Background: an optimization exercise with open tools, aiming at a short achievable clock period and few clock cycles. Do not read the settings as production practice. At most, simulation tests tie the RTL to the original design; equivalence was not proved. Some runs may be left out. An edit can pass the tests and still lose a function that they never use. The RTL of run 2 was laid out without a check of its function. Power and IR drop assume default switching activity.

<file path="design/flow/run.sh">
#!/bin/bash
# synth_recipe.tcl (not shown) runs the flow's synth.tcl, then flattens the netlist and writes it again
# the make line also repeats each setting of config.mk as NAME=value (left out here)
make -C /OpenROAD-flow-scripts/flow DESIGN_CONFIG=/design/flow/config.mk WORK_HOME=/design/flow/orfs CLKGATE_MAP_FILE= SYNTH_SCRIPT=/design/flow/synth_recipe.tcl finish
</file>
<file path="design/flow/config.mk">
export PLATFORM = sky130hd
export DESIGN_NAME = CONNECTED
export DESIGN_NICKNAME = CONNECTED
export VERILOG_FILES = /design/flow/design.v
export SDC_FILE = /design/flow/constraint.sdc
export NUM_CORES = 4
export LEC_CHECK = 0
export CAP_MARGIN = 20
export CORE_MARGIN = 2
export CORE_UTILIZATION = 40
export PLACE_DENSITY = 0.6
export SLEW_MARGIN = 20
</file>
<file path="design/flow/constraint.sdc">
create_clock -name core_clock -period 8.0 [get_ports {clk}]
set_input_delay 1.6000 -clock core_clock [delete_from_list [all_inputs] [get_ports {clk}]]
set_output_delay 1.6000 -clock core_clock [all_outputs]
set_load 0.01 [all_outputs]
</file>
<file path="design/flow/design.v">
module MUX2x1(input Sel, input [31:0] A, B, output [31:0] O);
    assign O = (Sel)? B:A;
endmodule
module MUX3x1(input [1:0] Sel, input [31:0] A, B, C, output [31:0] O);
    assign O = (Sel[1])? C:(Sel[0]? B:A);
endmodule
module ALU(out_sig, zero, a, b, alu_ct);
  output reg [31:0]out_sig;
  output zero;
  input [31:0]a;
  input [31:0]b;
  input [3:0]alu_ct;
  assign zero = (out_sig==0);
  always @ ( alu_ct, a, b) begin
	case ( alu_ct)
	0: out_sig <= a & b;  
	1: out_sig <= a | b;   
	2: out_sig <= a + b;  
	6: out_sig <= a - b;  
	default: out_sig <= 0;  
	endcase
   end
endmodule
module alu_control( ALUCtl, ALUOp, FuncCode);
   input [1:0] ALUOp;
   input [3:0] FuncCode;
   output reg [3:0]ALUCtl;
   always @ (ALUOp, FuncCode) begin
   if (ALUOp==2'b00)  
     ALUCtl <= 2;  
   else if(ALUOp==2'b01) 
       ALUCtl <= 6;  
   else if (ALUOp==2'b10)
      begin
      case(FuncCode)              
	   0: ALUCtl <= 2;  
	   8: ALUCtl <= 6;  
	   7: ALUCtl <= 0;  
	   6: ALUCtl <= 1;  
	   default: ALUCtl <=15;  
       endcase
      end
   else ALUCtl <=15;
   end
endmodule
module IMM_GEN(sign_ex_imm, inst);
   input [31:0]inst;
   output reg [31:0]sign_ex_imm;
   wire [6:0]opcode;
   assign opcode = inst[6:0]; 
   always @ (inst)
   begin
   case (opcode)
	7'd03: sign_ex_imm <= { {20{inst[31]}}, inst[31:20]}; 
	7'd35: sign_ex_imm  <= { {20{inst[31]}}, inst[31:25], inst[11:7]};  
	7'd99: sign_ex_imm  <= { {19{inst[31]}}, inst[31], inst[7],
                                    inst[30:25], inst[11:8], 1'b0}; 
	default: sign_ex_imm <= 32'b0;
   endcase
   end
endmodule
module REGISTER_FILE( input [4:0] Read_Reg1,
                      input [4:0] Read_Reg2,
                      input [4:0] Write_Reg,
                      input [31:0] Write_Data,
                      input Reset,
                      input Clk,
                      input RegWrite,
                      output [31:0] Read_Data1,
                      output [31:0] Read_Data2
                     );
reg [31:0] R [15:0];
integer ind;
assign Read_Data1 = (Read_Reg1[3:0] == 4'd0) ? 32'b0 : R[Read_Reg1[3:0]];
assign Read_Data2 = (Read_Reg2[3:0] == 4'd0) ? 32'b0 : R[Read_Reg2[3:0]];
always @(posedge Clk)
begin
    if (Reset == 1)
    begin
        for (ind = 0; ind < 16; ind = ind + 1)
            if (ind != 14)
                R[ind] <= 32'b0;
            else
                R[ind] <= 32'h1000;
    end
    else if (RegWrite == 1 && Write_Reg[3:0] != 4'd0)       
        R[Write_Reg[3:0]] <= Write_Data;
end
endmodule
module CONTROL(input [6:0] Opcode, input clk, rst, 
    output reg [1:0] PCSource, ALUOp, ALUSrcB, ALUSrcA,
    output reg PCWriteCond, PCWrite, IorD, MemRead, MemWrite,
        Mem2Reg, IRWrite, RegWrite);
    integer Step;
    always@(posedge clk)
    if(rst) begin 
        {PCSource, ALUOp, ALUSrcB,PCWriteCond, PCWrite, IorD, 
            MemRead, MemWrite, Mem2Reg, IRWrite, ALUSrcA, RegWrite} <= 0;
        Step <= 1;
    end
    else begin
        if (Step == 1)
	    begin
                PCSource <= 0;
                ALUOp <= 0;
                ALUSrcA <= 0;
                ALUSrcB <= 1;
                PCWriteCond <= 0;
                PCWrite <= 1;
                IorD <= 0;
                MemRead <= 1;
                MemWrite <= 0;
                Mem2Reg <= 0;
                IRWrite <= 1;
                RegWrite <= 0;
            end
        else if (Step == 2)
	    begin
                ALUSrcA <= 2;
                ALUSrcB <= 2;
                PCWrite <= 0;
                MemRead <= 0;
                IRWrite <= 0;
            end
        else if (Step == 3)
	    casex(Opcode[6:4])
                3'b0?0: begin
                    ALUSrcA <= 1;
                    ALUSrcB <= 2;
                    ALUOp <= 0;
                end
                3'b011: begin
                    ALUSrcA <= 1;
                    ALUSrcB <= 0;
                    ALUOp <= 2;
                end
                3'b110: begin
                    PCSource <= 1;
                    PCWriteCond <= 1;
                    ALUSrcA <= 1;
                    ALUSrcB <= 0;
                    ALUOp <= 1;
                end
            endcase
        else if (Step == 4)
	    begin
            PCWriteCond <= 0;
	    casex(Opcode[6:4])
                3'b000: begin
                    MemRead <= 1;
                    IorD <= 1;
                end
                3'b010: begin
                    MemWrite <= 1;
                    IorD <= 1;
                end
                3'b011: begin
                    RegWrite <= 1;
                    Mem2Reg <= 0;
                end
            endcase
            end
        else if (Step == 5)
	    begin
            MemWrite <= 0;
            RegWrite <= 0;
	    if(Opcode[6:4] == 3'b000) begin
                RegWrite <= 1;
                Mem2Reg <= 1;
            end
            end
        if (Step == 5) Step <= 1;
        else Step <= Step + 1;
    end
endmodule
module CONNECTED
    (
    input clk, rst,
    input [31:0] mem_rdata,
    output [31:0] mem_addr, mem_wdata,
    output mem_we, mem_re
    );
    wire pc_sel, pc_write_cond, pc_write, I_or_D, mem_read, mem_write,
        mem_to_reg, IR_write, reg_write, alu_zero_out, and_or;
    wire [3:0] alu_ctl;
    wire [31:0] read_data1, read_data2, write_data, imm_out_val, alu_input_A,
        alu_input_B, alu_out_signal, read_mem_data, pc_in, mem_address;
    wire [1:0] pc_src, alu_op, alu_src_B, alu_src_A;
    reg [31:0] pc_out, pc_old, instruction, mem_data_reg, A, B, ALUOut;
    MUX2x1 mux_I_or_D(I_or_D, pc_out, ALUOut, mem_address);
    assign mem_addr = mem_address;
    assign mem_wdata = B;
    assign mem_we = mem_write;
    assign mem_re = mem_read;
    assign read_mem_data = mem_rdata;
    MUX2x1 mux_mem_to_reg(mem_to_reg, ALUOut, mem_data_reg, write_data);
    REGISTER_FILE register_file(instruction[19:15], instruction[24:20], instruction[11:7], write_data, 
        rst, clk , reg_write, read_data1, read_data2);
    IMM_GEN imm_gen(imm_out_val, instruction);
    MUX3x1 mux_alu_input_A(alu_src_A, pc_out, A, pc_old, alu_input_A);
    MUX3x1 mux_alu_input_B(alu_src_B, B, 32'h4, imm_out_val, alu_input_B);
    ALU alu(alu_out_signal, alu_zero_out,alu_input_A, alu_input_B, alu_ctl);
    MUX2x1 muxPCSource(pc_src[0], alu_out_signal, ALUOut, pc_in);
    and(and_or, alu_zero_out, pc_write_cond);
    or(pc_sel, and_or, pc_write);
    CONTROL control(instruction[6:0], clk, rst, pc_src, alu_op, alu_src_B, alu_src_A,
        pc_write_cond, pc_write, I_or_D, mem_read, mem_write,
        mem_to_reg, IR_write, reg_write);
    alu_control aluControl(alu_ctl, alu_op, {instruction[30], instruction[14:12]});
    always@(posedge clk)
    if (rst) begin
        pc_out <= 0;
        pc_old <= 0;
        instruction <= 0;
        mem_data_reg <= 0;
        A <= 0;
        B <= 0;
        ALUOut <= 0;
    end
    else begin
        if(pc_sel) pc_out <= pc_in;
        if(IR_write) begin
            instruction <= read_mem_data;
            pc_old <= pc_out;
        end
        mem_data_reg <= read_mem_data;
        A <= read_data1;
        B <= read_data2;
        ALUOut <= alu_out_signal;
    end
endmodule
</file>
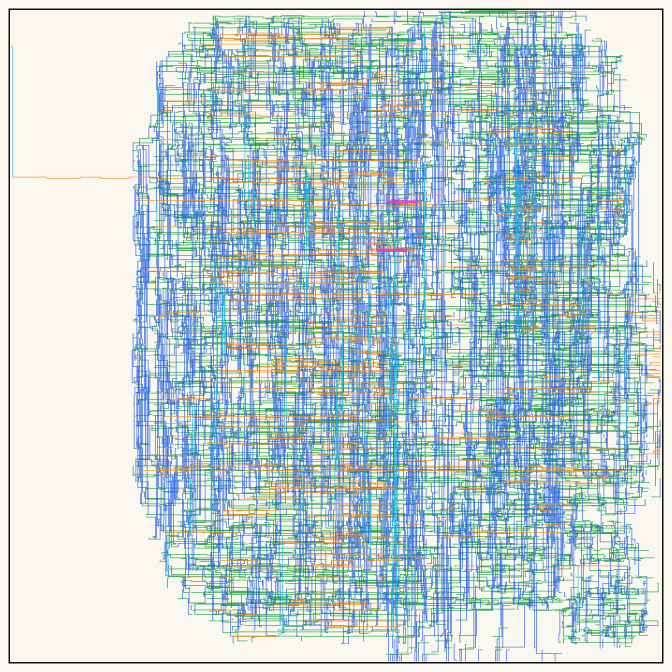
run_1/metal_stack.png
Key: met5 = magenta [wire length 27.6 microns]; met3 = orange [wire length 11600 microns]; met1 = green [wire length 52.6 mm]; met2 = blue [wire length 61.5 mm]; met4 = cyan [wire length 4400 microns]
vias: 28000
average wire per standard cell: 27.8 microns
final WL: 130 mm
Total GRT Usage: 25.2%

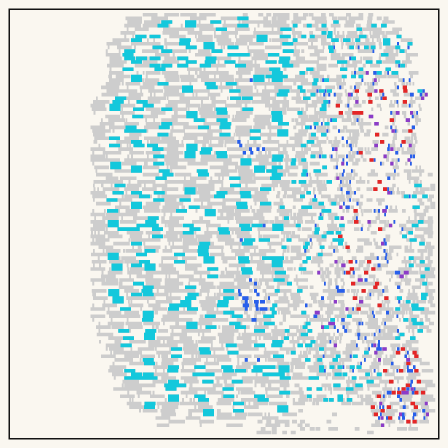
run_1/gate_families.png
Key: multiplexers = cyan [cells 514, most used mux4_2]; NAND gates = blue [cells 229, most used nand2_1]; XOR/XNOR gates = red [cells 66, most used xor2_1, where a column on the right]; AND and OR gates = purple [cells 56, most used and3_1, where a column on the right]

==> results.txt, run 1 <==
WHS between 0.4 and 0.5 ns; CTS Buf Count between 80 and 90; Final min period 6.99 ns; Clock power frac roughly 27%; EDFF count, synth a little over 500; logic gate share of total power ~38%; Routed Antenna Nets 0; clk slew on worst S/H paths ~0.06 ns; worst hold path type reg2reg; first-pass GRT wire length 188 mm; Post-synth top cells nor2_1, edfxtp_1, mux4_2; mux contribution to synthesized area 23.3%; GR peak layer met2; Multi-input gate area between 15000 and 20000 sq um; post-synthesis instance area around 40000 sq um; largest net degree at the start of global routing 100; Flop pwr share a little over a third; Max Clock Freq roughly 140 MHz; Final nets between 3000 and 4000; Final Util 45.4%; fin worst setup slack just over 1 ns; PostCTS Resize Cnt 0; clock buf count between 100 and 150; most numerous cell in the Yosys netlist nor2_1; status finished clean; grt ovf 0; Largest Register register_file.R; number of fill cells in the layout 8923; Leak around 15 nW; Synth Area in Adders 1.54%; Reg2Reg Depth 26; vias in the first global route 27100; Core Region between 90000 and 100000 sq um; M2 GR Usage about two fifths; Clock Latency Late Sink approximately 0.65 ns
Testbench counts for the RTL of run 1, summed over its fixed seeds: cycles 305,590.
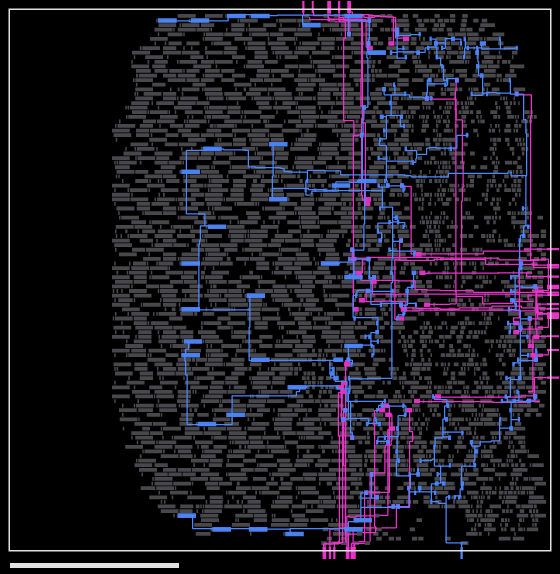
run_1/port_nets.png
Bar = 100 microns.
Key: `mem_rdata` = magenta [bits 32, direction input, end cells 63, buffers 32, wire 3480 microns]; `rst` = blue [bits 1, direction input, end cells 222, buffers 4, wire 3210 microns]
port buffer count: 99
Ports: 100

[run 1: worst max-delay path, stage by stage (launching register included)]
cell and delay, ns:
dfxtp_1 0.41, or4b_4 0.57, nor2_1 0.29, a22oi_1 0.21
ha_1 0.24, o21ai_0 0.12, a21oi_1 0.10, and3b_1 0.27
nand3_1 0.18, a211o_1 0.27, a21oi_1 0.09, nor4b_1 0.18
o21ai_0 0.16, o21ai_0 0.11, a221oi_1 0.41, ha_1 0.38
and4_1 0.25, and3_1 0.18, a32oi_1 0.26, nor3_1 0.11
or4_1 0.48, a31oi_1 0.31, and4_1 0.23, and4_1 0.25
a41oi_4 0.12, buf_4 0.33, mux2_4 0.35
[run 1: power groups by stage]
| stage | clock network [mW] | logic, mW | registers [mW] |
|---|---|---|---|
| global route | 4.03 | 5.70 | 5.06 |
| global placement | 0 | 5.25 | 5.09 |
| detailed placement | 0 | 5.22 | 5.10 |
| CTS | 3.88 | 5.26 | 5.02 |
| finish | 3.82 | 5.31 | 5.03 |
| floorplan | 0 | 3.66 | 4.87 |
run_1/final_all.png
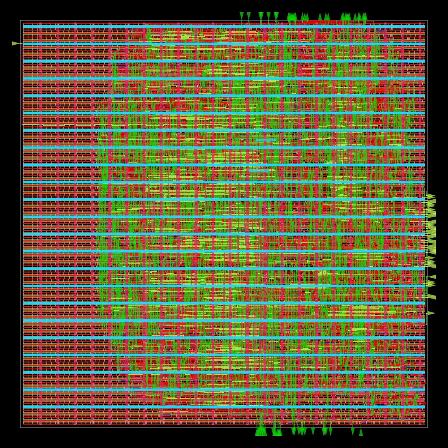

## Run 2: files that changed since run 1, shown whole
==> design/flow/design.v <==
module MUX2x1(input Sel, input [31:0] A, B, output [31:0] O);
    assign O = (Sel)? B:A;
endmodule
module MUX3x1(input [1:0] Sel, input [31:0] A, B, C, output [31:0] O);
    assign O = (Sel[1])? C:(Sel[0]? B:A);
endmodule
module ALU(out_sig, zero, a, b, alu_ct);
  output reg [31:0]out_sig;
  output zero;
  input [31:0]a;
  input [31:0]b;
  input [3:0]alu_ct;
  assign zero = (out_sig==0);
  always @ ( alu_ct, a, b) begin
	case ( alu_ct)
	0: out_sig <= a & b;  
	1: out_sig <= a | b;   
	2: out_sig <= a + b;  
	6: out_sig <= a - b;  
	default: out_sig <= 0;  
	endcase
   end
endmodule
module alu_control( ALUCtl, ALUOp, FuncCode);
   input [1:0] ALUOp;
   input [3:0] FuncCode;
   output reg [3:0]ALUCtl;
   always @ (ALUOp, FuncCode) begin
   if (ALUOp==2'b00)  
     ALUCtl <= 2;  
   else if(ALUOp==2'b01) 
       ALUCtl <= 6;  
   else if (ALUOp==2'b10)
      begin
      case(FuncCode)              
	   0: ALUCtl <= 2;  
	   8: ALUCtl <= 6;  
	   7: ALUCtl <= 0;  
	   6: ALUCtl <= 1;  
	   default: ALUCtl <=15;  
       endcase
      end
   else ALUCtl <=15;
   end
endmodule
module IMM_GEN(sign_ex_imm, inst);
   input [31:0]inst;
   output reg [31:0]sign_ex_imm;
   wire [6:0]opcode;
   assign opcode = inst[6:0]; 
   always @ (inst)
   begin
   case (opcode)
	7'd03: sign_ex_imm <= { {20{inst[31]}}, inst[31:20]}; 
	7'd35: sign_ex_imm  <= { {20{inst[31]}}, inst[31:25], inst[11:7]};  
	7'd99: sign_ex_imm  <= { {19{inst[31]}}, inst[31], inst[7],
                                    inst[30:25], inst[11:8], 1'b0}; 
	default: sign_ex_imm <= 32'b0;
   endcase
   end
endmodule
module REGISTER_FILE( input [3:0] Read_Reg1,
                      input [3:0] Read_Reg2,
                      input [3:0] Write_Reg,
                      input [31:0] Write_Data,
                      input Reset,
                      input Clk,
                      input RegWrite,
                      output [31:0] Read_Data1,
                      output [31:0] Read_Data2
                     );
reg [31:0] R [15:1];
integer ind;
assign Read_Data1 = (Read_Reg1 == 4'd0) ? 32'b0 : R[Read_Reg1];
assign Read_Data2 = (Read_Reg2 == 4'd0) ? 32'b0 : R[Read_Reg2];
always @(posedge Clk)
begin
    if (Reset == 1)
    begin
        for (ind = 1; ind < 16; ind = ind + 1)
            if (ind != 14)
                R[ind] <= 32'b0;
            else
                R[ind] <= 32'h1000;
    end
    else if (RegWrite == 1 && Write_Reg != 4'd0)
        R[Write_Reg] <= Write_Data;
end
endmodule
module CONTROL(input [6:0] Opcode, input clk, rst, 
    output reg [1:0] PCSource, ALUOp, ALUSrcB, ALUSrcA,
    output reg PCWriteCond, PCWrite, IorD, MemRead, MemWrite,
        Mem2Reg, IRWrite, RegWrite);
    integer Step;
    always@(posedge clk)
    if(rst) begin 
        {PCSource, ALUOp, ALUSrcB,PCWriteCond, PCWrite, IorD, 
            MemRead, MemWrite, Mem2Reg, IRWrite, ALUSrcA, RegWrite} <= 0;
        Step <= 1;
    end
    else begin
        if (Step == 1)
	    begin
                PCSource <= 0;
                ALUOp <= 0;
                ALUSrcA <= 0;
                ALUSrcB <= 1;
                PCWriteCond <= 0;
                PCWrite <= 1;
                IorD <= 0;
                MemRead <= 1;
                MemWrite <= 0;
                Mem2Reg <= 0;
                IRWrite <= 1;
                RegWrite <= 0;
            end
        else if (Step == 2)
	    begin
                ALUSrcA <= 2;
                ALUSrcB <= 2;
                PCWrite <= 0;
                MemRead <= 0;
                IRWrite <= 0;
            end
        else if (Step == 3)
	    casex(Opcode[6:4])
                3'b0?0: begin
                    ALUSrcA <= 1;
                    ALUSrcB <= 2;
                    ALUOp <= 0;
                end
                3'b011: begin
                    ALUSrcA <= 1;
                    ALUSrcB <= 0;
                    ALUOp <= 2;
                end
                3'b110: begin
                    PCSource <= 1;
                    PCWriteCond <= 1;
                    ALUSrcA <= 1;
                    ALUSrcB <= 0;
                    ALUOp <= 1;
                end
            endcase
        else if (Step == 4)
	    begin
            PCWriteCond <= 0;
	    casex(Opcode[6:4])
                3'b000: begin
                    MemRead <= 1;
                    IorD <= 1;
                end
                3'b010: begin
                    MemWrite <= 1;
                    IorD <= 1;
                end
                3'b011: begin
                    RegWrite <= 1;
                    Mem2Reg <= 0;
                end
            endcase
            end
        else if (Step == 5)
	    begin
            MemWrite <= 0;
            RegWrite <= 0;
	    if(Opcode[6:4] == 3'b000) begin
                RegWrite <= 1;
                Mem2Reg <= 1;
            end
            end
        if (Step == 5) Step <= 1;
        else Step <= Step + 1;
    end
endmodule
module CONNECTED
    (
    input clk, rst,
    input [31:0] mem_rdata,
    output [31:0] mem_addr, mem_wdata,
    output mem_we, mem_re
    );
    reg [11:0] aout;           
    reg        re_q, we_q;
    reg [31:0] wd_q;
    reg        mcyc;           
    reg        mload;          
    reg [3:0]  mrd;            
    assign mem_addr  = {18'b0, aout, 2'b00};
    assign mem_re    = re_q;
    assign mem_we    = we_q;
    assign mem_wdata = wd_q;
    reg [11:0] fa;             
    reg [31:0] ir;
    reg [11:0] pcD;
    reg        vD;
    wire [6:0] opD  = ir[6:0];
    wire [3:0] rs1D = ir[18:15];
    wire [3:0] rs2D = ir[23:20];
    wire [3:0] rdD  = ir[10:7];
    wire isR_D  = (opD[6:4] == 3'b011);
    wire isLW_D = (opD[6:4] == 3'b000);
    wire isSW_D = (opD[6:4] == 3'b010);
    wire isBQ_D = (opD[6:4] == 3'b110);
    wire [11:0] immI = ir[31:20];
    wire [11:0] immS = {ir[31:25], ir[11:7]};
    wire [11:0] offB = {ir[31], ir[31], ir[7], ir[30:25], ir[11:9]};
    wire predT_D = isBQ_D & ((ir[19:15] == ir[24:20]) | ir[31]);
    wire [11:0] tgtD = pcD + offB;
    wire [11:0] seqD = pcD + 12'd1;
    wire [31:0] rf_a, rf_b;
    reg  [31:0] W;
    reg  [3:0]  rdW;
    reg         wW;
    REGISTER_FILE register_file(.Read_Reg1(rs1D), .Read_Reg2(rs2D), .Write_Reg(rdW),
        .Write_Data(W), .Reset(rst), .Clk(clk), .RegWrite(wW),
        .Read_Data1(rf_a), .Read_Data2(rf_b));
    wire [31:0] opA_D = (wW && rdW == rs1D && rs1D != 4'd0) ? W : rf_a;
    wire [31:0] opB_D = (wW && rdW == rs2D && rs2D != 4'd0) ? W : rf_b;
    reg        vE;
    reg        isR_E, isLW_E, isSW_E, isBQ_E;
    reg        predE;
    reg [11:0] altE;           
    reg [3:0]  rdE;
    reg        wrE;            
    reg [1:0]  aluE;           
    reg [11:0] immE;
    reg [31:0] A, B;
    reg        fwdA, fwdB;
    wire [31:0] Ae = fwdA ? W : A;
    wire [31:0] Be = fwdB ? W : B;
    reg [31:0] resE;
    always @* begin
        case (aluE)
            2'd0: resE = Ae + Be;
            2'd1: resE = Ae - Be;
            2'd2: resE = Ae & Be;
            default: resE = Ae | Be;
        endcase
    end
    wire [13:0] daddr = Ae[13:0] + {{2{immE[11]}}, immE};
    wire eq      = (Ae == Be);
    wire mispE   = vE & isBQ_E & (eq != predE);
    wire memE    = vE & (isLW_E | isSW_E);
    wire predT_eff = vD & predT_D & ~mispE;
    wire [11:0] fa_next = mispE ? altE : (predT_eff ? tgtD : fa + 12'd1);
    always @(posedge clk) begin
        if (rst) begin
            aout <= 12'd0;
            re_q <= 1'b1;
            we_q <= 1'b0;
            mcyc <= 1'b0;
            mload <= 1'b0;
            fa <= 12'd0;
            vD <= 1'b0;
            vE <= 1'b0;
            wW <= 1'b0;
        end else if (mcyc) begin
            mcyc <= 1'b0;
            re_q <= 1'b1;
            we_q <= 1'b0;
            aout <= fa;
            wW <= mload;
        end else begin
            fa   <= fa_next;
            mcyc <= memE;
            mload <= vE & isLW_E;
            re_q <= ~(vE & isSW_E);
            we_q <= vE & isSW_E;
            aout <= memE ? daddr[13:2] : fa_next;
            vD <= ~(mispE | predT_eff);
            vE <= vD & ~mispE;
            wW <= vE & isR_E & wrE;
        end
    end
    always @(posedge clk) begin
        if (!mcyc) begin
            ir  <= mem_rdata;
            pcD <= fa;
            isR_E  <= isR_D;
            isLW_E <= isLW_D;
            isSW_E <= isSW_D;
            isBQ_E <= isBQ_D;
            predE  <= predT_D;
            altE   <= predT_D ? seqD : tgtD;
            rdE    <= rdD;
            wrE    <= (isR_D | isLW_D) & (rdD != 4'd0);
            aluE   <= isBQ_D ? 2'd1 :
                      ~isR_D ? 2'd0 :
                      (ir[14:12] == 3'b111) ? 2'd2 :
                      (ir[14:12] == 3'b110) ? 2'd3 :
                      ir[30] ? 2'd1 : 2'd0;
            immE   <= isSW_D ? immS : immI;
            A      <= opA_D;
            B      <= opB_D;
            fwdA   <= vE & wrE & (rdE == rs1D);
            fwdB   <= vE & wrE & (rdE == rs2D);
            mrd    <= rdE;
            wd_q   <= Be;
            W      <= resE;
            rdW    <= rdE;
        end else begin
            W      <= mem_rdata;
            rdW    <= mrd;
        end
    end
endmodule
==> design/flow/config.mk <==
export PLATFORM = sky130hd
export DESIGN_NAME = CONNECTED
export DESIGN_NICKNAME = CONNECTED
export VERILOG_FILES = /design/flow/design.v
export SDC_FILE = /design/flow/constraint.sdc
export NUM_CORES = 4
export LEC_CHECK = 0
export ABC_CLOCK_PERIOD_IN_PS = 2500
export CAP_MARGIN = 20
export CORE_MARGIN = 2
export CORE_UTILIZATION = 40
export PLACE_DENSITY = 0.6
export SETUP_SLACK_MARGIN = 5
export SLEW_MARGIN = 20
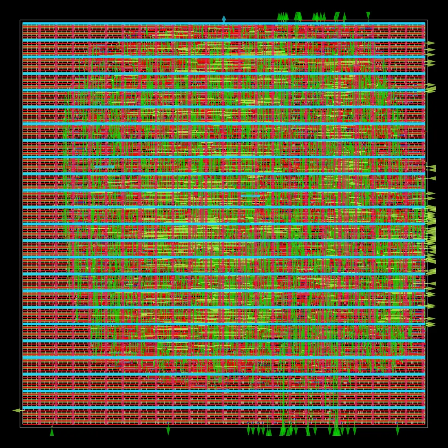
run_2/final_all.png
die area: 110000 sq um
final WL: 139 mm

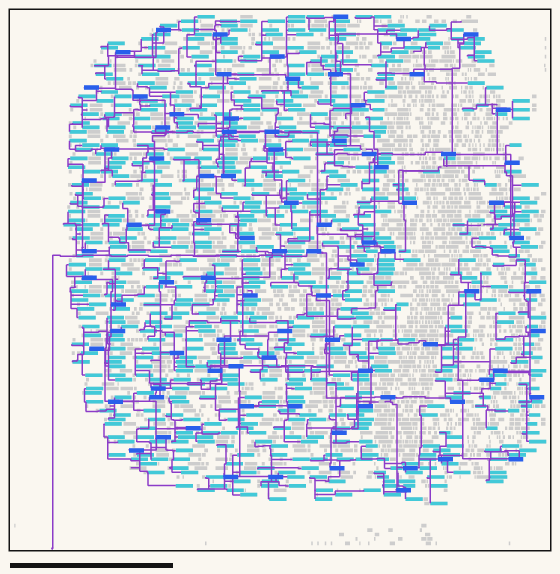
run_2/clock_map.png
Bar = 100 microns.
Key: clock wires = purple [length 10600 microns]; flip-flops = cyan [count 761]; cells driving clock nets = blue [count 88]
There are 89 routed clock nets. Position of the flops: widely spread.
clk_skew: 0.0262 ns
Clock Latency Late Sink: 0.66 ns

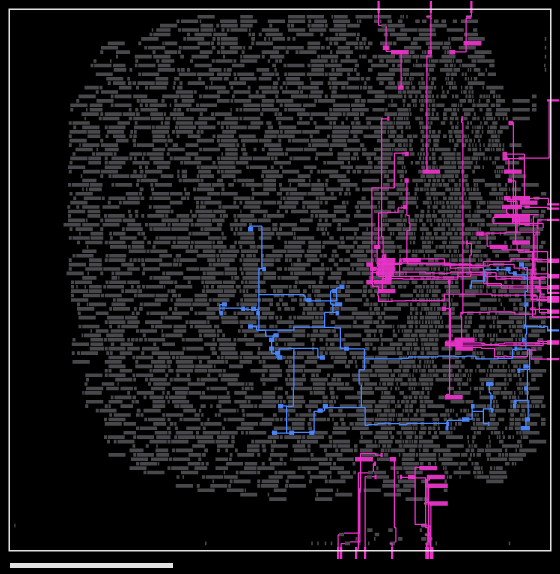
run_2/port_nets.png
Bar = 100 microns.
Key: `mem_rdata` = magenta [bits 32, direction input, end cells 66, buffers 32, wire 3230 microns]; `rst` = blue [bits 1, direction input, end cells 53, buffers 3, wire 1000 microns]

==> results.txt, run 2 <==
clock buf count 113 (was 109); M2 GR Usage 40.3% (was 41.0%); vias in the first global route 29100 (was 27100); Post-synth top cells edfxtp_1, and2_1, mux4_2 (was nor2_1, edfxtp_1, mux4_2); Core Region 107000 sq um (was 99700 sq um); number of fill cells in the layout 9219 (was 8923); EDFF count, synth 690 (was 512); PostCTS Resize Cnt 405 (was 0); DRT Pass-1 Iters 5 (unchanged); port buffer count 79 (was 99); Clock power frac 32.0% (was 27.0%); Total GRT Usage 24.6% (was 25.2%); most numerous cell in the Yosys netlist edfxtp_1 (was nor2_1); largest net degree at the start of global routing 133 (was 100); GR peak layer met2 (unchanged); Final min period 3.70 ns (was 6.99 ns); Max clock buf depth 3 (unchanged); Ports 100 (unchanged); area fraction of the dominant cell type after synthesis 48.2% (was 38.4%); Final Non-Filler Cells 4973 (was 4686); post-synthesis instance area 43000 sq um (was 40000 sq um); vias 29400 (was 28000); average wire per standard cell 28.0 microns (was 27.8 microns); Max Clock Freq 270 MHz (was 143 MHz); status finished clean (unchanged); worst hold path type reg2reg (unchanged); grt ovf 0 (unchanged); Largest Register register_file.R (unchanged); Leak 19.2 nW (was 15.3 nW); asr flop ratio synth 0% (unchanged); Synth Area in Adders 3.86% (was 1.54%); Flop pwr share 43.2% (was 35.5%); clock sinks 761 (was 781); top post-synthesis cells by area edfxtp_1, mux4_2, and2_1 (was edfxtp_1, mux4_2, dfxtp_1); first-pass GRT wire length 200 mm (was 188 mm); met3 Track Usage GR 4.52% (was 4.27%); logic gate share of total power 24.8% (was 37.5%); Final nets 3659 (was 3393); Reg2Reg Depth 14 (was 26); Routed Antenna Nets 0 (unchanged); largest area contributor in the netlist edfxtp_1 (unchanged); Final Util 48.3% (was 45.4%); clk slew on worst S/H paths 0.06 ns (about the same); WHS 0.478 ns (was 0.477 ns); sequential portion of the cell area 43.0% (was 45.9%); CTS Buf Count 88 (was 83); cells after synthesis 3380 (was 3280)
-- run 2: changes by cell type after synthesis, moves of 75 or more --
cell,before,now
and2_1,6,481
dfxtp_1,269,71
ha_1,38,128
a211oi_1,7,82
inv_1,22,117
nor2_1,756,133
edfxtp_1,512,690
-- run 2: worst max-delay path, stage by stage, from the launching register on --
cell,delay [ns]
edfxtp_1,0.42
buf_6,0.17
buf_16,0.15
mux2i_4,0.20
ha_4,0.30
or3_4,0.40
or4_4,0.58
nor4_4,0.25
xor2_1,0.12
and3_4,0.18
buf_12,0.15
nor3_2,0.16
nor2_1,0.07
o32ai_2,0.32
o2bb2ai_1,0.14
-- run 2: worst max-delay path by stage --
stage          start  endpoint  cells after the start
2_1_floorplan   fwdB   aout[7]                     16
3_3_place_gp    fwdB   aout[3]                     12
3_5_place_dp    fwdB   aout[3]                     12
4_1_cts         fwdA   aout[3]                     13
5_1_grt         fwdA   aout[2]                     14
6_report        fwdA   aout[2]                     14
-- run 2: power groups by stage --
stage	clock network, mW	registers (mW)	logic [mW]
after detailed placement	0	5.57	2.40
after global routing	4.32	5.66	3.41
after CTS	4.18	5.55	2.89
after global placement	0	5.57	2.39
after floorplan	0	4.95	2.04
final	4.13	5.58	3.21
run_2/cts_layout.png
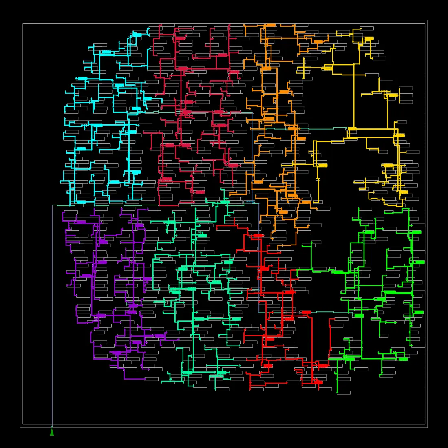

==> run 3: changes to the inputs <==
--- a/design/flow/design.v
+++ b/design/flow/design.v
@@ -4,22 +4,8 @@
 module MUX3x1(input [1:0] Sel, input [31:0] A, B, C, output [31:0] O);
     assign O = (Sel[1])? C:(Sel[0]? B:A);
 endmodule
-module ALU(out_sig, zero, a, b, alu_ct);
-  output reg [31:0]out_sig;
-  output zero;
-  input [31:0]a;
-  input [31:0]b;
-  input [3:0]alu_ct;
-  assign zero = (out_sig==0);
-  always @ ( alu_ct, a, b) begin
-	case ( alu_ct)
-	0: out_sig <= a & b;  
-	1: out_sig <= a | b;   
-	2: out_sig <= a + b;  
-	6: out_sig <= a - b;  
-	default: out_sig <= 0;  
-	endcase
-   end
+module ADD32(input [31:0] a, input [31:0] b, input cin, output [31:0] s);
+    assign s = a + b + cin;
 endmodule
 module alu_control( ALUCtl, ALUOp, FuncCode);
    input [1:0] ALUOp;
@@ -180,6 +166,8 @@
     output [31:0] mem_addr, mem_wdata,
     output mem_we, mem_re
     );
+    reg rst_rf;
+    always @(posedge clk) rst_rf <= rst;
     reg [11:0] aout;           
     reg        re_q, we_q;
     reg [31:0] wd_q;
@@ -204,16 +192,21 @@
     wire isBQ_D = (opD[6:4] == 3'b110);
     wire [11:0] immI = ir[31:20];
     wire [11:0] immS = {ir[31:25], ir[11:7]};
+    wire [11:0] immD = isSW_D ? immS : immI;
     wire [11:0] offB = {ir[31], ir[31], ir[7], ir[30:25], ir[11:9]};
     wire predT_D = isBQ_D & ((ir[19:15] == ir[24:20]) | ir[31]);
     wire [11:0] tgtD = pcD + offB;
     wire [11:0] seqD = pcD + 12'd1;
+    wire andD = isR_D & (ir[14:12] == 3'b111);
+    wire orD  = isR_D & (ir[14:12] == 3'b110);
+    wire logD = andD | orD;
+    wire subD = isR_D & ~logD & ir[30];
     wire [31:0] rf_a, rf_b;
-    reg  [31:0] W;
+    reg  [31:0] W, Wn;         
     reg  [3:0]  rdW;
     reg         wW;
     REGISTER_FILE register_file(.Read_Reg1(rs1D), .Read_Reg2(rs2D), .Write_Reg(rdW),
-        .Write_Data(W), .Reset(rst), .Clk(clk), .RegWrite(wW),
+        .Write_Data(W), .Reset(rst_rf), .Clk(clk), .RegWrite(wW),
         .Read_Data1(rf_a), .Read_Data2(rf_b));
     wire [31:0] opA_D = (wW && rdW == rs1D && rs1D != 4'd0) ? W : rf_a;
     wire [31:0] opB_D = (wW && rdW == rs2D && rs2D != 4'd0) ? W : rf_b;
@@ -223,27 +216,38 @@
     reg [11:0] altE;           
     reg [3:0]  rdE;
     reg        wrE;            
-    reg [1:0]  aluE;           
+    reg        subE, orE;
     reg [11:0] immE;
-    reg [31:0] A, B;
-    reg        fwdA, fwdB;
+    reg [31:0] A, B, Bs;       
+    reg        fwdA, fwdB;     
+    reg        selAB, selWB, selAW, selAWn, selWW, selLOG;
     wire [31:0] Ae = fwdA ? W : A;
     wire [31:0] Be = fwdB ? W : B;
-    reg [31:0] resE;
-    always @* begin
-        case (aluE)
-            2'd0: resE = Ae + Be;
-            2'd1: resE = Ae - Be;
-            2'd2: resE = Ae & Be;
-            default: resE = Ae | Be;
-        endcase
-    end
-    wire [13:0] daddr = Ae[13:0] + {{2{immE[11]}}, immE};
-    wire eq      = (Ae == Be);
+    wire [31:0] sAB, sWB, sAW, sAWn;
+    ADD32 addAB (.a(A), .b(Bs), .cin(subE), .s(sAB));
+    ADD32 addWB (.a(W), .b(Bs), .cin(subE), .s(sWB));
+    ADD32 addAW (.a(A), .b(W),  .cin(1'b0), .s(sAW));
+    ADD32 addAWn(.a(A), .b(Wn), .cin(1'b1), .s(sAWn));
+    wire [31:0] sWW  = {W[30:0], 1'b0};
+    wire [31:0] logE = orE ? (Ae | Be) : (Ae & Be);
+    wire [31:0] resE = ({32{selAB}}  & sAB)  | ({32{selWB}} & sWB) |
+                       ({32{selAW}}  & sAW)  | ({32{selAWn}} & sAWn) |
+                       ({32{selWW}}  & sWW)  | ({32{selLOG}} & logE);
+    wire [13:0] dA = A[13:0] + {{2{immE[11]}}, immE};
+    wire [13:0] dW = W[13:0] + {{2{immE[11]}}, immE};
+    wire [11:0] daddr = fwdA ? dW[13:2] : dA[13:2];
+    wire eqAB = (A == B);
+    wire eqWB = (W == B);
+    wire eqAW = (A == W);
+    wire eq   = fwdA ? (fwdB | eqWB) : (fwdB ? eqAW : eqAB);
     wire mispE   = vE & isBQ_E & (eq != predE);
     wire memE    = vE & (isLW_E | isSW_E);
     wire predT_eff = vD & predT_D & ~mispE;
-    wire [11:0] fa_next = mispE ? altE : (predT_eff ? tgtD : fa + 12'd1);
+    wire [11:0] fa_seq  = predT_eff ? tgtD : fa + 12'd1;
+    wire [11:0] fa_next = mispE ? altE : fa_seq;
+    wire [11:0] aout_next = mispE ? altE : (memE ? daddr : fa_seq);
+    wire fA_D = vE & wrE & (rdE == rs1D);
+    wire fB_D = vE & wrE & (rdE == rs2D);
     always @(posedge clk) begin
         if (rst) begin
             aout <= 12'd0;
@@ -267,7 +271,7 @@
             mload <= vE & isLW_E;
             re_q <= ~(vE & isSW_E);
             we_q <= vE & isSW_E;
-            aout <= memE ? daddr[13:2] : fa_next;
+            aout <= aout_next;
             vD <= ~(mispE | predT_eff);
             vE <= vD & ~mispE;
             wW <= vE & isR_E & wrE;
@@ -285,22 +289,28 @@
             altE   <= predT_D ? seqD : tgtD;
             rdE    <= rdD;
             wrE    <= (isR_D | isLW_D) & (rdD != 4'd0);
-            aluE   <= isBQ_D ? 2'd1 :
-                      ~isR_D ? 2'd0 :
-                      (ir[14:12] == 3'b111) ? 2'd2 :
-                      (ir[14:12] == 3'b110) ? 2'd3 :
-                      ir[30] ? 2'd1 : 2'd0;
-            immE   <= isSW_D ? immS : immI;
+            subE   <= subD;
+            orE    <= orD;
+            immE   <= immD;
             A      <= opA_D;
             B      <= opB_D;
-            fwdA   <= vE & wrE & (rdE == rs1D);
-            fwdB   <= vE & wrE & (rdE == rs2D);
+            Bs     <= opB_D ^ {32{subD}};
+            fwdA   <= fA_D;
+            fwdB   <= fB_D;
+            selAB  <= ~logD & ~fA_D & ~fB_D;
+            selWB  <= ~logD &  fA_D & ~fB_D;
+            selAW  <= ~logD & ~subD & ~fA_D & fB_D;
+            selAWn <=  subD & ~fA_D & fB_D;
+            selWW  <= ~logD & ~subD &  fA_D & fB_D;
+            selLOG <=  logD;
             mrd    <= rdE;
             wd_q   <= Be;
             W      <= resE;
+            Wn     <= ~resE;
             rdW    <= rdE;
         end else begin
             W      <= mem_rdata;
+            Wn     <= ~mem_rdata;
             rdW    <= mrd;
         end
     end
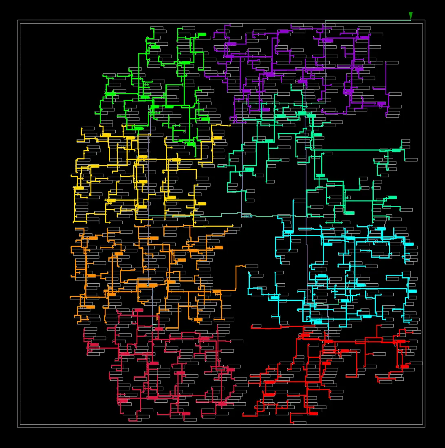
run_3/cts_layout.png
sequential cell count: 832
CTS Buf Count: 93
clk root buf: clkbuf_16
H-tree depth: 3

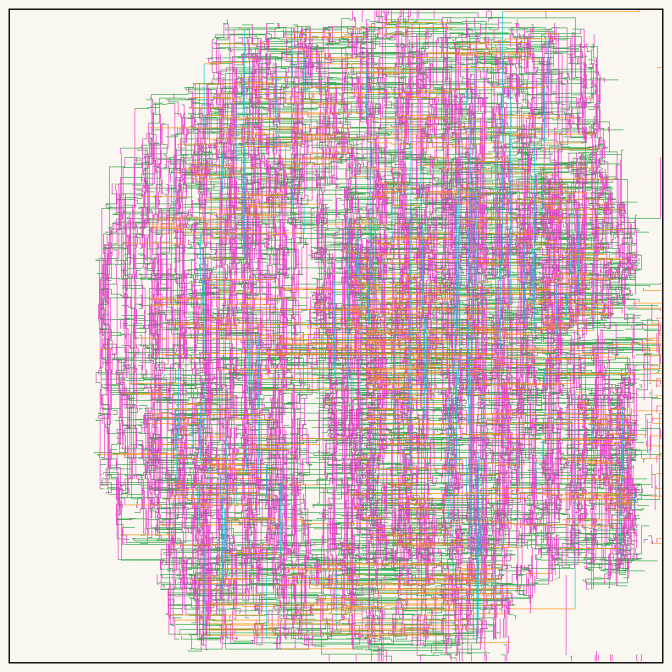
run_3/metal_stack.png
Key: met3 = orange [wire length 16400 microns]; met2 = magenta [wire length 80.0 mm]; met1 = green [wire length 70.7 mm]; met4 = cyan [wire length 7760 microns]

==> results.txt, run 3 <==
vias in the first global route 34400 (was 29100); largest area contributor in the netlist edfxtp_1 (unchanged); CP Cell Sequence fa_2 -> fa_2 -> a21oi_2 -> nand4b_1 -> a21oi_2 -> a311o_1 -> a41o_4 -> a221o_1 -> a221oi_2 -> xnor2_2 -> a21oi_2 -> a32o_1 (was buf_6 -> buf_16 -> mux2i_4 -> ha_4 -> or3_4 -> or4_4 -> nor4_4 -> xor2_1 -> and3_4 -> buf_12 -> nor3_2 -> nor2_1 -> o32ai_2 -> o2bb2ai_1); status finished clean (unchanged); CP bufs+invs 0 (was 3); sequential portion of the cell area 42.0% (was 43.0%); DRT Pass-1 Iters 8 (was 5); hold path depth 2 (unchanged); clk slew on worst S/H paths 0.06 ns (about the same); mux contribution to synthesized area 15.2% (was 17.2%); Worst path max stage delay 0.45 ns (was 0.58 ns); Taps Inserted 1625 (was 1403); Worst path top cell family by delay compound AO/OA/AOI/OAI gates (was simple AND/OR/NAND/NOR gates); Largest Register register_file.R (unchanged); Final min period 3.78 ns (was 3.70 ns); worst hold path type reg2reg (unchanged); Top cell by count, worst path a21oi_2; cells after synthesis 3985 (was 3380); number of fill cells in the layout 10900 (was 9219); Multi-input gate area 25000 sq um (was 21600 sq um); Routed Antenna Nets 0 (unchanged); first-pass GRT wire length 245 mm (was 200 mm); most numerous cell in the Yosys netlist edfxtp_1 (unchanged); Post-synth top cells edfxtp_1, and2_1, clkbuf_1, mux4_2, a21oi_1 (was edfxtp_1, and2_1, mux4_2); CP startpoint Bs[0] (was fwdA); initial DRC count 4362 (was 2861); pre-CTS setup slack 3.49 ns (was 3.17 ns); Starting Density 40.3% (was 40.2%); Reg2Reg Depth 12 (was 14); top post-synthesis cells by area edfxtp_1, mux4_2, and2_1 (unchanged); Critical Path Slowest Stage Cell edfxtp_1 (was or4_4); clock buf count 122 (was 113); grt ovf 0 (unchanged); Max Clock Freq 265 MHz (was 270 MHz); Total GRT Usage 27.0% (was 24.6%); Synth Area in Adders 4.47% (was 3.86%); largest net degree at the start of global routing 133 (unchanged); Leak 21.5 nW (was 19.2 nW); area fraction of the dominant cell type after synthesis 44.6% (was 48.2%); vias 35700 (was 29400); Final nets 4292 (was 3659); clk_skew 0.0392 ns (was 0.0262 ns); Final Non-Filler Cells 5812 (was 4973); Max clock buf depth 3 (unchanged); GR peak layer met2 (unchanged); Clock Latency Late Sink 0.71 ns (was 0.66 ns); average wire per standard cell 30.1 microns (was 28.0 microns); final WL 175 mm (was 139 mm); asr flop ratio synth 0% (unchanged); Core Region 122000 sq um (was 107000 sq um); clock sinks 832 (was 761); fin worst setup slack 4.22 ns (was 4.30 ns)
Testbench counts for the RTL of run 3, summed over its fixed seeds: cycles 93,178.
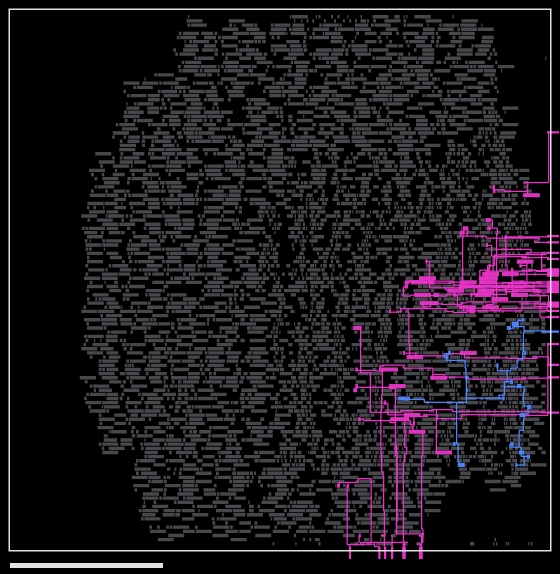
run_3/port_nets.png
Bar = 100 microns.
Key: `rst` = blue [bits 1, direction input, end cells 22, buffers 1, wire 383 microns]; `mem_rdata` = magenta [bits 32, direction input, end cells 69, buffers 32, wire 3110 microns]

[run 3: cell types whose count changed after synthesis, sizes merged, moves of 41 or more]
cell and delta:
a21o +45, a21oi +69, inv -41, mux2 +56
mux2i -60, nand2 +53, xnor2 +125, xor2 +48
[run 3: power by group]
group	internal [mW]	leakage (nW)	switching, mW	total [mW]
sequential	5.30	8.49	0.803	6.10
clock	2.47	1.49	1.90	4.37
combinational	2.69	11.5	3.57	6.26
total	10.5	21.5	6.28	16.7
[run 3: metrics by stage]
step / hold WS [ns] / utilization [%]
after global routing: 0.493 / 47.0
after detailed placement: 0.470 / 42.3
after CTS: 0.478 / 46.2
final: 0.482 / 47.0
after floorplan: 0.431 / -
after global placement: 0.463 / 42.3
[run 3: worst max-delay path by stage]
stage	slack, ns	depth (start not counted)	to
global placement	3.57	12	aout[10]
CTS	4.20	12	Wn[30]
global route	4.16	12	Wn[30]
floorplan	4.72	12	W[28]
finish	4.22	12	Wn[30]
detailed placement	3.49	11	aout[9]
[run 3: timing repair]
| item | in CTS | in global routing |
|---|---|---|
| endpoints found under the setup margin | 500 | 391 |
| pin swaps | 53 | 99 |
| cloned | 7 | 0 |
| gates resized for setup | 367 | 136 |
| buffers inserted | 87 | 40 |
run_3/final_all.png
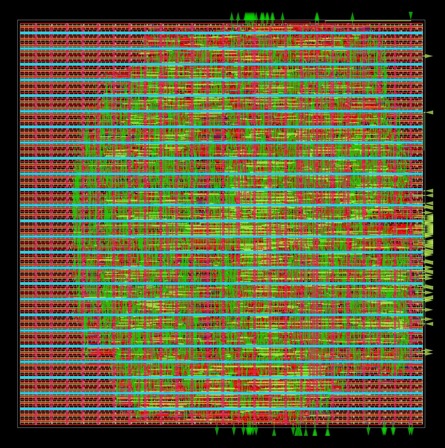

==> run 4: a larger rewrite; changed files in full <==
==> design/flow/design.v <==
module MUX2x1(input Sel, input [31:0] A, B, output [31:0] O);
    assign O = (Sel)? B:A;
endmodule
module MUX3x1(input [1:0] Sel, input [31:0] A, B, C, output [31:0] O);
    assign O = (Sel[1])? C:(Sel[0]? B:A);
endmodule
module PREFIX32(input [31:0] g0, input [31:0] p0, output [31:0] c);
    reg [31:0] g, p, gn, pn;
    integer k, i;
    always @* begin
        g = g0;
        p = p0;
        for (k = 1; k < 32; k = k * 2) begin
            for (i = 0; i < 32; i = i + 1) begin
                if (i >= k) begin
                    gn[i] = g[i] | (p[i] & g[i-k]);
                    pn[i] = p[i] & p[i-k];
                end else begin
                    gn[i] = g[i];
                    pn[i] = p[i];
                end
            end
            g = gn;
            p = pn;
        end
    end
    assign c = {g[30:0], 1'b0};
endmodule
module alu_control( ALUCtl, ALUOp, FuncCode);
   input [1:0] ALUOp;
   input [3:0] FuncCode;
   output reg [3:0]ALUCtl;
   always @ (ALUOp, FuncCode) begin
   if (ALUOp==2'b00)  
     ALUCtl <= 2;  
   else if(ALUOp==2'b01) 
       ALUCtl <= 6;  
   else if (ALUOp==2'b10)
      begin
      case(FuncCode)              
	   0: ALUCtl <= 2;  
	   8: ALUCtl <= 6;  
	   7: ALUCtl <= 0;  
	   6: ALUCtl <= 1;  
	   default: ALUCtl <=15;  
       endcase
      end
   else ALUCtl <=15;
   end
endmodule
module IMM_GEN(sign_ex_imm, inst);
   input [31:0]inst;
   output reg [31:0]sign_ex_imm;
   wire [6:0]opcode;
   assign opcode = inst[6:0]; 
   always @ (inst)
   begin
   case (opcode)
	7'd03: sign_ex_imm <= { {20{inst[31]}}, inst[31:20]}; 
	7'd35: sign_ex_imm  <= { {20{inst[31]}}, inst[31:25], inst[11:7]};  
	7'd99: sign_ex_imm  <= { {19{inst[31]}}, inst[31], inst[7],
                                    inst[30:25], inst[11:8], 1'b0}; 
	default: sign_ex_imm <= 32'b0;
   endcase
   end
endmodule
module REGISTER_FILE( input [3:0] Read_Reg1,
                      input [3:0] Read_Reg2,
                      input [3:0] Write_Reg,
                      input [31:0] Write_Data,
                      input Reset,
                      input Clk,
                      input RegWrite,
                      output [31:0] Read_Data1,
                      output [31:0] Read_Data2
                     );
reg [31:0] R [15:1];
integer ind;
assign Read_Data1 = (Read_Reg1 == 4'd0) ? 32'b0 : R[Read_Reg1];
assign Read_Data2 = (Read_Reg2 == 4'd0) ? 32'b0 : R[Read_Reg2];
always @(posedge Clk)
begin
    if (Reset == 1)
    begin
        for (ind = 1; ind < 16; ind = ind + 1)
            if (ind != 14)
                R[ind] <= 32'b0;
            else
                R[ind] <= 32'h1000;
    end
    else if (RegWrite == 1 && Write_Reg != 4'd0)
        R[Write_Reg] <= Write_Data;
end
endmodule
module CONTROL(input [6:0] Opcode, input clk, rst, 
    output reg [1:0] PCSource, ALUOp, ALUSrcB, ALUSrcA,
    output reg PCWriteCond, PCWrite, IorD, MemRead, MemWrite,
        Mem2Reg, IRWrite, RegWrite);
    integer Step;
    always@(posedge clk)
    if(rst) begin 
        {PCSource, ALUOp, ALUSrcB,PCWriteCond, PCWrite, IorD, 
            MemRead, MemWrite, Mem2Reg, IRWrite, ALUSrcA, RegWrite} <= 0;
        Step <= 1;
    end
    else begin
        if (Step == 1)
	    begin
                PCSource <= 0;
                ALUOp <= 0;
                ALUSrcA <= 0;
                ALUSrcB <= 1;
                PCWriteCond <= 0;
                PCWrite <= 1;
                IorD <= 0;
                MemRead <= 1;
                MemWrite <= 0;
                Mem2Reg <= 0;
                IRWrite <= 1;
                RegWrite <= 0;
            end
        else if (Step == 2)
	    begin
                ALUSrcA <= 2;
                ALUSrcB <= 2;
                PCWrite <= 0;
                MemRead <= 0;
                IRWrite <= 0;
            end
        else if (Step == 3)
	    casex(Opcode[6:4])
                3'b0?0: begin
                    ALUSrcA <= 1;
                    ALUSrcB <= 2;
                    ALUOp <= 0;
                end
                3'b011: begin
                    ALUSrcA <= 1;
                    ALUSrcB <= 0;
                    ALUOp <= 2;
                end
                3'b110: begin
                    PCSource <= 1;
                    PCWriteCond <= 1;
                    ALUSrcA <= 1;
                    ALUSrcB <= 0;
                    ALUOp <= 1;
                end
            endcase
        else if (Step == 4)
	    begin
            PCWriteCond <= 0;
	    casex(Opcode[6:4])
                3'b000: begin
                    MemRead <= 1;
                    IorD <= 1;
                end
                3'b010: begin
                    MemWrite <= 1;
                    IorD <= 1;
                end
                3'b011: begin
                    RegWrite <= 1;
                    Mem2Reg <= 0;
                end
            endcase
            end
        else if (Step == 5)
	    begin
            MemWrite <= 0;
            RegWrite <= 0;
	    if(Opcode[6:4] == 3'b000) begin
                RegWrite <= 1;
                Mem2Reg <= 1;
            end
            end
        if (Step == 5) Step <= 1;
        else Step <= Step + 1;
    end
endmodule
module CONNECTED
    (
    input clk, rst,
    input [31:0] mem_rdata,
    output [31:0] mem_addr, mem_wdata,
    output mem_we, mem_re
    );
    reg rst_rf;
    always @(posedge clk) rst_rf <= rst;
    reg [11:0] aout;           
    reg        re_q, we_q;
    reg [31:0] wd_q;
    reg        mcyc;           
    reg        mload;          
    reg [3:0]  mrd;            
    assign mem_addr  = {18'b0, aout, 2'b00};
    assign mem_re    = re_q;
    assign mem_we    = we_q;
    assign mem_wdata = wd_q;
    reg [11:0] fa;             
    wire [31:0] fw = mem_rdata;
    wire predT_F = (fw[6:4] == 3'b110) & ((fw[19:15] == fw[24:20]) | fw[31]);
    wire [11:0] offF = {fw[31], fw[31], fw[7], fw[30:25], fw[11:9]};
    wire [11:0] tgtF = fa + offF;
    reg [31:0] ir;
    reg [11:0] pcD;
    reg [11:0] pcD1;           
    reg        vD;
    wire [6:0] opD  = ir[6:0];
    wire [3:0] rs1D = ir[18:15];
    wire [3:0] rs2D = ir[23:20];
    wire [3:0] rdD  = ir[10:7];
    wire isR_D  = (opD[6:4] == 3'b011);
    wire isLW_D = (opD[6:4] == 3'b000);
    wire isSW_D = (opD[6:4] == 3'b010);
    wire isBQ_D = (opD[6:4] == 3'b110);
    wire [11:0] immI = ir[31:20];
    wire [11:0] immS = {ir[31:25], ir[11:7]};
    wire [31:0] immD = {{20{isSW_D ? immS[11] : immI[11]}}, isSW_D ? immS : immI};
    wire [11:0] offB = {ir[31], ir[31], ir[7], ir[30:25], ir[11:9]};
    wire predT_D = isBQ_D & ((ir[19:15] == ir[24:20]) | ir[31]);
    wire [11:0] altD = predT_D ? pcD1 : pcD + offB;
    wire andD = isR_D & (ir[14:12] == 3'b111);
    wire orD  = isR_D & (ir[14:12] == 3'b110);
    wire subD = isR_D & ~andD & ~orD & ir[30];
    wire immSelD = isLW_D | isSW_D;
    wire [31:0] rf_a, rf_b;
    wire [31:0] wdata;
    wire [3:0]  wreg;
    wire        wen;
    REGISTER_FILE register_file(.Read_Reg1(rs1D), .Read_Reg2(rs2D), .Write_Reg(wreg),
        .Write_Data(wdata), .Reset(rst_rf), .Clk(clk), .RegWrite(wen),
        .Read_Data1(rf_a), .Read_Data2(rf_b));
    reg        vE;
    reg        isR_E, isLW_E, isSW_E, isBQ_E;
    reg        predE;
    reg [11:0] altE;           
    reg [3:0]  rdE;
    reg        wrE;            
    reg        subE, andE, orE, immSelE;
    reg [31:0] immE;
    reg [31:0] Araw, Braw;     
    reg        ldA, ldB;       
    reg [31:0] g0, p0;         
    wire [31:0] cy;
    PREFIX32 carry(.g0(g0), .p0(p0), .c(cy));
    wire [31:0] sum  = p0 ^ cy;
    wire [31:0] resE = andE ? g0 : orE ? (g0 | p0) : subE ? ~sum : sum;
    wire [11:0] daddr = sum[13:2];
    wire eq      = ~|p0;
    wire mispE   = vE & isBQ_E & (eq != predE);
    wire memE    = vE & (isLW_E | isSW_E);
    wire fA = vE & isR_E & wrE & (rdE == rs1D);
    wire fB = vE & isR_E & wrE & (rdE == rs2D);
    wire [31:0] opA = fA ? resE : rf_a;
    wire [31:0] opB = fB ? resE : rf_b;
    assign wdata = mcyc ? mem_rdata : resE;
    assign wreg  = mcyc ? mrd : rdE;
    assign wen   = mcyc ? mload : (vE & isR_E & wrE);
    wire [31:0] xA   = mcyc ? (ldA ? mem_rdata : Araw) : opA;
    wire [31:0] xB   = mcyc ? (ldB ? mem_rdata : Braw) : opB;
    wire        xsub = mcyc ? subE : subD;
    wire        ximm = mcyc ? immSelE : immSelD;
    wire [31:0] xI   = mcyc ? immE : immD;
    wire [31:0] aIn  = xA ^ {32{xsub}};
    wire [31:0] bIn  = ximm ? xI : xB;
    wire [11:0] fa_seq  = predT_F ? tgtF : fa + 12'd1;
    wire [11:0] fa_next = mispE ? altE : fa_seq;
    wire [11:0] aout_next = mispE ? altE : (memE ? daddr : fa_seq);
    always @(posedge clk) begin
        if (rst) begin
            aout <= 12'd0;
            re_q <= 1'b1;
            we_q <= 1'b0;
            mcyc <= 1'b0;
            mload <= 1'b0;
            fa <= 12'd0;
            vD <= 1'b0;
            vE <= 1'b0;
        end else if (mcyc) begin
            mcyc <= 1'b0;
            re_q <= 1'b1;
            we_q <= 1'b0;
            aout <= fa;
        end else begin
            fa   <= fa_next;
            mcyc <= memE;
            mload <= vE & isLW_E & wrE;
            re_q <= ~(vE & isSW_E);
            we_q <= vE & isSW_E;
            aout <= aout_next;
            vD <= ~mispE;
            vE <= vD & ~mispE;
        end
    end
    always @(posedge clk) begin
        g0   <= aIn & bIn;
        p0   <= aIn ^ bIn;
        Araw <= xA;
        Braw <= xB;
        if (!mcyc) begin
            ir  <= mem_rdata;
            pcD <= fa;
            pcD1 <= fa + 12'd1;
            isR_E  <= isR_D;
            isLW_E <= isLW_D;
            isSW_E <= isSW_D;
            isBQ_E <= isBQ_D;
            predE  <= predT_D;
            altE   <= altD;
            rdE    <= rdD;
            wrE    <= (isR_D | isLW_D) & (rdD != 4'd0);
            subE   <= subD;
            andE   <= andD;
            orE    <= orD;
            immSelE <= immSelD;
            immE   <= immD;
            ldA    <= vE & isLW_E & wrE & (rdE == rs1D);
            ldB    <= vE & isLW_E & wrE & (rdE == rs2D);
            mrd    <= rdE;
            wd_q   <= Braw;
        end
    end
endmodule
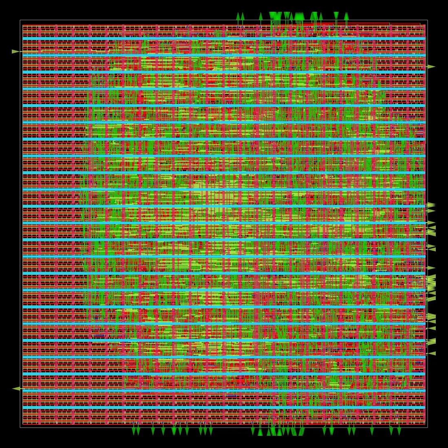
run_4/final_all.png
die area: 109000 sq um
final WL: 155 mm

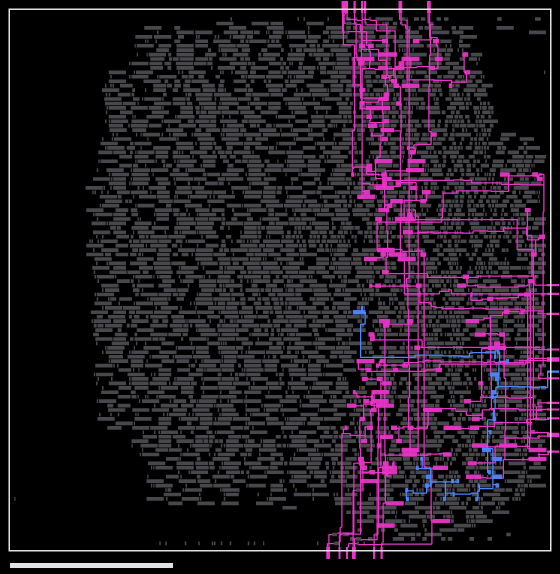
run_4/port_nets.png
Bar = 100 microns.
Key: `mem_rdata` = magenta [bits 32, direction input, end cells 153, buffers 40, wire 5490 microns]; `rst` = blue [bits 1, direction input, end cells 29, buffers 2, wire 434 microns]

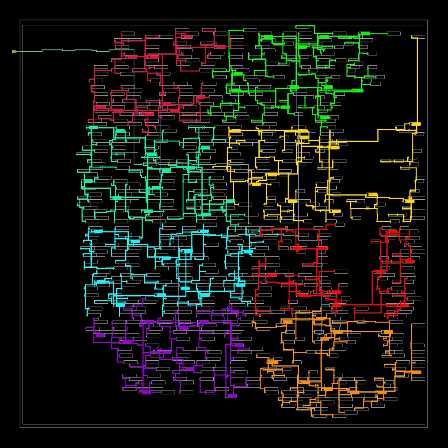
run_4/cts_layout.png
clock sinks: 827
CTS Buf Count: 89
sequential cell count: 827

==> results.txt, run 4 <==
status finished clean (unchanged); grt ovf 0 (unchanged); Synth Area in Adders 1.74% (was 4.47%); most numerous cell in the Yosys netlist edfxtp_1 (unchanged); Routed Antenna Nets 0 (unchanged); post-synthesis instance area 42700 sq um (was 49000 sq um); Reg2Reg Depth 8 (was 12); sequential portion of the cell area 42.7% (was 42.0%); hold path depth 0 (was 2); initial DRC count 4362 (unchanged); Multi-input gate area 21200 sq um (was 25000 sq um); Max Clock Freq 306 MHz (was 265 MHz); Clock Latency Late Sink 0.68 ns (was 0.71 ns); logic gate share of total power 32.1% (was 37.4%); Leak 20.0 nW (was 21.5 nW); Ports 100 (unchanged); top post-synthesis cells by area edfxtp_1, mux4_2, dfxtp_1 (was edfxtp_1, mux4_2, and2_1); Final Util 50.8% (was 47.0%); cells after synthesis 3453 (was 3985); Critical Path Slowest Stage Cell nor2_1 (was edfxtp_1); Starting Density 40.4% (was 40.3%); WHS 0.426 ns (was 0.482 ns); fin worst setup slack 4.74 ns (was 4.22 ns); clk slew on worst S/H paths 0.06 ns (about the same); Final Non-Filler Cells 5186 (was 5812); CP Cell Sequence buf_4 -> buf_4 -> clkinvlp_4 -> nor2_1 -> o41ai_2 -> a21boi_2 -> mux2_4 -> ha_4 (was fa_2 -> fa_2 -> a21oi_2 -> nand4b_1 -> a21oi_2 -> a311o_1 -> a41o_4 -> a221o_1 -> a221oi_2 -> xnor2_2 -> a21oi_2 -> a32o_1); asr flop ratio synth 0% (unchanged); EDFF count, synth 622 (was 728); first-pass GRT wire length 213 mm (was 245 mm); port buffer count 79 (unchanged); P_seq 5.50 mW (was 6.10 mW); Flop pwr share 38.9% (was 36.5%); Final nets 3811 (was 4292); PostCTS Resize Cnt 442 (was 367); pre-CTS setup slack 3.55 ns (was 3.49 ns); clk root buf clkbuf_16 (unchanged); Post-synth top cells edfxtp_1, nor2_1, mux4_2 (was edfxtp_1, and2_1, clkbuf_1, mux4_2, a21oi_1)
Testbench counts for the RTL of run 4, summed over its fixed seeds: cycles 88,240.
==> run 4: cell types whose count changed in the layout (fill, tap and decap cells not counted), sizes merged, moves of 49 or more <==
cell / previous run / this run
ha: 147 / 56
and2: 491 / 8
buf: 240 / 338
o21ai: 126 / 77
nor2: 135 / 612
mux2i: 82 / 136
dfxtp: 104 / 205
edfxtp: 728 / 622
xnor2: 176 / 66
a21oi: 242 / 144
a22o: 67 / 0
==> run 4: worst max path at each step <==
stage | from | endpoint | slack [ns]
6_report | andE | p0[28] | 4.74
2_1_floorplan | mem_rdata[9] | aout[10] | 4.56
3_3_place_gp | mem_rdata[22] | aout[10] | 3.58
5_1_grt | andE | p0[28] | 4.74
3_5_place_dp | mem_rdata[22] | aout[10] | 3.55
4_1_cts | p0[6] | p0[23] | 4.86
==> run 4: per-layer routing <==
layer	track usage, %	share of wire, %	vias to the layer above
li1	-	-	13400
met4	12.6	4.9	0
met2	43.3	47	1922
met5	0	0	-
met1	35.4	38	16200
met3	5.74	11	377
==> run 4: critical path: cells and delay by family (launching register included) <==
kind	cells	cell delay (ns)
buf+inv	3	0.84
fa+ha+maj	1	0.23
flops	1	0.46
compound gates	2	0.38
simple gates	1	0.92
mux	1	0.29
run_4/clock_map.png
Bar = 100 microns.
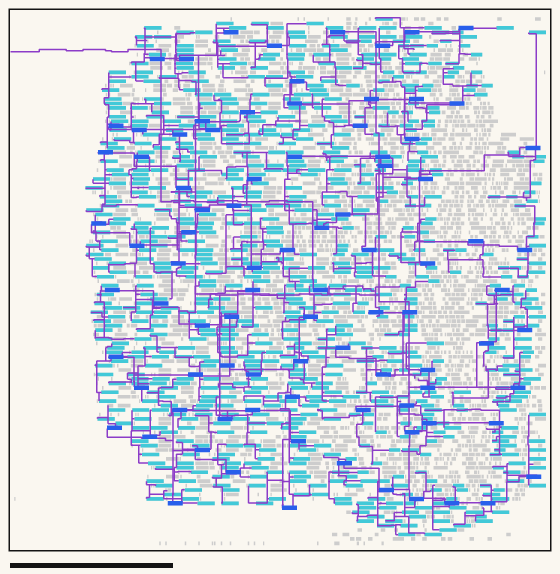

--- run 5 (changed files replaced; the others as in run 4) ---
==> design/flow/design.v <==
module MUX2x1(input Sel, input [31:0] A, B, output [31:0] O);
    assign O = (Sel)? B:A;
endmodule
module MUX3x1(input [1:0] Sel, input [31:0] A, B, C, output [31:0] O);
    assign O = (Sel[1])? C:(Sel[0]? B:A);
endmodule
module PREFIX32(input [31:0] g0, input [31:0] p0, output [31:0] c);
    reg [31:0] g, p, gn, pn;
    integer k, i;
    always @* begin
        g = g0;
        p = p0;
        for (k = 1; k < 32; k = k * 2) begin
            for (i = 0; i < 32; i = i + 1) begin
                if (i >= k) begin
                    gn[i] = g[i] | (p[i] & g[i-k]);
                    pn[i] = p[i] & p[i-k];
                end else begin
                    gn[i] = g[i];
                    pn[i] = p[i];
                end
            end
            g = gn;
            p = pn;
        end
    end
    assign c = {g[30:0], 1'b0};
endmodule
module alu_control( ALUCtl, ALUOp, FuncCode);
   input [1:0] ALUOp;
   input [3:0] FuncCode;
   output reg [3:0]ALUCtl;
   always @ (ALUOp, FuncCode) begin
   if (ALUOp==2'b00)  
     ALUCtl <= 2;  
   else if(ALUOp==2'b01) 
       ALUCtl <= 6;  
   else if (ALUOp==2'b10)
      begin
      case(FuncCode)              
	   0: ALUCtl <= 2;  
	   8: ALUCtl <= 6;  
	   7: ALUCtl <= 0;  
	   6: ALUCtl <= 1;  
	   default: ALUCtl <=15;  
       endcase
      end
   else ALUCtl <=15;
   end
endmodule
module IMM_GEN(sign_ex_imm, inst);
   input [31:0]inst;
   output reg [31:0]sign_ex_imm;
   wire [6:0]opcode;
   assign opcode = inst[6:0]; 
   always @ (inst)
   begin
   case (opcode)
	7'd03: sign_ex_imm <= { {20{inst[31]}}, inst[31:20]}; 
	7'd35: sign_ex_imm  <= { {20{inst[31]}}, inst[31:25], inst[11:7]};  
	7'd99: sign_ex_imm  <= { {19{inst[31]}}, inst[31], inst[7],
                                    inst[30:25], inst[11:8], 1'b0}; 
	default: sign_ex_imm <= 32'b0;
   endcase
   end
endmodule
module REGISTER_FILE( input [3:0] Read_Reg1,
                      input [3:0] Read_Reg2,
                      input [3:0] Write_Reg,
                      input [31:0] Write_Data,
                      input RegWrite,
                      input [3:0] Write_Reg2,
                      input [31:0] Write_Data2,
                      input RegWrite2,
                      input Reset,
                      input Clk,
                      output [31:0] Read_Data1,
                      output [31:0] Read_Data2
                     );
reg [31:0] R [15:1];
integer ind;
assign Read_Data1 = (Read_Reg1 == 4'd0) ? 32'b0 : R[Read_Reg1];
assign Read_Data2 = (Read_Reg2 == 4'd0) ? 32'b0 : R[Read_Reg2];
always @(posedge Clk)
begin
    for (ind = 1; ind < 16; ind = ind + 1)
        if (Reset == 1)
            R[ind] <= (ind == 14) ? 32'h1000 : 32'b0;
        else if (RegWrite == 1 && Write_Reg == ind)
            R[ind] <= Write_Data;
        else if (RegWrite2 == 1 && Write_Reg2 == ind)
            R[ind] <= Write_Data2;
end
endmodule
module CONTROL(input [6:0] Opcode, input clk, rst, 
    output reg [1:0] PCSource, ALUOp, ALUSrcB, ALUSrcA,
    output reg PCWriteCond, PCWrite, IorD, MemRead, MemWrite,
        Mem2Reg, IRWrite, RegWrite);
    integer Step;
    always@(posedge clk)
    if(rst) begin 
        {PCSource, ALUOp, ALUSrcB,PCWriteCond, PCWrite, IorD, 
            MemRead, MemWrite, Mem2Reg, IRWrite, ALUSrcA, RegWrite} <= 0;
        Step <= 1;
    end
    else begin
        if (Step == 1)
	    begin
                PCSource <= 0;
                ALUOp <= 0;
                ALUSrcA <= 0;
                ALUSrcB <= 1;
                PCWriteCond <= 0;
                PCWrite <= 1;
                IorD <= 0;
                MemRead <= 1;
                MemWrite <= 0;
                Mem2Reg <= 0;
                IRWrite <= 1;
                RegWrite <= 0;
            end
        else if (Step == 2)
	    begin
                ALUSrcA <= 2;
                ALUSrcB <= 2;
                PCWrite <= 0;
                MemRead <= 0;
                IRWrite <= 0;
            end
        else if (Step == 3)
	    casex(Opcode[6:4])
                3'b0?0: begin
                    ALUSrcA <= 1;
                    ALUSrcB <= 2;
                    ALUOp <= 0;
                end
                3'b011: begin
                    ALUSrcA <= 1;
                    ALUSrcB <= 0;
                    ALUOp <= 2;
                end
                3'b110: begin
                    PCSource <= 1;
                    PCWriteCond <= 1;
                    ALUSrcA <= 1;
                    ALUSrcB <= 0;
                    ALUOp <= 1;
                end
            endcase
        else if (Step == 4)
	    begin
            PCWriteCond <= 0;
	    casex(Opcode[6:4])
                3'b000: begin
                    MemRead <= 1;
                    IorD <= 1;
                end
                3'b010: begin
                    MemWrite <= 1;
                    IorD <= 1;
                end
                3'b011: begin
                    RegWrite <= 1;
                    Mem2Reg <= 0;
                end
            endcase
            end
        else if (Step == 5)
	    begin
            MemWrite <= 0;
            RegWrite <= 0;
	    if(Opcode[6:4] == 3'b000) begin
                RegWrite <= 1;
                Mem2Reg <= 1;
            end
            end
        if (Step == 5) Step <= 1;
        else Step <= Step + 1;
    end
endmodule
module CONNECTED
    (
    input clk, rst,
    input [31:0] mem_rdata,
    output [31:0] mem_addr, mem_wdata,
    output mem_we, mem_re
    );
    localparam CB = 4;                  
    localparam CN = 1 << CB;
    reg rst_rf;
    always @(posedge clk) rst_rf <= rst;
    reg [11:0] aout;           
    reg        re_q, we_q;
    reg [31:0] wd_q;
    reg        mcyc;           
    reg        mload;          
    reg [3:0]  mrd;            
    assign mem_addr  = {18'b0, aout, 2'b00};
    assign mem_re    = re_q;
    assign mem_we    = we_q;
    assign mem_wdata = wd_q;
    reg [11:0] fa;             
    wire [31:0] fw = mem_rdata;
    wire predT_F = (fw[6:4] == 3'b110) & ((fw[19:15] == fw[24:20]) | fw[31]);
    wire [11:0] offF = {fw[31], fw[31], fw[7], fw[30:25], fw[11:9]};
    wire [11:0] tgtF = fa + offF;
    reg          c_v   [0:CN-1];
    reg [11-CB:0] c_tag [0:CN-1];
    reg [31:0]   c_ins [0:CN-1];
    reg          c_pt  [0:CN-1];
    reg [11:0]   c_tgt [0:CN-1];
    wire [CB-1:0] cidx = fa[CB-1:0];
    wire chit = c_v[cidx] & (c_tag[cidx] == fa[11:CB]);
    wire [31:0] fins = mcyc ? c_ins[cidx] : fw;
    wire        fpt  = mcyc ? c_pt[cidx]  : predT_F;
    wire [11:0] ftgt = mcyc ? c_tgt[cidx] : tgtF;
    reg [31:0] ir;
    reg [11:0] pcD;
    reg [11:0] pcD1;           
    reg        vD;
    wire [6:0] opD  = ir[6:0];
    wire [3:0] rs1D = ir[18:15];
    wire [3:0] rs2D = ir[23:20];
    wire [3:0] rdD  = ir[10:7];
    wire isR_D  = (opD[6:4] == 3'b011);
    wire isLW_D = (opD[6:4] == 3'b000);
    wire isSW_D = (opD[6:4] == 3'b010);
    wire isBQ_D = (opD[6:4] == 3'b110);
    wire [11:0] immI = ir[31:20];
    wire [11:0] immS = {ir[31:25], ir[11:7]};
    wire [31:0] immD = {{20{isSW_D ? immS[11] : immI[11]}}, isSW_D ? immS : immI};
    wire [11:0] offB = {ir[31], ir[31], ir[7], ir[30:25], ir[11:9]};
    wire predT_D = isBQ_D & ((ir[19:15] == ir[24:20]) | ir[31]);
    wire [11:0] altD = predT_D ? pcD1 : pcD + offB;
    wire andD = isR_D & (ir[14:12] == 3'b111);
    wire orD  = isR_D & (ir[14:12] == 3'b110);
    wire subD = isR_D & ~andD & ~orD & ir[30];
    wire immSelD = isLW_D | isSW_D;
    reg        vE;
    reg        isR_E, isLW_E, isSW_E, isBQ_E;
    reg        predE;
    reg [11:0] altE;           
    reg [3:0]  rdE;
    reg        wrE;            
    reg        subE, andE, orE, immSelE;
    reg [31:0] immE;
    reg [31:0] Araw, Braw;     
    reg        ldA, ldB;       
    reg [31:0] g0, p0;         
    wire [31:0] cy;
    PREFIX32 carry(.g0(g0), .p0(p0), .c(cy));
    wire [31:0] sum  = p0 ^ cy;
    wire [31:0] resE = andE ? g0 : orE ? (g0 | p0) : subE ? ~sum : sum;
    wire [11:0] daddr = sum[13:2];
    wire eq      = ~|p0;
    wire stallE  = mcyc & (ldA | ldB);
    wire exE     = vE & ~stallE;
    wire mispE   = exE & isBQ_E & (eq != predE);
    wire memE    = exE & (isLW_E | isSW_E);
    wire [31:0] rf_a, rf_b;
    REGISTER_FILE register_file(.Read_Reg1(rs1D), .Read_Reg2(rs2D),
        .Write_Reg(rdE), .Write_Data(resE), .RegWrite(exE & isR_E & wrE),
        .Write_Reg2(mrd), .Write_Data2(mem_rdata), .RegWrite2(mcyc & mload),
        .Reset(rst_rf), .Clk(clk), .Read_Data1(rf_a), .Read_Data2(rf_b));
    wire fA = vE & isR_E & wrE & (rdE == rs1D);
    wire fB = vE & isR_E & wrE & (rdE == rs2D);
    wire mA = mcyc & mload & (mrd == rs1D);
    wire mB = mcyc & mload & (mrd == rs2D);
    wire [31:0] opA = fA ? resE : mA ? mem_rdata : rf_a;
    wire [31:0] opB = fB ? resE : mB ? mem_rdata : rf_b;
    wire [31:0] xA   = stallE ? (ldA ? mem_rdata : Araw) : opA;
    wire [31:0] xB   = stallE ? (ldB ? mem_rdata : Braw) : opB;
    wire        xsub = stallE ? subE : subD;
    wire        ximm = stallE ? immSelE : immSelD;
    wire [31:0] xI   = stallE ? immE : immD;
    wire [31:0] aIn  = xA ^ {32{xsub}};
    wire [31:0] bIn  = ximm ? xI : xB;
    wire moveD   = ~stallE;
    wire fetch   = (~mcyc | chit) & (moveD | ~vD);
    wire [11:0] fa_seq  = fetch ? (fpt ? ftgt : fa + 12'd1) : fa;
    wire [11:0] fa_next = mispE ? altE : fa_seq;
    wire [11:0] aout_next = mispE ? altE : (memE ? daddr : fa_seq);
    integer ci;
    always @(posedge clk) begin
        if (rst) begin
            aout <= 12'd0;
            re_q <= 1'b1;
            we_q <= 1'b0;
            mcyc <= 1'b0;
            mload <= 1'b0;
            fa <= 12'd0;
            vD <= 1'b0;
            vE <= 1'b0;
            for (ci = 0; ci < CN; ci = ci + 1) c_v[ci] <= 1'b0;
        end else begin
            fa    <= fa_next;
            aout  <= aout_next;
            mcyc  <= memE;
            mload <= memE & isLW_E & wrE;
            re_q  <= ~(memE & isSW_E);
            we_q  <= memE & isSW_E;
            vD    <= ~mispE & (fetch | (vD & ~moveD));
            vE    <= stallE ? vE : (vD & ~mispE);
            if (~mcyc) c_v[cidx] <= 1'b1;
        end
    end
    always @(posedge clk) begin
        if (~mcyc) begin
            c_tag[cidx] <= fa[11:CB];
            c_ins[cidx] <= fw;
            c_pt[cidx]  <= predT_F;
            c_tgt[cidx] <= tgtF;
        end
        if (fetch) begin
            ir   <= fins;
            pcD  <= fa;
            pcD1 <= fa + 12'd1;
        end
        g0   <= aIn & bIn;
        p0   <= aIn ^ bIn;
        Araw <= xA;
        Braw <= xB;
        if (memE) begin
            mrd  <= rdE;
            wd_q <= Braw;
        end
        if (moveD) begin
            isR_E  <= isR_D;
            isLW_E <= isLW_D;
            isSW_E <= isSW_D;
            isBQ_E <= isBQ_D;
            predE  <= predT_D;
            altE   <= altD;
            rdE    <= rdD;
            wrE    <= (isR_D | isLW_D) & (rdD != 4'd0);
            subE   <= subD;
            andE   <= andD;
            orE    <= orD;
            immSelE <= immSelD;
            immE   <= immD;
            ldA    <= vD & memE & isLW_E & wrE & (rdE == rs1D);
            ldB    <= vD & memE & isLW_E & wrE & (rdE == rs2D);
        end
    end
endmodule
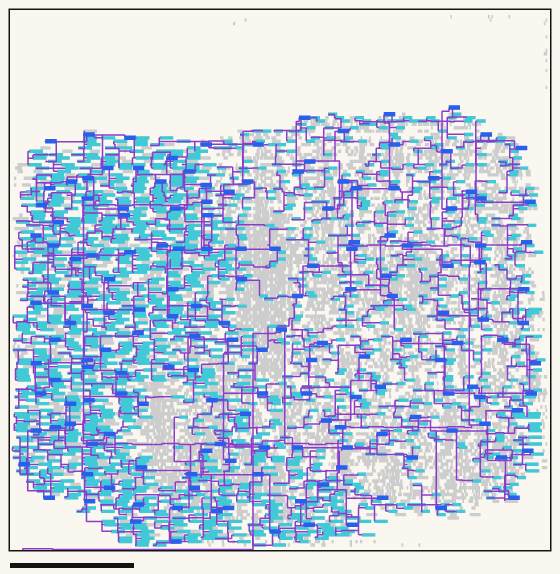
run_5/clock_map.png
Bar = 100 microns.
Key: clock wires = purple [length 20.0 mm]; cells driving clock nets = blue [count 164]; flip-flops = cyan [count 1587]
There are 165 routed clock nets.
Clock Latency Late Sink: 0.84 ns
clk_skew: 0.0300 ns

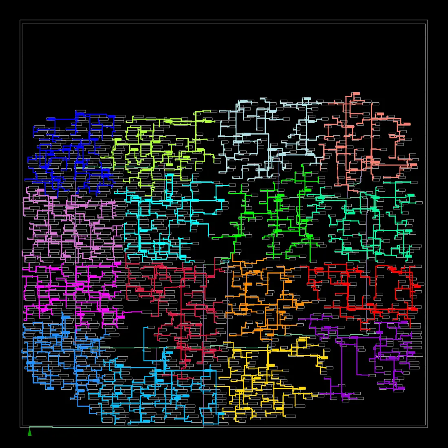
run_5/cts_layout.png
CTS Buf Count: 164
clock sinks: 1587

==> results.txt, run 5 <==
Critical Path Slowest Stage Cell edfxtp_1 (was nor2_1); first-pass GRT wire length 432 mm (was 213 mm); Final min period 3.39 ns (was 3.26 ns); CP Depth 16 (was 8); Largest Register register_file.R (unchanged); M2 GR Usage 44.6% (was 43.3%); M1 WL 117 mm (was 58.2 mm); Clock power frac 37.3% (was 29.0%); worst hold path type reg2reg (unchanged); CP bufs+invs 6 (was 3); Max Clock Freq 295 MHz (was 306 MHz); Critical Path End p0[7] (was p0[28]); max layer used met5 (was met4); most numerous cell in the Yosys netlist edfxtp_1 (unchanged); clk slew on worst S/H paths 0.06 ns (about the same); Max clock buf depth 3 (unchanged); port buffer count 79 (unchanged); asr flop ratio synth 0% (unchanged); logic gate share of total power 17.7% (was 32.1%); Flop pwr share 45.0% (was 38.9%); Sw Share 28.5% (was 34.2%); grt ovf 0 (unchanged); Net Switching 5.85 mW (was 4.83 mW); PostCTS Resize Cnt 835 (was 442); vias 63100 (was 31900); DRT Pass-1 Iters 17 (was 7); Multi-input gate area 35000 sq um (was 21200 sq um); largest net degree at the start of global routing 208 (was 76); status finished clean (unchanged); Core Region 186000 sq um (was 106000 sq um); post-synthesis instance area 74800 sq um (was 42700 sq um); Comb power 3.63 mW (was 4.54 mW); hold path depth 0 (unchanged); P_seq 9.25 mW (was 5.50 mW); number of fill cells in the layout 15600 (was 8867); Post-synth top cells edfxtp_1, dfxtp_1, a211oi_1, nor2_1, mux2i_1 (was edfxtp_1, nor2_1, mux4_2); Clk. pwr 7.68 mW (was 4.11 mW); Leak 32.4 nW (was 20.0 nW); Synth Area in Adders 1.04% (was 1.74%); area fraction of the dominant cell type after synthesis 36.0% (was 43.8%); vias in the first global route 57500 (was 30200); met3 Track Usage GR 10.8% (was 5.74%); H-tree depth 4 (was 3); Ports 100 (unchanged); Top cell by count, worst path buf_6 (was buf_4); initial DRC count 12500 (was 4362); post-CTS setup buffer count 224 (was 130); GR peak layer met2 (unchanged); average wire per standard cell 35.1 microns (was 29.8 microns); clk root buf clkbuf_16 (unchanged); mux contribution to synthesized area 14.9% (was 18.9%)
Testbench counts for the RTL of run 5, summed over its fixed seeds: cycles 80,955.
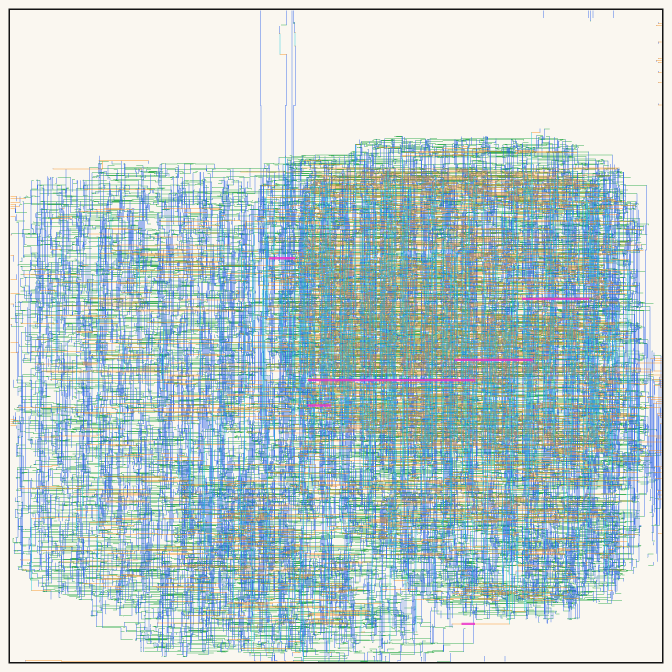
run_5/metal_stack.png
Key: met2 = blue [wire length 132 mm]; met3 = orange [wire length 47.3 mm]; met1 = green [wire length 117 mm]; met4 = cyan [wire length 25.1 mm]; met5 = magenta [wire length 241 microns]
Total GRT Usage: 31.4%
final WL: 321 mm

-- run 5: cell types whose count changed in the layout (fill, tap and decap cells not counted), sizes merged, moves of 276 or more --
cell | previous run | this run
dfxtp | 205 | 689
a211oi | 102 | 583
buf | 338 | 662
a22oi | 6 | 324
mux2i | 136 | 474
edfxtp | 622 | 898
-- run 5: per-stage QoR --
stage / cell area (sq um) / worst slack [ns]
6_report: 93300 / 4.61
5_1_grt: 93300 / 4.63
4_1_cts: 89300 / 4.79
3_5_place_dp: 78300 / 2.88
3_3_place_gp: 78300 / 2.94
2_1_floorplan: 75300 / 4.39
-- run 5: final cells by class --
| cell class | instances | share of cell area (%) |
|---|---|---|
| clock inverters | 81 | 0.738 |
| diodes | 16 | 0.0429 |
| flip-flops and latches | 1587 | 43.8 |
| multi-input cells | 3979 | 37.5 |
| repair inverters | 2 | 0.0188 |
| clock buffers | 216 | 4.88 |
| well taps | 2480 | 3.33 |
| inverters | 64 | 0.296 |
| repair buffers | 719 | 9.39 |
run_5/final_all.png
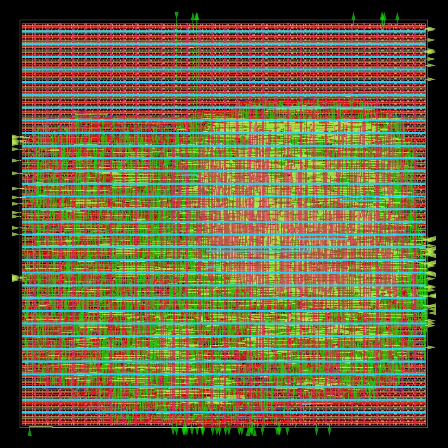

--- run 6 (changed files replaced; the others as in run 5) ---
==> design/flow/design.v <==
module MUX2x1(input Sel, input [31:0] A, B, output [31:0] O);
    assign O = (Sel)? B:A;
endmodule
module MUX3x1(input [1:0] Sel, input [31:0] A, B, C, output [31:0] O);
    assign O = (Sel[1])? C:(Sel[0]? B:A);
endmodule
module PFXLVL #(parameter K = 1) (input [31:0] gi, input [31:0] pi, output [31:0] go, output [31:0] po);
    genvar i;
    generate
        for (i = 0; i < 32; i = i + 1) begin : col
            if (i >= K) begin : comb
                assign go[i] = gi[i] | (pi[i] & gi[i-K]);
                assign po[i] = pi[i] & pi[i-K];
            end else begin : pass
                assign go[i] = gi[i];
                assign po[i] = pi[i];
            end
        end
    endgenerate
endmodule
module PREFIX32(input [31:0] g0, input [31:0] p0, output [31:0] c);
    wire [31:0] g1, p1, g2, p2, g3, p3, g4, p4, g5, p5;
    PFXLVL #(1)  l1(.gi(g0), .pi(p0), .go(g1), .po(p1));
    PFXLVL #(2)  l2(.gi(g1), .pi(p1), .go(g2), .po(p2));
    PFXLVL #(4)  l3(.gi(g2), .pi(p2), .go(g3), .po(p3));
    PFXLVL #(8)  l4(.gi(g3), .pi(p3), .go(g4), .po(p4));
    PFXLVL #(16) l5(.gi(g4), .pi(p4), .go(g5), .po(p5));
    assign c = {g5[30:0], 1'b0};
endmodule
module alu_control( ALUCtl, ALUOp, FuncCode);
   input [1:0] ALUOp;
   input [3:0] FuncCode;
   output reg [3:0]ALUCtl;
   always @ (ALUOp, FuncCode) begin
   if (ALUOp==2'b00)  
     ALUCtl <= 2;  
   else if(ALUOp==2'b01) 
       ALUCtl <= 6;  
   else if (ALUOp==2'b10)
      begin
      case(FuncCode)              
	   0: ALUCtl <= 2;  
	   8: ALUCtl <= 6;  
	   7: ALUCtl <= 0;  
	   6: ALUCtl <= 1;  
	   default: ALUCtl <=15;  
       endcase
      end
   else ALUCtl <=15;
   end
endmodule
module IMM_GEN(sign_ex_imm, inst);
   input [31:0]inst;
   output reg [31:0]sign_ex_imm;
   wire [6:0]opcode;
   assign opcode = inst[6:0]; 
   always @ (inst)
   begin
   case (opcode)
	7'd03: sign_ex_imm <= { {20{inst[31]}}, inst[31:20]}; 
	7'd35: sign_ex_imm  <= { {20{inst[31]}}, inst[31:25], inst[11:7]};  
	7'd99: sign_ex_imm  <= { {19{inst[31]}}, inst[31], inst[7],
                                    inst[30:25], inst[11:8], 1'b0}; 
	default: sign_ex_imm <= 32'b0;
   endcase
   end
endmodule
module REGISTER_FILE( input [15:0] Read_Sel1,
                      input [15:0] Read_Sel2,
                      input [3:0] Write_Reg,
                      input [31:0] Write_Data,
                      input RegWrite,
                      input Reset,
                      input Clk,
                      output reg [31:0] Read_Data1,
                      output reg [31:0] Read_Data2
                     );
reg [31:0] R [15:1];
integer ind;
always @* begin
    Read_Data1 = 32'b0;
    Read_Data2 = 32'b0;
    for (ind = 1; ind < 16; ind = ind + 1) begin
        Read_Data1 = Read_Data1 | ({32{Read_Sel1[ind]}} & R[ind]);
        Read_Data2 = Read_Data2 | ({32{Read_Sel2[ind]}} & R[ind]);
    end
end
always @(posedge Clk)
begin
    for (ind = 1; ind < 16; ind = ind + 1)
        if (Reset == 1)
            R[ind] <= (ind == 14) ? 32'h1000 : 32'b0;
        else if (RegWrite == 1 && Write_Reg == ind)
            R[ind] <= Write_Data;
end
endmodule
module CONTROL(input [6:0] Opcode, input clk, rst, 
    output reg [1:0] PCSource, ALUOp, ALUSrcB, ALUSrcA,
    output reg PCWriteCond, PCWrite, IorD, MemRead, MemWrite,
        Mem2Reg, IRWrite, RegWrite);
    integer Step;
    always@(posedge clk)
    if(rst) begin 
        {PCSource, ALUOp, ALUSrcB,PCWriteCond, PCWrite, IorD, 
            MemRead, MemWrite, Mem2Reg, IRWrite, ALUSrcA, RegWrite} <= 0;
        Step <= 1;
    end
    else begin
        if (Step == 1)
	    begin
                PCSource <= 0;
                ALUOp <= 0;
                ALUSrcA <= 0;
                ALUSrcB <= 1;
                PCWriteCond <= 0;
                PCWrite <= 1;
                IorD <= 0;
                MemRead <= 1;
                MemWrite <= 0;
                Mem2Reg <= 0;
                IRWrite <= 1;
                RegWrite <= 0;
            end
        else if (Step == 2)
	    begin
                ALUSrcA <= 2;
                ALUSrcB <= 2;
                PCWrite <= 0;
                MemRead <= 0;
                IRWrite <= 0;
            end
        else if (Step == 3)
	    casex(Opcode[6:4])
                3'b0?0: begin
                    ALUSrcA <= 1;
                    ALUSrcB <= 2;
                    ALUOp <= 0;
                end
                3'b011: begin
                    ALUSrcA <= 1;
                    ALUSrcB <= 0;
                    ALUOp <= 2;
                end
                3'b110: begin
                    PCSource <= 1;
                    PCWriteCond <= 1;
                    ALUSrcA <= 1;
                    ALUSrcB <= 0;
                    ALUOp <= 1;
                end
            endcase
        else if (Step == 4)
	    begin
            PCWriteCond <= 0;
	    casex(Opcode[6:4])
                3'b000: begin
                    MemRead <= 1;
                    IorD <= 1;
                end
                3'b010: begin
                    MemWrite <= 1;
                    IorD <= 1;
                end
                3'b011: begin
                    RegWrite <= 1;
                    Mem2Reg <= 0;
                end
            endcase
            end
        else if (Step == 5)
	    begin
            MemWrite <= 0;
            RegWrite <= 0;
	    if(Opcode[6:4] == 3'b000) begin
                RegWrite <= 1;
                Mem2Reg <= 1;
            end
            end
        if (Step == 5) Step <= 1;
        else Step <= Step + 1;
    end
endmodule
module CONNECTED
    (
    input clk, rst,
    input [31:0] mem_rdata,
    output [31:0] mem_addr, mem_wdata,
    output mem_we, mem_re
    );
    localparam CB = 4;                  
    localparam CN = 1 << CB;
    reg rst_rf;
    always @(posedge clk) rst_rf <= rst;
    reg [11:0] aout;           
    reg        re_q, we_q;
    reg [31:0] wd_q;
    reg        mcyc;           
    reg        mload;          
    reg [3:0]  mrd;            
    assign mem_addr  = {18'b0, aout, 2'b00};
    assign mem_re    = re_q;
    assign mem_we    = we_q;
    assign mem_wdata = wd_q;
    reg [11:0] fa;             
    wire [31:0] fw = mem_rdata;
    wire predT_F = (fw[6:4] == 3'b110) & ((fw[19:15] == fw[24:20]) | fw[31]);
    wire [11:0] offF = {fw[31], fw[31], fw[7], fw[30:25], fw[11:9]};
    wire [11:0] tgtF = fa + offF;
    reg          c_v   [0:CN-1];
    reg [11-CB:0] c_tag [0:CN-1];
    reg [31:0]   c_ins [0:CN-1];
    reg          c_pt  [0:CN-1];
    reg [11:0]   c_tgt [0:CN-1];
    wire [CB-1:0] cidx = fa[CB-1:0];
    reg [CN-1:0] cmatch;
    integer mi;
    always @* for (mi = 0; mi < CN; mi = mi + 1) cmatch[mi] = c_v[mi] & (c_tag[mi] == fa[11:CB]);
    wire chit = cmatch[cidx];
    wire [31:0] fins = mcyc ? c_ins[cidx] : fw;
    reg [31:0] ir;
    reg [11:0] pcD;
    reg [11:0] pcD1;           
    reg        vD;
    reg        irOK;           
    reg [CN-1:0] pcDoh;        
    reg [15:0] sel1D, sel2D;   
    wire [6:0] opD  = ir[6:0];
    wire [3:0] rs1D = ir[18:15];
    wire [3:0] rs2D = ir[23:20];
    wire [3:0] rdD  = ir[10:7];
    wire isR_D  = (opD[6:4] == 3'b011);
    wire isLW_D = (opD[6:4] == 3'b000);
    wire isSW_D = (opD[6:4] == 3'b010);
    wire isBQ_D = (opD[6:4] == 3'b110);
    wire [11:0] immI = ir[31:20];
    wire [11:0] immS = {ir[31:25], ir[11:7]};
    wire [31:0] immD = {{20{isSW_D ? immS[11] : immI[11]}}, isSW_D ? immS : immI};
    wire [11:0] offB = {ir[31], ir[31], ir[7], ir[30:25], ir[11:9]};
    wire predT_D = isBQ_D & ((ir[19:15] == ir[24:20]) | ir[31]);
    wire [11:0] tgtD = pcD + offB;
    wire [11:0] altD = predT_D ? pcD1 : tgtD;
    wire andD = isR_D & (ir[14:12] == 3'b111);
    wire orD  = isR_D & (ir[14:12] == 3'b110);
    wire subD = isR_D & ~andD & ~orD & ir[30];
    wire immSelD = isLW_D | isSW_D;
    reg        vE;
    reg        isR_E, isLW_E, isSW_E, isBQ_E;
    reg        predE;
    reg [11:0] altE;           
    reg [3:0]  rdE;
    reg        wrE;            
    reg        subE, andE, orE, immSelE;
    reg [31:0] immE;
    reg [31:0] Araw, Braw;     
    reg        ldA, ldB;       
    reg [31:0] g0, p0;         
    wire [31:0] cy;
    PREFIX32 carry(.g0(g0), .p0(p0), .c(cy));
    wire [31:0] sum  = p0 ^ cy;
    wire [31:0] logE = andE ? g0 : (g0 | p0);
    wire        arE  = ~(andE | orE);
    wire [31:0] resE  = arE ? (subE ? ~sum : sum) : logE;
    wire [31:0] resEn = arE ? (subE ? sum : ~sum) : ~logE;      
    wire [11:0] daddr = sum[13:2];
    wire eq      = ~|p0;
    wire stallE  = mcyc & (ldA | ldB);
    wire exE     = vE & ~stallE;
    wire mispE   = exE & isBQ_E & (eq != predE);
    wire memE    = exE & (isLW_E | isSW_E);
    wire [31:0] rf_a, rf_b;
    reg  [31:0] W;
    reg  [3:0]  rdW;
    reg         wW;
    wire        ldw = mcyc & mload;
    REGISTER_FILE register_file(.Read_Sel1(sel1D), .Read_Sel2(sel2D),
        .Write_Reg(ldw ? mrd : rdW), .Write_Data(ldw ? mem_rdata : W), .RegWrite(ldw | wW),
        .Reset(rst_rf), .Clk(clk), .Read_Data1(rf_a), .Read_Data2(rf_b));
    wire fA = vE & isR_E & wrE & (rdE == rs1D);
    wire fB = vE & isR_E & wrE & (rdE == rs2D);
    wire mA = ldw & (mrd == rs1D);
    wire mB = ldw & (mrd == rs2D);
    wire wA = wW & (rdW == rs1D);
    wire wB = wW & (rdW == rs2D);
    wire [31:0] rdA = mA ? mem_rdata : wA ? W : rf_a;
    wire [31:0] rdB = mB ? mem_rdata : wB ? W : rf_b;
    wire [31:0] opA = fA ? resE : rdA;
    wire [31:0] opB = fB ? resE : rdB;
    wire [31:0] opAs = fA ? (subD ? resEn : resE) : (rdA ^ {32{subD}});
    wire [31:0] xA   = stallE ? (ldA ? mem_rdata : Araw) : opA;
    wire [31:0] xB   = stallE ? (ldB ? mem_rdata : Braw) : opB;
    wire        xsub = stallE ? subE : subD;
    wire        ximm = stallE ? immSelE : immSelD;
    wire [31:0] xI   = stallE ? immE : immD;
    wire [31:0] aIn  = stallE ? (xA ^ {32{xsub}}) : opAs;
    wire [31:0] bIn  = ximm ? xI : xB;
    wire moveD   = ~stallE;
    wire fetch   = (~mcyc | chit) & (moveD | ~vD);
    wire [11:0] fa_inc  = fa + 12'd1;
    wire        useT    = ~mcyc & predT_F & ~mispE;
    wire [11:0] fa_oth  = mispE ? altE : (~mcyc ? fa_inc : (fetch ? (c_pt[cidx] ? c_tgt[cidx] : fa_inc) : fa));
    wire [11:0] fa_next = useT ? tgtF : fa_oth;
    wire [11:0] aout_next = (useT & ~memE) ? tgtF : (memE & ~mispE) ? daddr : fa_oth;
    integer ci, wi;
    always @(posedge clk) begin
        if (rst) begin
            aout <= 12'd0;
            re_q <= 1'b1;
            we_q <= 1'b0;
            mcyc <= 1'b0;
            mload <= 1'b0;
            fa <= 12'd0;
            vD <= 1'b0;
            vE <= 1'b0;
            wW <= 1'b0;
            irOK <= 1'b0;
            for (ci = 0; ci < CN; ci = ci + 1) c_v[ci] <= 1'b0;
        end else begin
            fa    <= fa_next;
            aout  <= aout_next;
            mcyc  <= memE;
            mload <= memE & isLW_E & wrE;
            re_q  <= ~(memE & isSW_E);
            we_q  <= memE & isSW_E;
            vD    <= ~mispE & (fetch | (vD & ~moveD));
            vE    <= stallE ? vE : (vD & ~mispE);
            wW    <= exE & isR_E & wrE;
            if (fetch) irOK <= 1'b1;
            for (ci = 0; ci < CN; ci = ci + 1) if (irOK & pcDoh[ci]) c_v[ci] <= 1'b1;
        end
    end
    always @(posedge clk) begin
        for (wi = 0; wi < CN; wi = wi + 1)
            if (irOK & pcDoh[wi]) begin
                c_tag[wi] <= pcD[11:CB];
                c_ins[wi] <= ir;
                c_pt[wi]  <= predT_D;
                c_tgt[wi] <= tgtD;
            end
        if (fetch) begin
            ir   <= fins;
            pcD  <= fa;
            pcD1 <= fa + 12'd1;
            pcDoh <= {{(CN-1){1'b0}}, 1'b1} << fa[CB-1:0];
            sel1D <= 16'd1 << fins[18:15];
            sel2D <= 16'd1 << fins[23:20];
        end
        g0   <= aIn & bIn;
        p0   <= aIn ^ bIn;
        Araw <= xA;
        Braw <= xB;
        wd_q <= Braw;
        W    <= resE;
        rdW  <= rdE;
        if (memE) mrd <= rdE;
        if (moveD) begin
            isR_E  <= isR_D;
            isLW_E <= isLW_D;
            isSW_E <= isSW_D;
            isBQ_E <= isBQ_D;
            predE  <= predT_D;
            altE   <= altD;
            rdE    <= rdD;
            wrE    <= (isR_D | isLW_D) & (rdD != 4'd0);
            subE   <= subD;
            andE   <= andD;
            orE    <= orD;
            immSelE <= immSelD;
            immE   <= immD;
            ldA    <= vD & memE & isLW_E & wrE & (rdE == rs1D);
            ldB    <= vD & memE & isLW_E & wrE & (rdE == rs2D);
        end
    end
endmodule
==> design/flow/config.mk <==
export PLATFORM = sky130hd
export DESIGN_NAME = CONNECTED
export DESIGN_NICKNAME = CONNECTED
export VERILOG_FILES = /design/flow/design.v
export SDC_FILE = /design/flow/constraint.sdc
export NUM_CORES = 4
export LEC_CHECK = 0
export ABC_CLOCK_PERIOD_IN_PS = 2500
export CAP_MARGIN = 20
export CORE_MARGIN = 2
export CORE_UTILIZATION = 40
export PLACE_DENSITY = 0.6
export SETUP_SLACK_MARGIN = 5
export SLEW_MARGIN = 20
export SYNTH_HIERARCHICAL = 1
export SYNTH_MINIMUM_KEEP_SIZE = 0
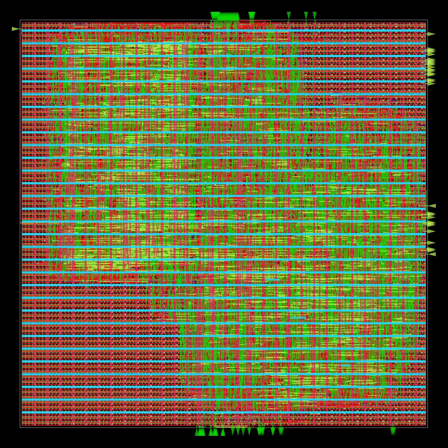
run_6/final_all.png
Die Width: 436 microns
final WL: 283 mm
Die H: 436 microns

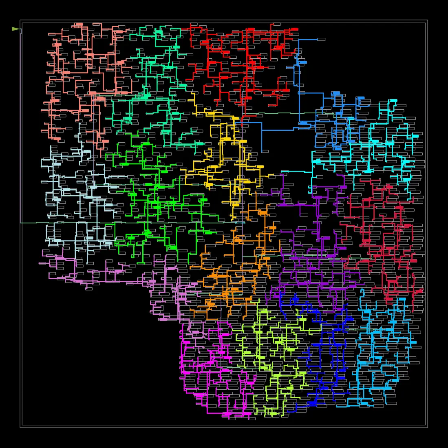
run_6/cts_layout.png
H-tree depth: 4
CTS Buf Count: 177
sequential cell count: 1671
clock sinks: 1671

==> results.txt, run 6 <==
status finished clean (unchanged); met1 Use GR 36.5% (was 41.0%); Total GRT Usage 28.0% (was 31.4%); met3 Track Usage GR 5.63% (was 10.8%); hold path depth 0 (unchanged); Final min period 3.26 ns (was 3.39 ns); fraction of area in multi-input gates 35.5% (was 37.5%); vias 55800 (was 63100); Max clock buf depth 3 (unchanged); Leak 34.8 nW (was 32.4 nW); M2 GR Usage 44.5% (was 44.6%); cells after synthesis 6142 (was 6253); area post-placement 77100 sq um (was 78300 sq um); Multi-input gate area 31800 sq um (was 35000 sq um); average wire per standard cell 31.4 microns (was 35.1 microns); post-synthesis instance area 74500 sq um (was 74800 sq um); diode count 14 (was 16); Net Switching 5.35 mW (was 5.85 mW); largest net degree at the start of global routing 220 (was 208); Biggest consumer sequential cells (unchanged); Core Region 185000 sq um (was 186000 sq um); die area 190000 sq um (was 191000 sq um); grt ovf 0 (unchanged); Starting Density 40.2% (was 40.3%); #MultiIn Comb 3895 (was 3979); P_seq 9.67 mW (was 9.25 mW); Final Cell Area 89600 sq um (was 93300 sq um); port buffer count 79 (unchanged); worst hold path type reg2reg (unchanged); first-pass GRT wire length 388 mm (was 432 mm); Routed Antenna Nets 0 (unchanged); initial DRC count 7070 (was 12500); Largest Register register_file.R (unchanged); Reg2Reg Depth 13 (was 16); vias in the first global route 52300 (was 57500); WHS 0.345 ns (was 0.433 ns); NonClk Buf Share 6.49% (was 9.39%); Final nets 6477 (was 6612); DRT Pass-1 Iters 9 (was 17); Clk. pwr 8.19 mW (was 7.68 mW); clk cell area share 6.36% (was 5.62%); Taps Inserted 2480 (unchanged); clk_skew 0.0512 ns (was 0.0300 ns); clk slew on worst S/H paths 0.06 ns (about the same)
Testbench counts for the RTL of run 6, summed over its fixed seeds: cycles 80,955.
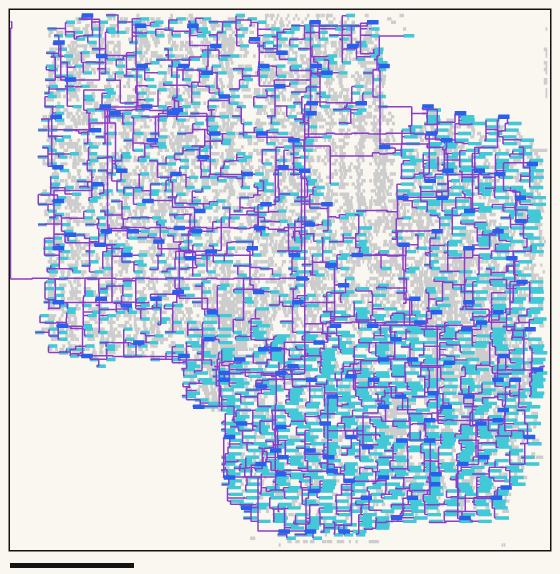
run_6/clock_map.png
Bar = 100 microns.
Key: cells driving clock nets = blue [count 177]; clock wires = purple [length 20.8 mm]; flip-flops = cyan [count 1671]
Position of the flops: widely spread.

==> run 6: worst max-delay path by stage <==
stage	from	endpoint	slack, ns	cells past startpoint
3_3_place_gp	mem_rdata[26]	fa[11]	3.00	11
3_5_place_dp	mem_rdata[26]	fa[11]	3.14	11
5_1_grt	fa[0]	aout[9]	4.70	14
6_report	fa[0]	fa[4]	4.74	13
2_1_floorplan	fa[10]	aout[11]	4.00	12
4_1_cts	fa[1]	fa[4]	4.84	14
==> run 6: worst max-delay path, cell delays in order, from the launching register on <==
cell and delay (ns):
dfxtp_2 0.34, inv_2 0.12, buf_6 0.14, ha_4 0.19, buf_6 0.12, nor3b_4 0.40
bufbuf_16 0.40, a22oi_1 0.10, nand3_1 0.13, o22ai_1 0.11, a2111o_1 0.43, a21o_1 0.18
and3_4 0.18, a2111oi_4 0.32
==> run 6: what timing repair did <==
action | CTS | global route
buffers inserted | 177 | 134
resized for setup | 659 | 385
pin swaps | 112 | 284
endpoints found under the setup margin | 936 | 416
gates cloned | 23 | 16
==> run 6: layer usage <==
layer,part of all wire (%),up-vias
met1,38,28000
met3,9.9,794
li1,-,23500
met2,46,3443
met5,0.012,-
met4,5.9,6
run_6/port_nets.png
Bar = 100 microns.
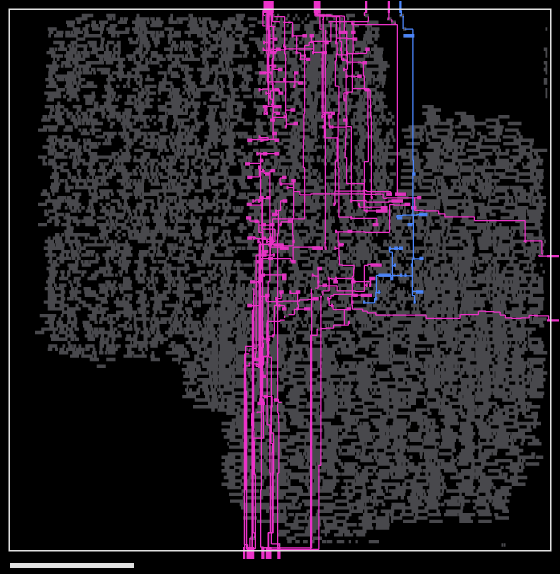

==> run 7: changes to the inputs <==
--- a/design/flow/design.v
+++ b/design/flow/design.v
@@ -67,9 +67,8 @@
 endmodule
 module REGISTER_FILE( input [15:0] Read_Sel1,
                       input [15:0] Read_Sel2,
-                      input [3:0] Write_Reg,
+                      input [15:0] Write_Sel,
                       input [31:0] Write_Data,
-                      input RegWrite,
                       input Reset,
                       input Clk,
                       output reg [31:0] Read_Data1,
@@ -90,7 +89,7 @@
     for (ind = 1; ind < 16; ind = ind + 1)
         if (Reset == 1)
             R[ind] <= (ind == 14) ? 32'h1000 : 32'b0;
-        else if (RegWrite == 1 && Write_Reg == ind)
+        else if (Write_Sel[ind])
             R[ind] <= Write_Data;
 end
 endmodule
@@ -209,8 +208,7 @@
     reg          c_v   [0:CN-1];
     reg [11-CB:0] c_tag [0:CN-1];
     reg [31:0]   c_ins [0:CN-1];
-    reg          c_pt  [0:CN-1];
-    reg [11:0]   c_tgt [0:CN-1];
+    reg [11:0]   c_nxt [0:CN-1];    
     wire [CB-1:0] cidx = fa[CB-1:0];
     reg [CN-1:0] cmatch;
     integer mi;
@@ -272,8 +270,10 @@
     reg  [3:0]  rdW;
     reg         wW;
     wire        ldw = mcyc & mload;
+    reg  [15:0] wsel;
+    reg         wld;
     REGISTER_FILE register_file(.Read_Sel1(sel1D), .Read_Sel2(sel2D),
-        .Write_Reg(ldw ? mrd : rdW), .Write_Data(ldw ? mem_rdata : W), .RegWrite(ldw | wW),
+        .Write_Sel(wsel), .Write_Data(wld ? mem_rdata : W),
         .Reset(rst_rf), .Clk(clk), .Read_Data1(rf_a), .Read_Data2(rf_b));
     wire fA = vE & isR_E & wrE & (rdE == rs1D);
     wire fB = vE & isR_E & wrE & (rdE == rs2D);
@@ -297,7 +297,7 @@
     wire fetch   = (~mcyc | chit) & (moveD | ~vD);
     wire [11:0] fa_inc  = fa + 12'd1;
     wire        useT    = ~mcyc & predT_F & ~mispE;
-    wire [11:0] fa_oth  = mispE ? altE : (~mcyc ? fa_inc : (fetch ? (c_pt[cidx] ? c_tgt[cidx] : fa_inc) : fa));
+    wire [11:0] fa_oth  = mispE ? altE : (~mcyc ? fa_inc : (fetch ? c_nxt[cidx] : fa));
     wire [11:0] fa_next = useT ? tgtF : fa_oth;
     wire [11:0] aout_next = (useT & ~memE) ? tgtF : (memE & ~mispE) ? daddr : fa_oth;
     integer ci, wi;
@@ -312,6 +312,7 @@
             vD <= 1'b0;
             vE <= 1'b0;
             wW <= 1'b0;
+            wsel <= 16'd0;
             irOK <= 1'b0;
             for (ci = 0; ci < CN; ci = ci + 1) c_v[ci] <= 1'b0;
         end else begin
@@ -324,6 +325,8 @@
             vD    <= ~mispE & (fetch | (vD & ~moveD));
             vE    <= stallE ? vE : (vD & ~mispE);
             wW    <= exE & isR_E & wrE;
+            wsel  <= (exE & (isR_E | isLW_E) & wrE) ? (16'd1 << rdE) : 16'd0;
+            wld   <= isLW_E;
             if (fetch) irOK <= 1'b1;
             for (ci = 0; ci < CN; ci = ci + 1) if (irOK & pcDoh[ci]) c_v[ci] <= 1'b1;
         end
@@ -333,8 +336,7 @@
             if (irOK & pcDoh[wi]) begin
                 c_tag[wi] <= pcD[11:CB];
                 c_ins[wi] <= ir;
-                c_pt[wi]  <= predT_D;
-                c_tgt[wi] <= tgtD;
+                c_nxt[wi] <= predT_D ? tgtD : pcD1;
             end
         if (fetch) begin
             ir   <= fins;
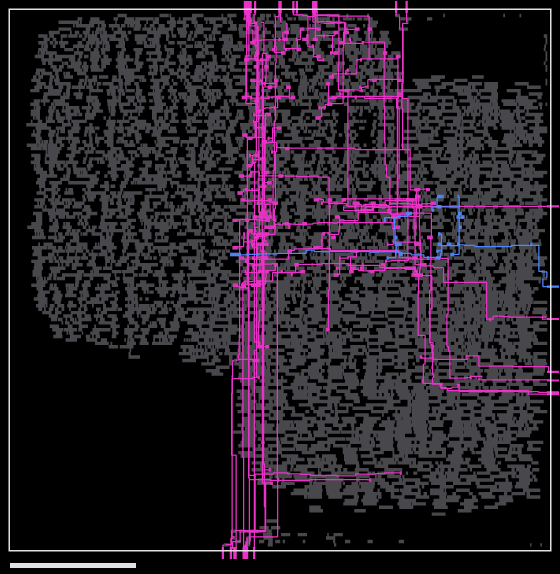
run_7/port_nets.png
Bar = 100 microns.
Key: `rst` = blue [bits 1, direction input, end cells 25, buffers 2, wire 487 microns]; `mem_rdata` = magenta [bits 32, direction input, end cells 209, buffers 46, wire 9210 microns]
port buffer count: 79

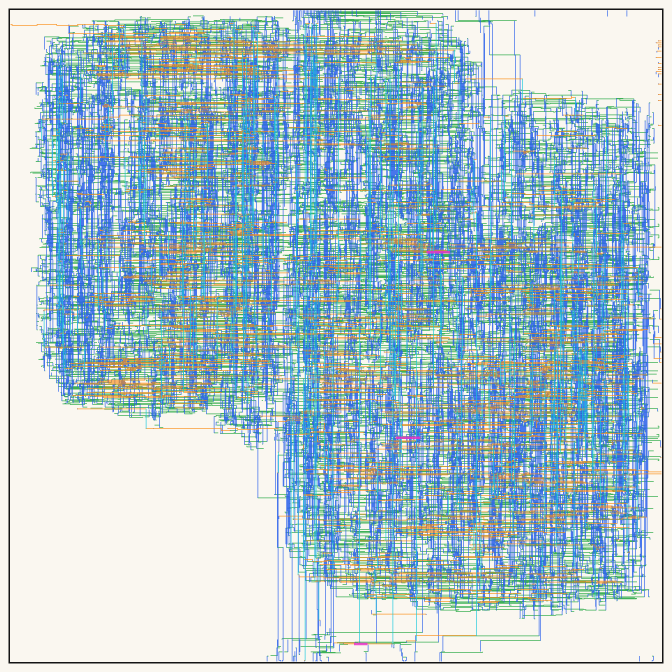
run_7/metal_stack.png
Key: met4 = cyan [wire length 14600 microns]; met5 = magenta [wire length 35.9 microns]; met2 = blue [wire length 121 mm]; met3 = orange [wire length 27.0 mm]; met1 = green [wire length 106 mm]

==> results.txt, run 7 <==
largest net degree at the start of global routing 244 (was 220); routed length on met3 27.0 mm (was 28.2 mm); clk slew on worst S/H paths 0.06 ns (about the same); status finished clean (unchanged); initial DRC count 7138 (was 7070); clk root buf clkbuf_16 (unchanged); CP Cell Sequence buf_12 -> a222oi_1 -> and3_1 -> nand4_1 -> mux2i_1 -> a211oi_1 -> a211oi_1 -> a21oi_1 -> mux2_2 -> ha_1 (was inv_2 -> buf_6 -> ha_4 -> buf_6 -> nor3b_4 -> bufbuf_16 -> a22oi_1 -> nand3_1 -> o22ai_1 -> a2111o_1 -> a21o_1 -> and3_4 -> a2111oi_4); fin worst setup slack 4.92 ns (was 4.74 ns); CP bufs+invs 1 (was 4); pre-CTS setup slack 3.28 ns (was 3.14 ns); Leak 30.6 nW (was 34.8 nW); GR peak layer met2 (unchanged); PostCTS Resize Cnt 552 (was 659); Critical Path Slowest Stage Cell edfxtp_1 (was a2111o_1); Starting Density 40.2% (about the same); Largest Register register_file.R (unchanged); met1 Use GR 36.1% (was 36.5%); Core Region 181000 sq um (was 185000 sq um); Worst path top cell family by delay compound AO/OA/AOI/OAI gates (unchanged); Ports 100 (unchanged); Final nets 6324 (was 6477); DRT Pass-1 Iters 8 (was 9); Routed Antenna Nets 0 (unchanged); Worst path max stage delay 0.41 ns (was 0.43 ns); first-pass GRT wire length 371 mm (was 388 mm); Max clock buf depth 3 (unchanged); Clock Latency Late Sink 0.86 ns (was 0.84 ns); WHS 0.348 ns (was 0.345 ns); metal2 WL 121 mm (was 130 mm); worst hold path type reg2reg (unchanged); vias in the first global route 50800 (was 52300); die area 185000 sq um (was 190000 sq um); vias 54000 (was 55800); Die H 430 microns (was 436 microns); Die Width 430 microns (was 436 microns); met3 Track Usage GR 5.78% (was 5.63%); final WL 268 mm (was 283 mm); grt ovf 0 (unchanged); Max Clock Freq 324 MHz (was 306 MHz); M2 GR Usage 43.6% (was 44.5%); area post-placement 75300 sq um (was 77100 sq um); Total GRT Usage 27.6% (was 28.0%); post-CTS setup buffer count 122 (was 177); M1 WL 106 mm (was 109 mm)
Testbench counts for the RTL of run 7, summed over its fixed seeds: cycles 80,955.
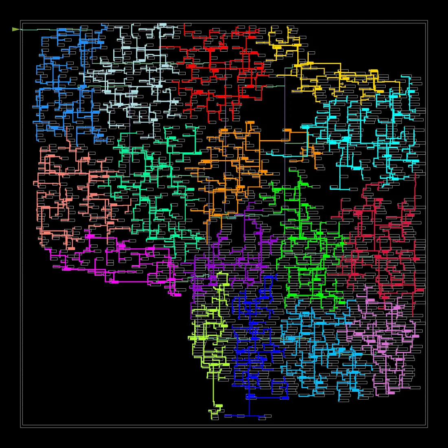
run_7/cts_layout.png
CTS Buf Count: 178

run 7: cell count changes in the layout (fill, tap and decap cells not counted), sizes merged, moves of 17 or more:
cell	before	now
buf	485	375
xor2	66	118
xnor2	247	194
nand2b	518	12
a22oi	445	424
nor2	231	725
clkbuf	256	273
run 7: layout make-up:
cell class	instances	area, sq um	area share, %
Timing Repair Buffer	428	4590	5.36
Inverter	89	372	0.435
Tap cell	2370	2970	3.47
Multi-Input combinational cell	3859	29100	34.0
Antenna cell	6	15.0	0.0176
Timing Repair inverter	1	8.76	0.0102
Clock buffer	257	5130	6.00
Sequential cell	1671	42600	49.9
Clock inverter	72	712	0.833
run 7: power breakdown:
part,internal (mW),switching [mW],leakage (nW)
clock network,4.73,3.56,2.85
registers,9.50,0.276,14.8
logic,0.858,1.83,12.9
total,15.1,5.67,30.6
run 7: worst paths after layout:
kind / from / cells after the start / to / slack (ns)
hold reg to reg: Braw[25] / 0 / wd_q[25] / 0.35
hold / removal: Braw[25] / 0 / wd_q[25] / 0.35
setup reg to reg: sel2D[4] / 10 / p0[1] / 4.92
setup / recovery: sel2D[4] / 10 / p0[1] / 4.92
run_7/final_all.png
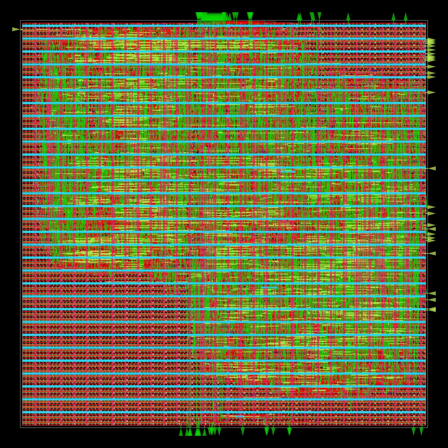

==> run 8: changes to the inputs <==
--- a/design/flow/design.v
+++ b/design/flow/design.v
@@ -27,6 +27,9 @@
     PFXLVL #(16) l5(.gi(g4), .pi(p4), .go(g5), .po(p5));
     assign c = {g5[30:0], 1'b0};
 endmodule
+module SEL16 #(parameter W = 1) (input [3:0] idx, input [16*W-1:0] d, output [W-1:0] q);
+    assign q = d[idx*W +: W];
+endmodule
 module alu_control( ALUCtl, ALUOp, FuncCode);
    input [1:0] ALUOp;
    input [3:0] FuncCode;
@@ -213,8 +216,22 @@
     reg [CN-1:0] cmatch;
     integer mi;
     always @* for (mi = 0; mi < CN; mi = mi + 1) cmatch[mi] = c_v[mi] & (c_tag[mi] == fa[11:CB]);
-    wire chit = cmatch[cidx];
-    wire [31:0] fins = mcyc ? c_ins[cidx] : fw;
+    wire chit;
+    wire [31:0] c_ins_r;
+    wire [11:0] c_nxt_r;
+    wire [32*CN-1:0] c_ins_v;
+    wire [12*CN-1:0] c_nxt_v;
+    genvar gi;
+    generate
+        for (gi = 0; gi < CN; gi = gi + 1) begin : cflat
+            assign c_ins_v[32*gi +: 32] = c_ins[gi];
+            assign c_nxt_v[12*gi +: 12] = c_nxt[gi];
+        end
+    endgenerate
+    assign chit = cmatch[cidx];
+    SEL16 #(32) sel_ins(.idx(cidx), .d(c_ins_v), .q(c_ins_r));
+    SEL16 #(12) sel_nxt(.idx(cidx), .d(c_nxt_v), .q(c_nxt_r));
+    wire [31:0] fins = mcyc ? c_ins_r : fw;
     reg [31:0] ir;
     reg [11:0] pcD;
     reg [11:0] pcD1;           
@@ -291,15 +308,23 @@
     wire        xsub = stallE ? subE : subD;
     wire        ximm = stallE ? immSelE : immSelD;
     wire [31:0] xI   = stallE ? immE : immD;
-    wire [31:0] aIn  = stallE ? (xA ^ {32{xsub}}) : opAs;
-    wire [31:0] bIn  = ximm ? xI : xB;
+    wire        fAn  = ~stallE & fA;
+    wire        fBn  = ~ximm & ~stallE & fB;
+    wire        rfA  = ~stallE & ~mA & ~wA;
+    wire        rfB  = ~ximm & ~stallE & ~mB & ~wB;
+    wire [31:0] aAlt = stallE ? ((ldA ? mem_rdata : Araw) ^ {32{subE}}) : ((mA ? mem_rdata : W) ^ {32{subD}});
+    wire [31:0] bAlt = ximm ? xI : stallE ? (ldB ? mem_rdata : Braw) : mB ? mem_rdata : W;
+    wire [31:0] aIn  = fAn ? (subD ? resEn : resE) : rfA ? (rf_a ^ {32{subD}}) : aAlt;
+    wire [31:0] bIn  = fBn ? resE : rfB ? rf_b : bAlt;
     wire moveD   = ~stallE;
     wire fetch   = (~mcyc | chit) & (moveD | ~vD);
+    wire loadD   = moveD | ~vD;
     wire [11:0] fa_inc  = fa + 12'd1;
     wire        useT    = ~mcyc & predT_F & ~mispE;
-    wire [11:0] fa_oth  = mispE ? altE : (~mcyc ? fa_inc : (fetch ? c_nxt[cidx] : fa));
-    wire [11:0] fa_next = useT ? tgtF : fa_oth;
-    wire [11:0] aout_next = (useT & ~memE) ? tgtF : (memE & ~mispE) ? daddr : fa_oth;
+    wire        useC    = mcyc & fetch & ~mispE;
+    wire [11:0] fa_oth  = mispE ? altE : (~mcyc ? fa_inc : fa);
+    wire [11:0] fa_next = useC ? c_nxt_r : useT ? tgtF : fa_oth;
+    wire [11:0] aout_next = (useC & ~memE) ? c_nxt_r : (useT & ~memE) ? tgtF : (memE & ~mispE) ? daddr : fa_oth;
     integer ci, wi;
     always @(posedge clk) begin
         if (rst) begin
@@ -327,7 +352,7 @@
             wW    <= exE & isR_E & wrE;
             wsel  <= (exE & (isR_E | isLW_E) & wrE) ? (16'd1 << rdE) : 16'd0;
             wld   <= isLW_E;
-            if (fetch) irOK <= 1'b1;
+            if (loadD) irOK <= ~mcyc | chit;
             for (ci = 0; ci < CN; ci = ci + 1) if (irOK & pcDoh[ci]) c_v[ci] <= 1'b1;
         end
     end
@@ -338,7 +363,7 @@
                 c_ins[wi] <= ir;
                 c_nxt[wi] <= predT_D ? tgtD : pcD1;
             end
-        if (fetch) begin
+        if (loadD) begin
             ir   <= fins;
             pcD  <= fa;
             pcD1 <= fa + 12'd1;
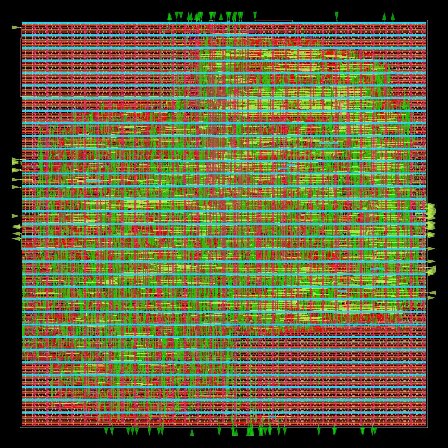
run_8/final_all.png
final WL: 272 mm
Die H: 441 microns
row cnt: 160
Die Width: 441 microns
Final Cell Area: 87200 sq um

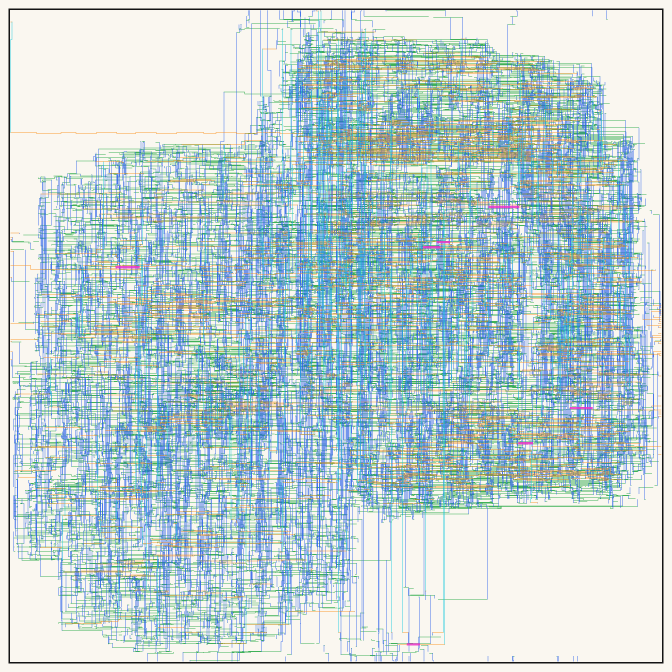
run_8/metal_stack.png
Key: met5 = magenta [wire length 81.0 microns]; met2 = blue [wire length 121 mm]; met1 = green [wire length 109 mm]; met4 = cyan [wire length 13800 microns]; met3 = orange [wire length 28.0 mm]

==> results.txt, run 8 <==
status finished clean (unchanged); Total GRT Usage 27.2% (was 27.6%); Non-CTS inverters 70 (was 90); sequential portion of the cell area 48.8% (was 49.9%); clk cell area share 6.55% (was 6.83%); sequential cell count 1671 (unchanged); Flop pwr share 47.7% (was 47.1%); Final min period 3.04 ns (was 3.08 ns); Final nets 6436 (was 6324); PostCTS Resize Cnt 433 (was 552); Max clock buf depth 3 (unchanged); clk slew on worst S/H paths 0.06 ns (about the same); CP Cell Sequence dlygate4sd2_1 -> buf_12 -> ha_4 -> nand3_1 -> a21oi_4 -> nor3_2 -> o31ai_2 -> a21oi_2 -> xor2_2 -> a2111oi_1 -> mux2_1 (was buf_12 -> a222oi_1 -> and3_1 -> nand4_1 -> mux2i_1 -> a211oi_1 -> a211oi_1 -> a21oi_1 -> mux2_2 -> ha_1); largest net degree at the start of global routing 218 (was 244); P_seq 9.58 mW (was 9.77 mW); post-synthesis instance area 76400 sq um (was 72600 sq um); worst hold path type reg2reg (unchanged); Hold Crit Endpoint wd_q[17] (was wd_q[25]); CTS Buf Count 177 (was 178); Worst R2R Setup Slack 4.99 ns (was 4.92 ns); Worst path top cell family by delay compound AO/OA/AOI/OAI gates (unchanged); die area 194000 sq um (was 185000 sq um); clock sinks 1671 (unchanged); Core Region 190000 sq um (was 181000 sq um); P_int 14.8 mW (was 15.1 mW); Worst path max stage delay 0.43 ns (was 0.41 ns); Final Non-Filler Cells 9010 (was 8753); average wire per standard cell 30.2 microns (was 30.7 microns); port buffer count 79 (unchanged); clk root buf clkbuf_16 (unchanged); Reg2Reg Depth 9 (was 10); diode count 15 (was 6); vias in the first global route 53200 (was 50800); Clock power frac 40.9% (was 39.9%); hold wc startpoint Braw[17] (was Braw[25]); H-tree depth 4 (unchanged); fin worst setup slack 4.96 ns (was 4.92 ns); clock buf count 241 (was 257); grt ovf 0 (unchanged); clk_skew 0.0644 ns (was 0.0547 ns); vias 56200 (was 54000); Clk. pwr 8.20 mW (was 8.29 mW); reg2reg end fa[7] (was p0[1]); logic gate share of total power 11.4% (was 13.0%); cells after synthesis 6356 (was 6102); Taps Inserted 2511 (was 2370); register area 42600 sq um (about the same); Biggest consumer sequential cells (unchanged); DRT Pass-1 Iters 8 (unchanged); Regs by FF count register_file.R: 480 flops, c_ins: 448 flops, c_nxt: 192 flops (unchanged); Net Switching 5.29 mW (was 5.67 mW); reg2reg start p0[1] (was sel2D[4]); hold path depth 0 (unchanged); Leak 30.5 nW (was 30.6 nW); fraction of area in multi-input gates 36.8% (was 34.0%); Multi-input gate area 32100 sq um (was 29100 sq um); first-pass GRT wire length 383 mm (was 371 mm); antenna violations before repair 18 (was 13); Routed Antenna Nets 0 (unchanged)
Testbench counts for the RTL of run 8, summed over its fixed seeds: cycles 80,955.
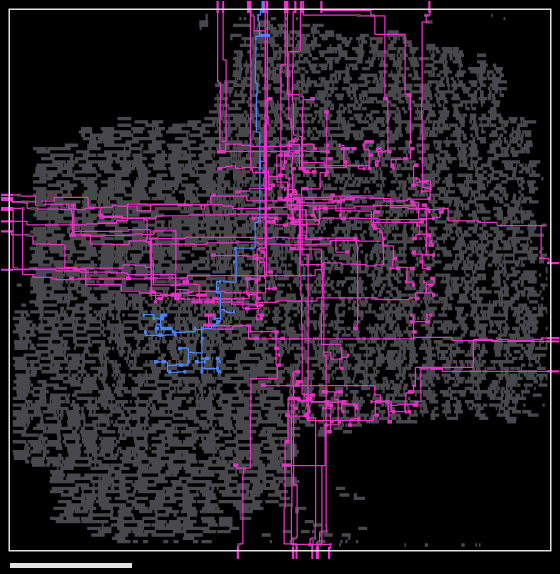
run_8/port_nets.png
Bar = 100 microns.
Key: `mem_rdata` = magenta [bits 32, direction input, end cells 238, buffers 51, wire 10900 microns]; `rst` = blue [bits 1, direction input, end cells 37, buffers 2, wire 612 microns]

-- run 8: cell count changes in the layout (fill, tap and decap cells not counted), moves of 36 or more --
cell	delta
a221oi_1	-36
a22o_1	-38
a22oi_1	-87
mux4_2	+145
nand2_1	+137
nor2_1	-49
nor2b_1	+42
o211ai_1	+42
o21ai_0	+93
o22ai_1	+43
-- run 8: worst max path at each step --
stage                        from     endpoint  slack (ns)  cells past startpoint
floorplan            mem_rdata[9]       fa[10]        4.49                     11
finish              mem_rdata[26]     aout[10]        4.96                     11
global route                p0[4]        fa[7]        4.91                      9
CTS                       aout[0]  mem_addr[2]        4.98                      1
detailed placement  mem_rdata[24]     aout[10]        2.79                      8
global placement    mem_rdata[24]      aout[9]        2.85                      8
-- run 8: metrics by stage --
stage          hold WS (ns)  instance area [sq um]
6_report              0.342                  87200
3_3_place_gp          0.344                  78900
4_1_cts               0.342                  86400
5_1_grt               0.349                  87200
3_5_place_dp          0.338                  79000
2_1_floorplan         0.324                  76600
-- run 8: metal layers --
layer,wire (microns),track usage (%),vias to the layer above
met5,80,0,-
met4,13800,12.8,14
met3,28000,6.74,697
met2,121000,41.6,3272
met1,109000,36.2,28300
li1,-,-,23900

==> layout pictures side by side <==
Signal wires by layer.
panel A
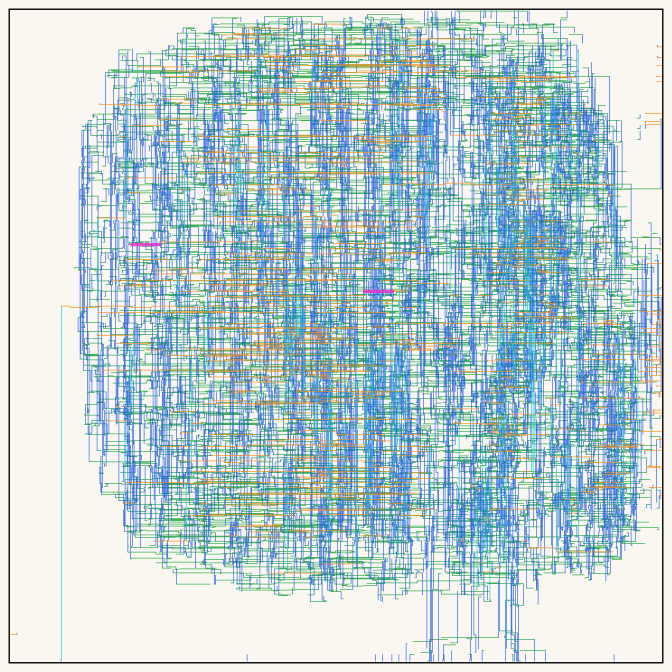
panel B
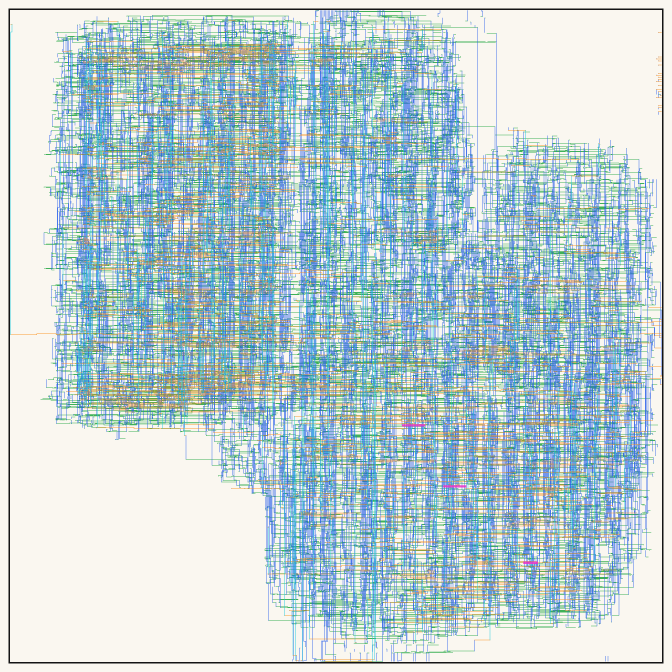
panel C
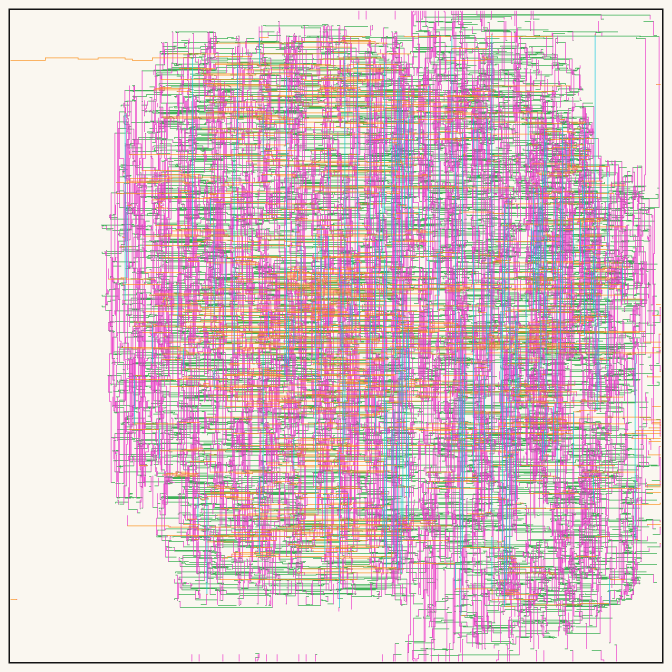
Of these, most wire: panel B
Panel A comes from run 2.
Panel B comes from run 6.
Panel C comes from run 4.


==> notes/layouts.md <==
Pictures saved along the way, in no particular order.

Clock network drawn from the DEF.
Bar = 100 microns.
image #1
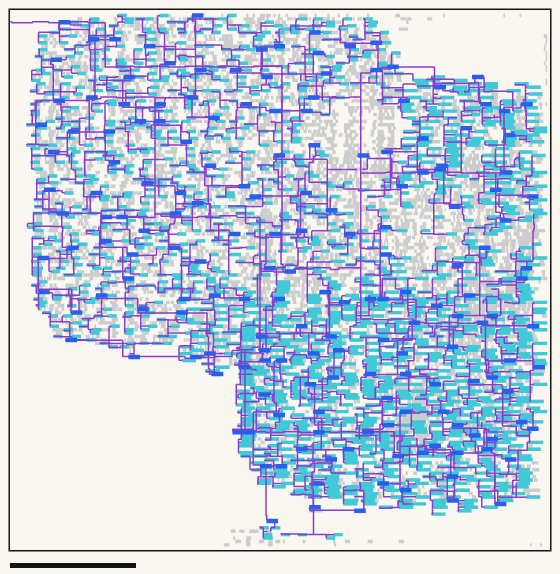
image #2
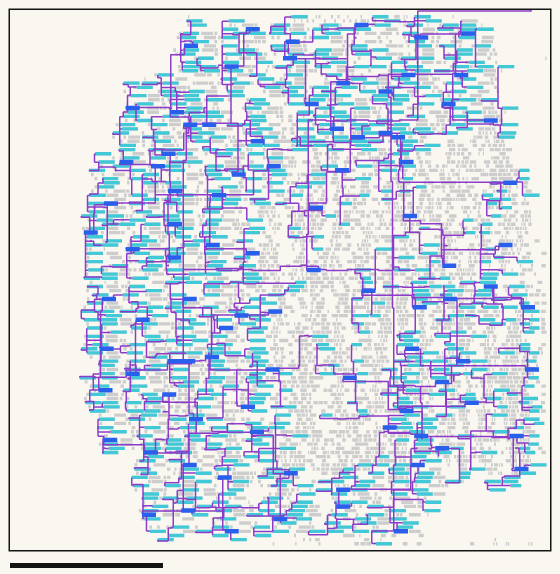
image #3
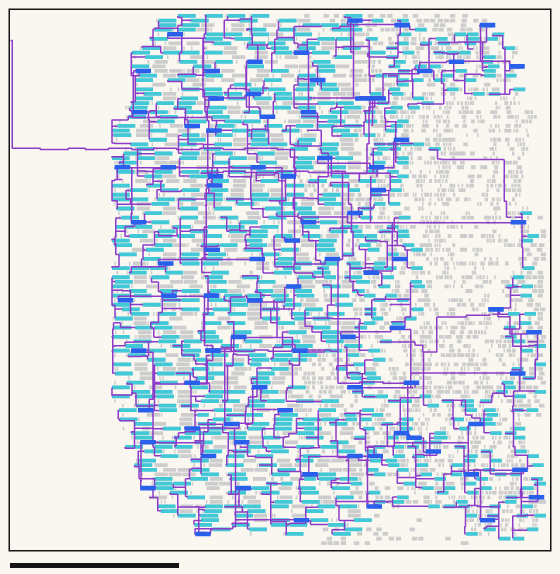
image #4
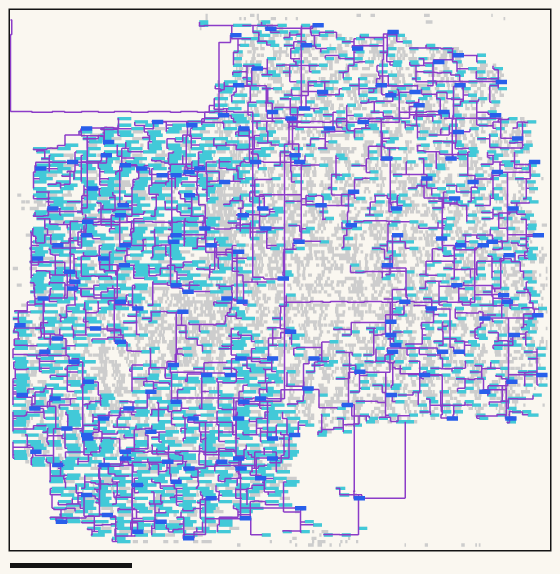
For run 1, see image #3.
For run 3, see image #2.
For run 8, see image #4.
For run 7, see image #1.

## separate check: timing with driven ports
In the flow no input, the clock included, has a driving cell. The finished layouts below were timed again as built, in two steps.
Step 1 assumes that a clkbuf_16 drives the clock port and a buf_2 every other input.
Step 2 adds t to the input delays and takes it off the output delays; t is the mean of the earliest and latest rising clock arrival at the registers after step 1. Input paths then give back, and output paths get back, about the clock's delay inside the block.
a / b / c = no drivers / after step 1 / after step 2; a / b = the first two.
run	t, ns	slack for setup (ns)	hold WS [ns]	worst setup path after step 2
run 1	0.710	1.008 / 1.008 / 1.008	0.477 / 0.477 / 0.477	register to register
run 2	0.723	4.297 / 4.297 / 3.634	0.478 / 0.478 / 0.478	input to register
run 3	0.768	4.222 / 4.222 / 4.075	0.482 / 0.482 / 0.482	input to register
run 4	0.741	4.737 / 4.737 / 4.228	0.426 / 0.426 / 0.426	input to register
run 5	0.905	4.609 / 4.609 / 3.861	0.433 / 0.433 / 0.433	input to register
run 6	0.905	4.736 / 4.736 / 3.929	0.345 / 0.345 / 0.345	input to register
run 7	0.927	4.917 / 4.871 / 4.043	0.348 / 0.348 / 0.348	input to register
run 8	0.910	4.964 / 4.827 / 3.917	0.342 / 0.342 / 0.342	input to register
After both steps setup and hold are still met in every run listed. For run 8, which loses most, drivers alone change the setup slack by -0.137 ns; drivers and shift together by -1.047 ns.
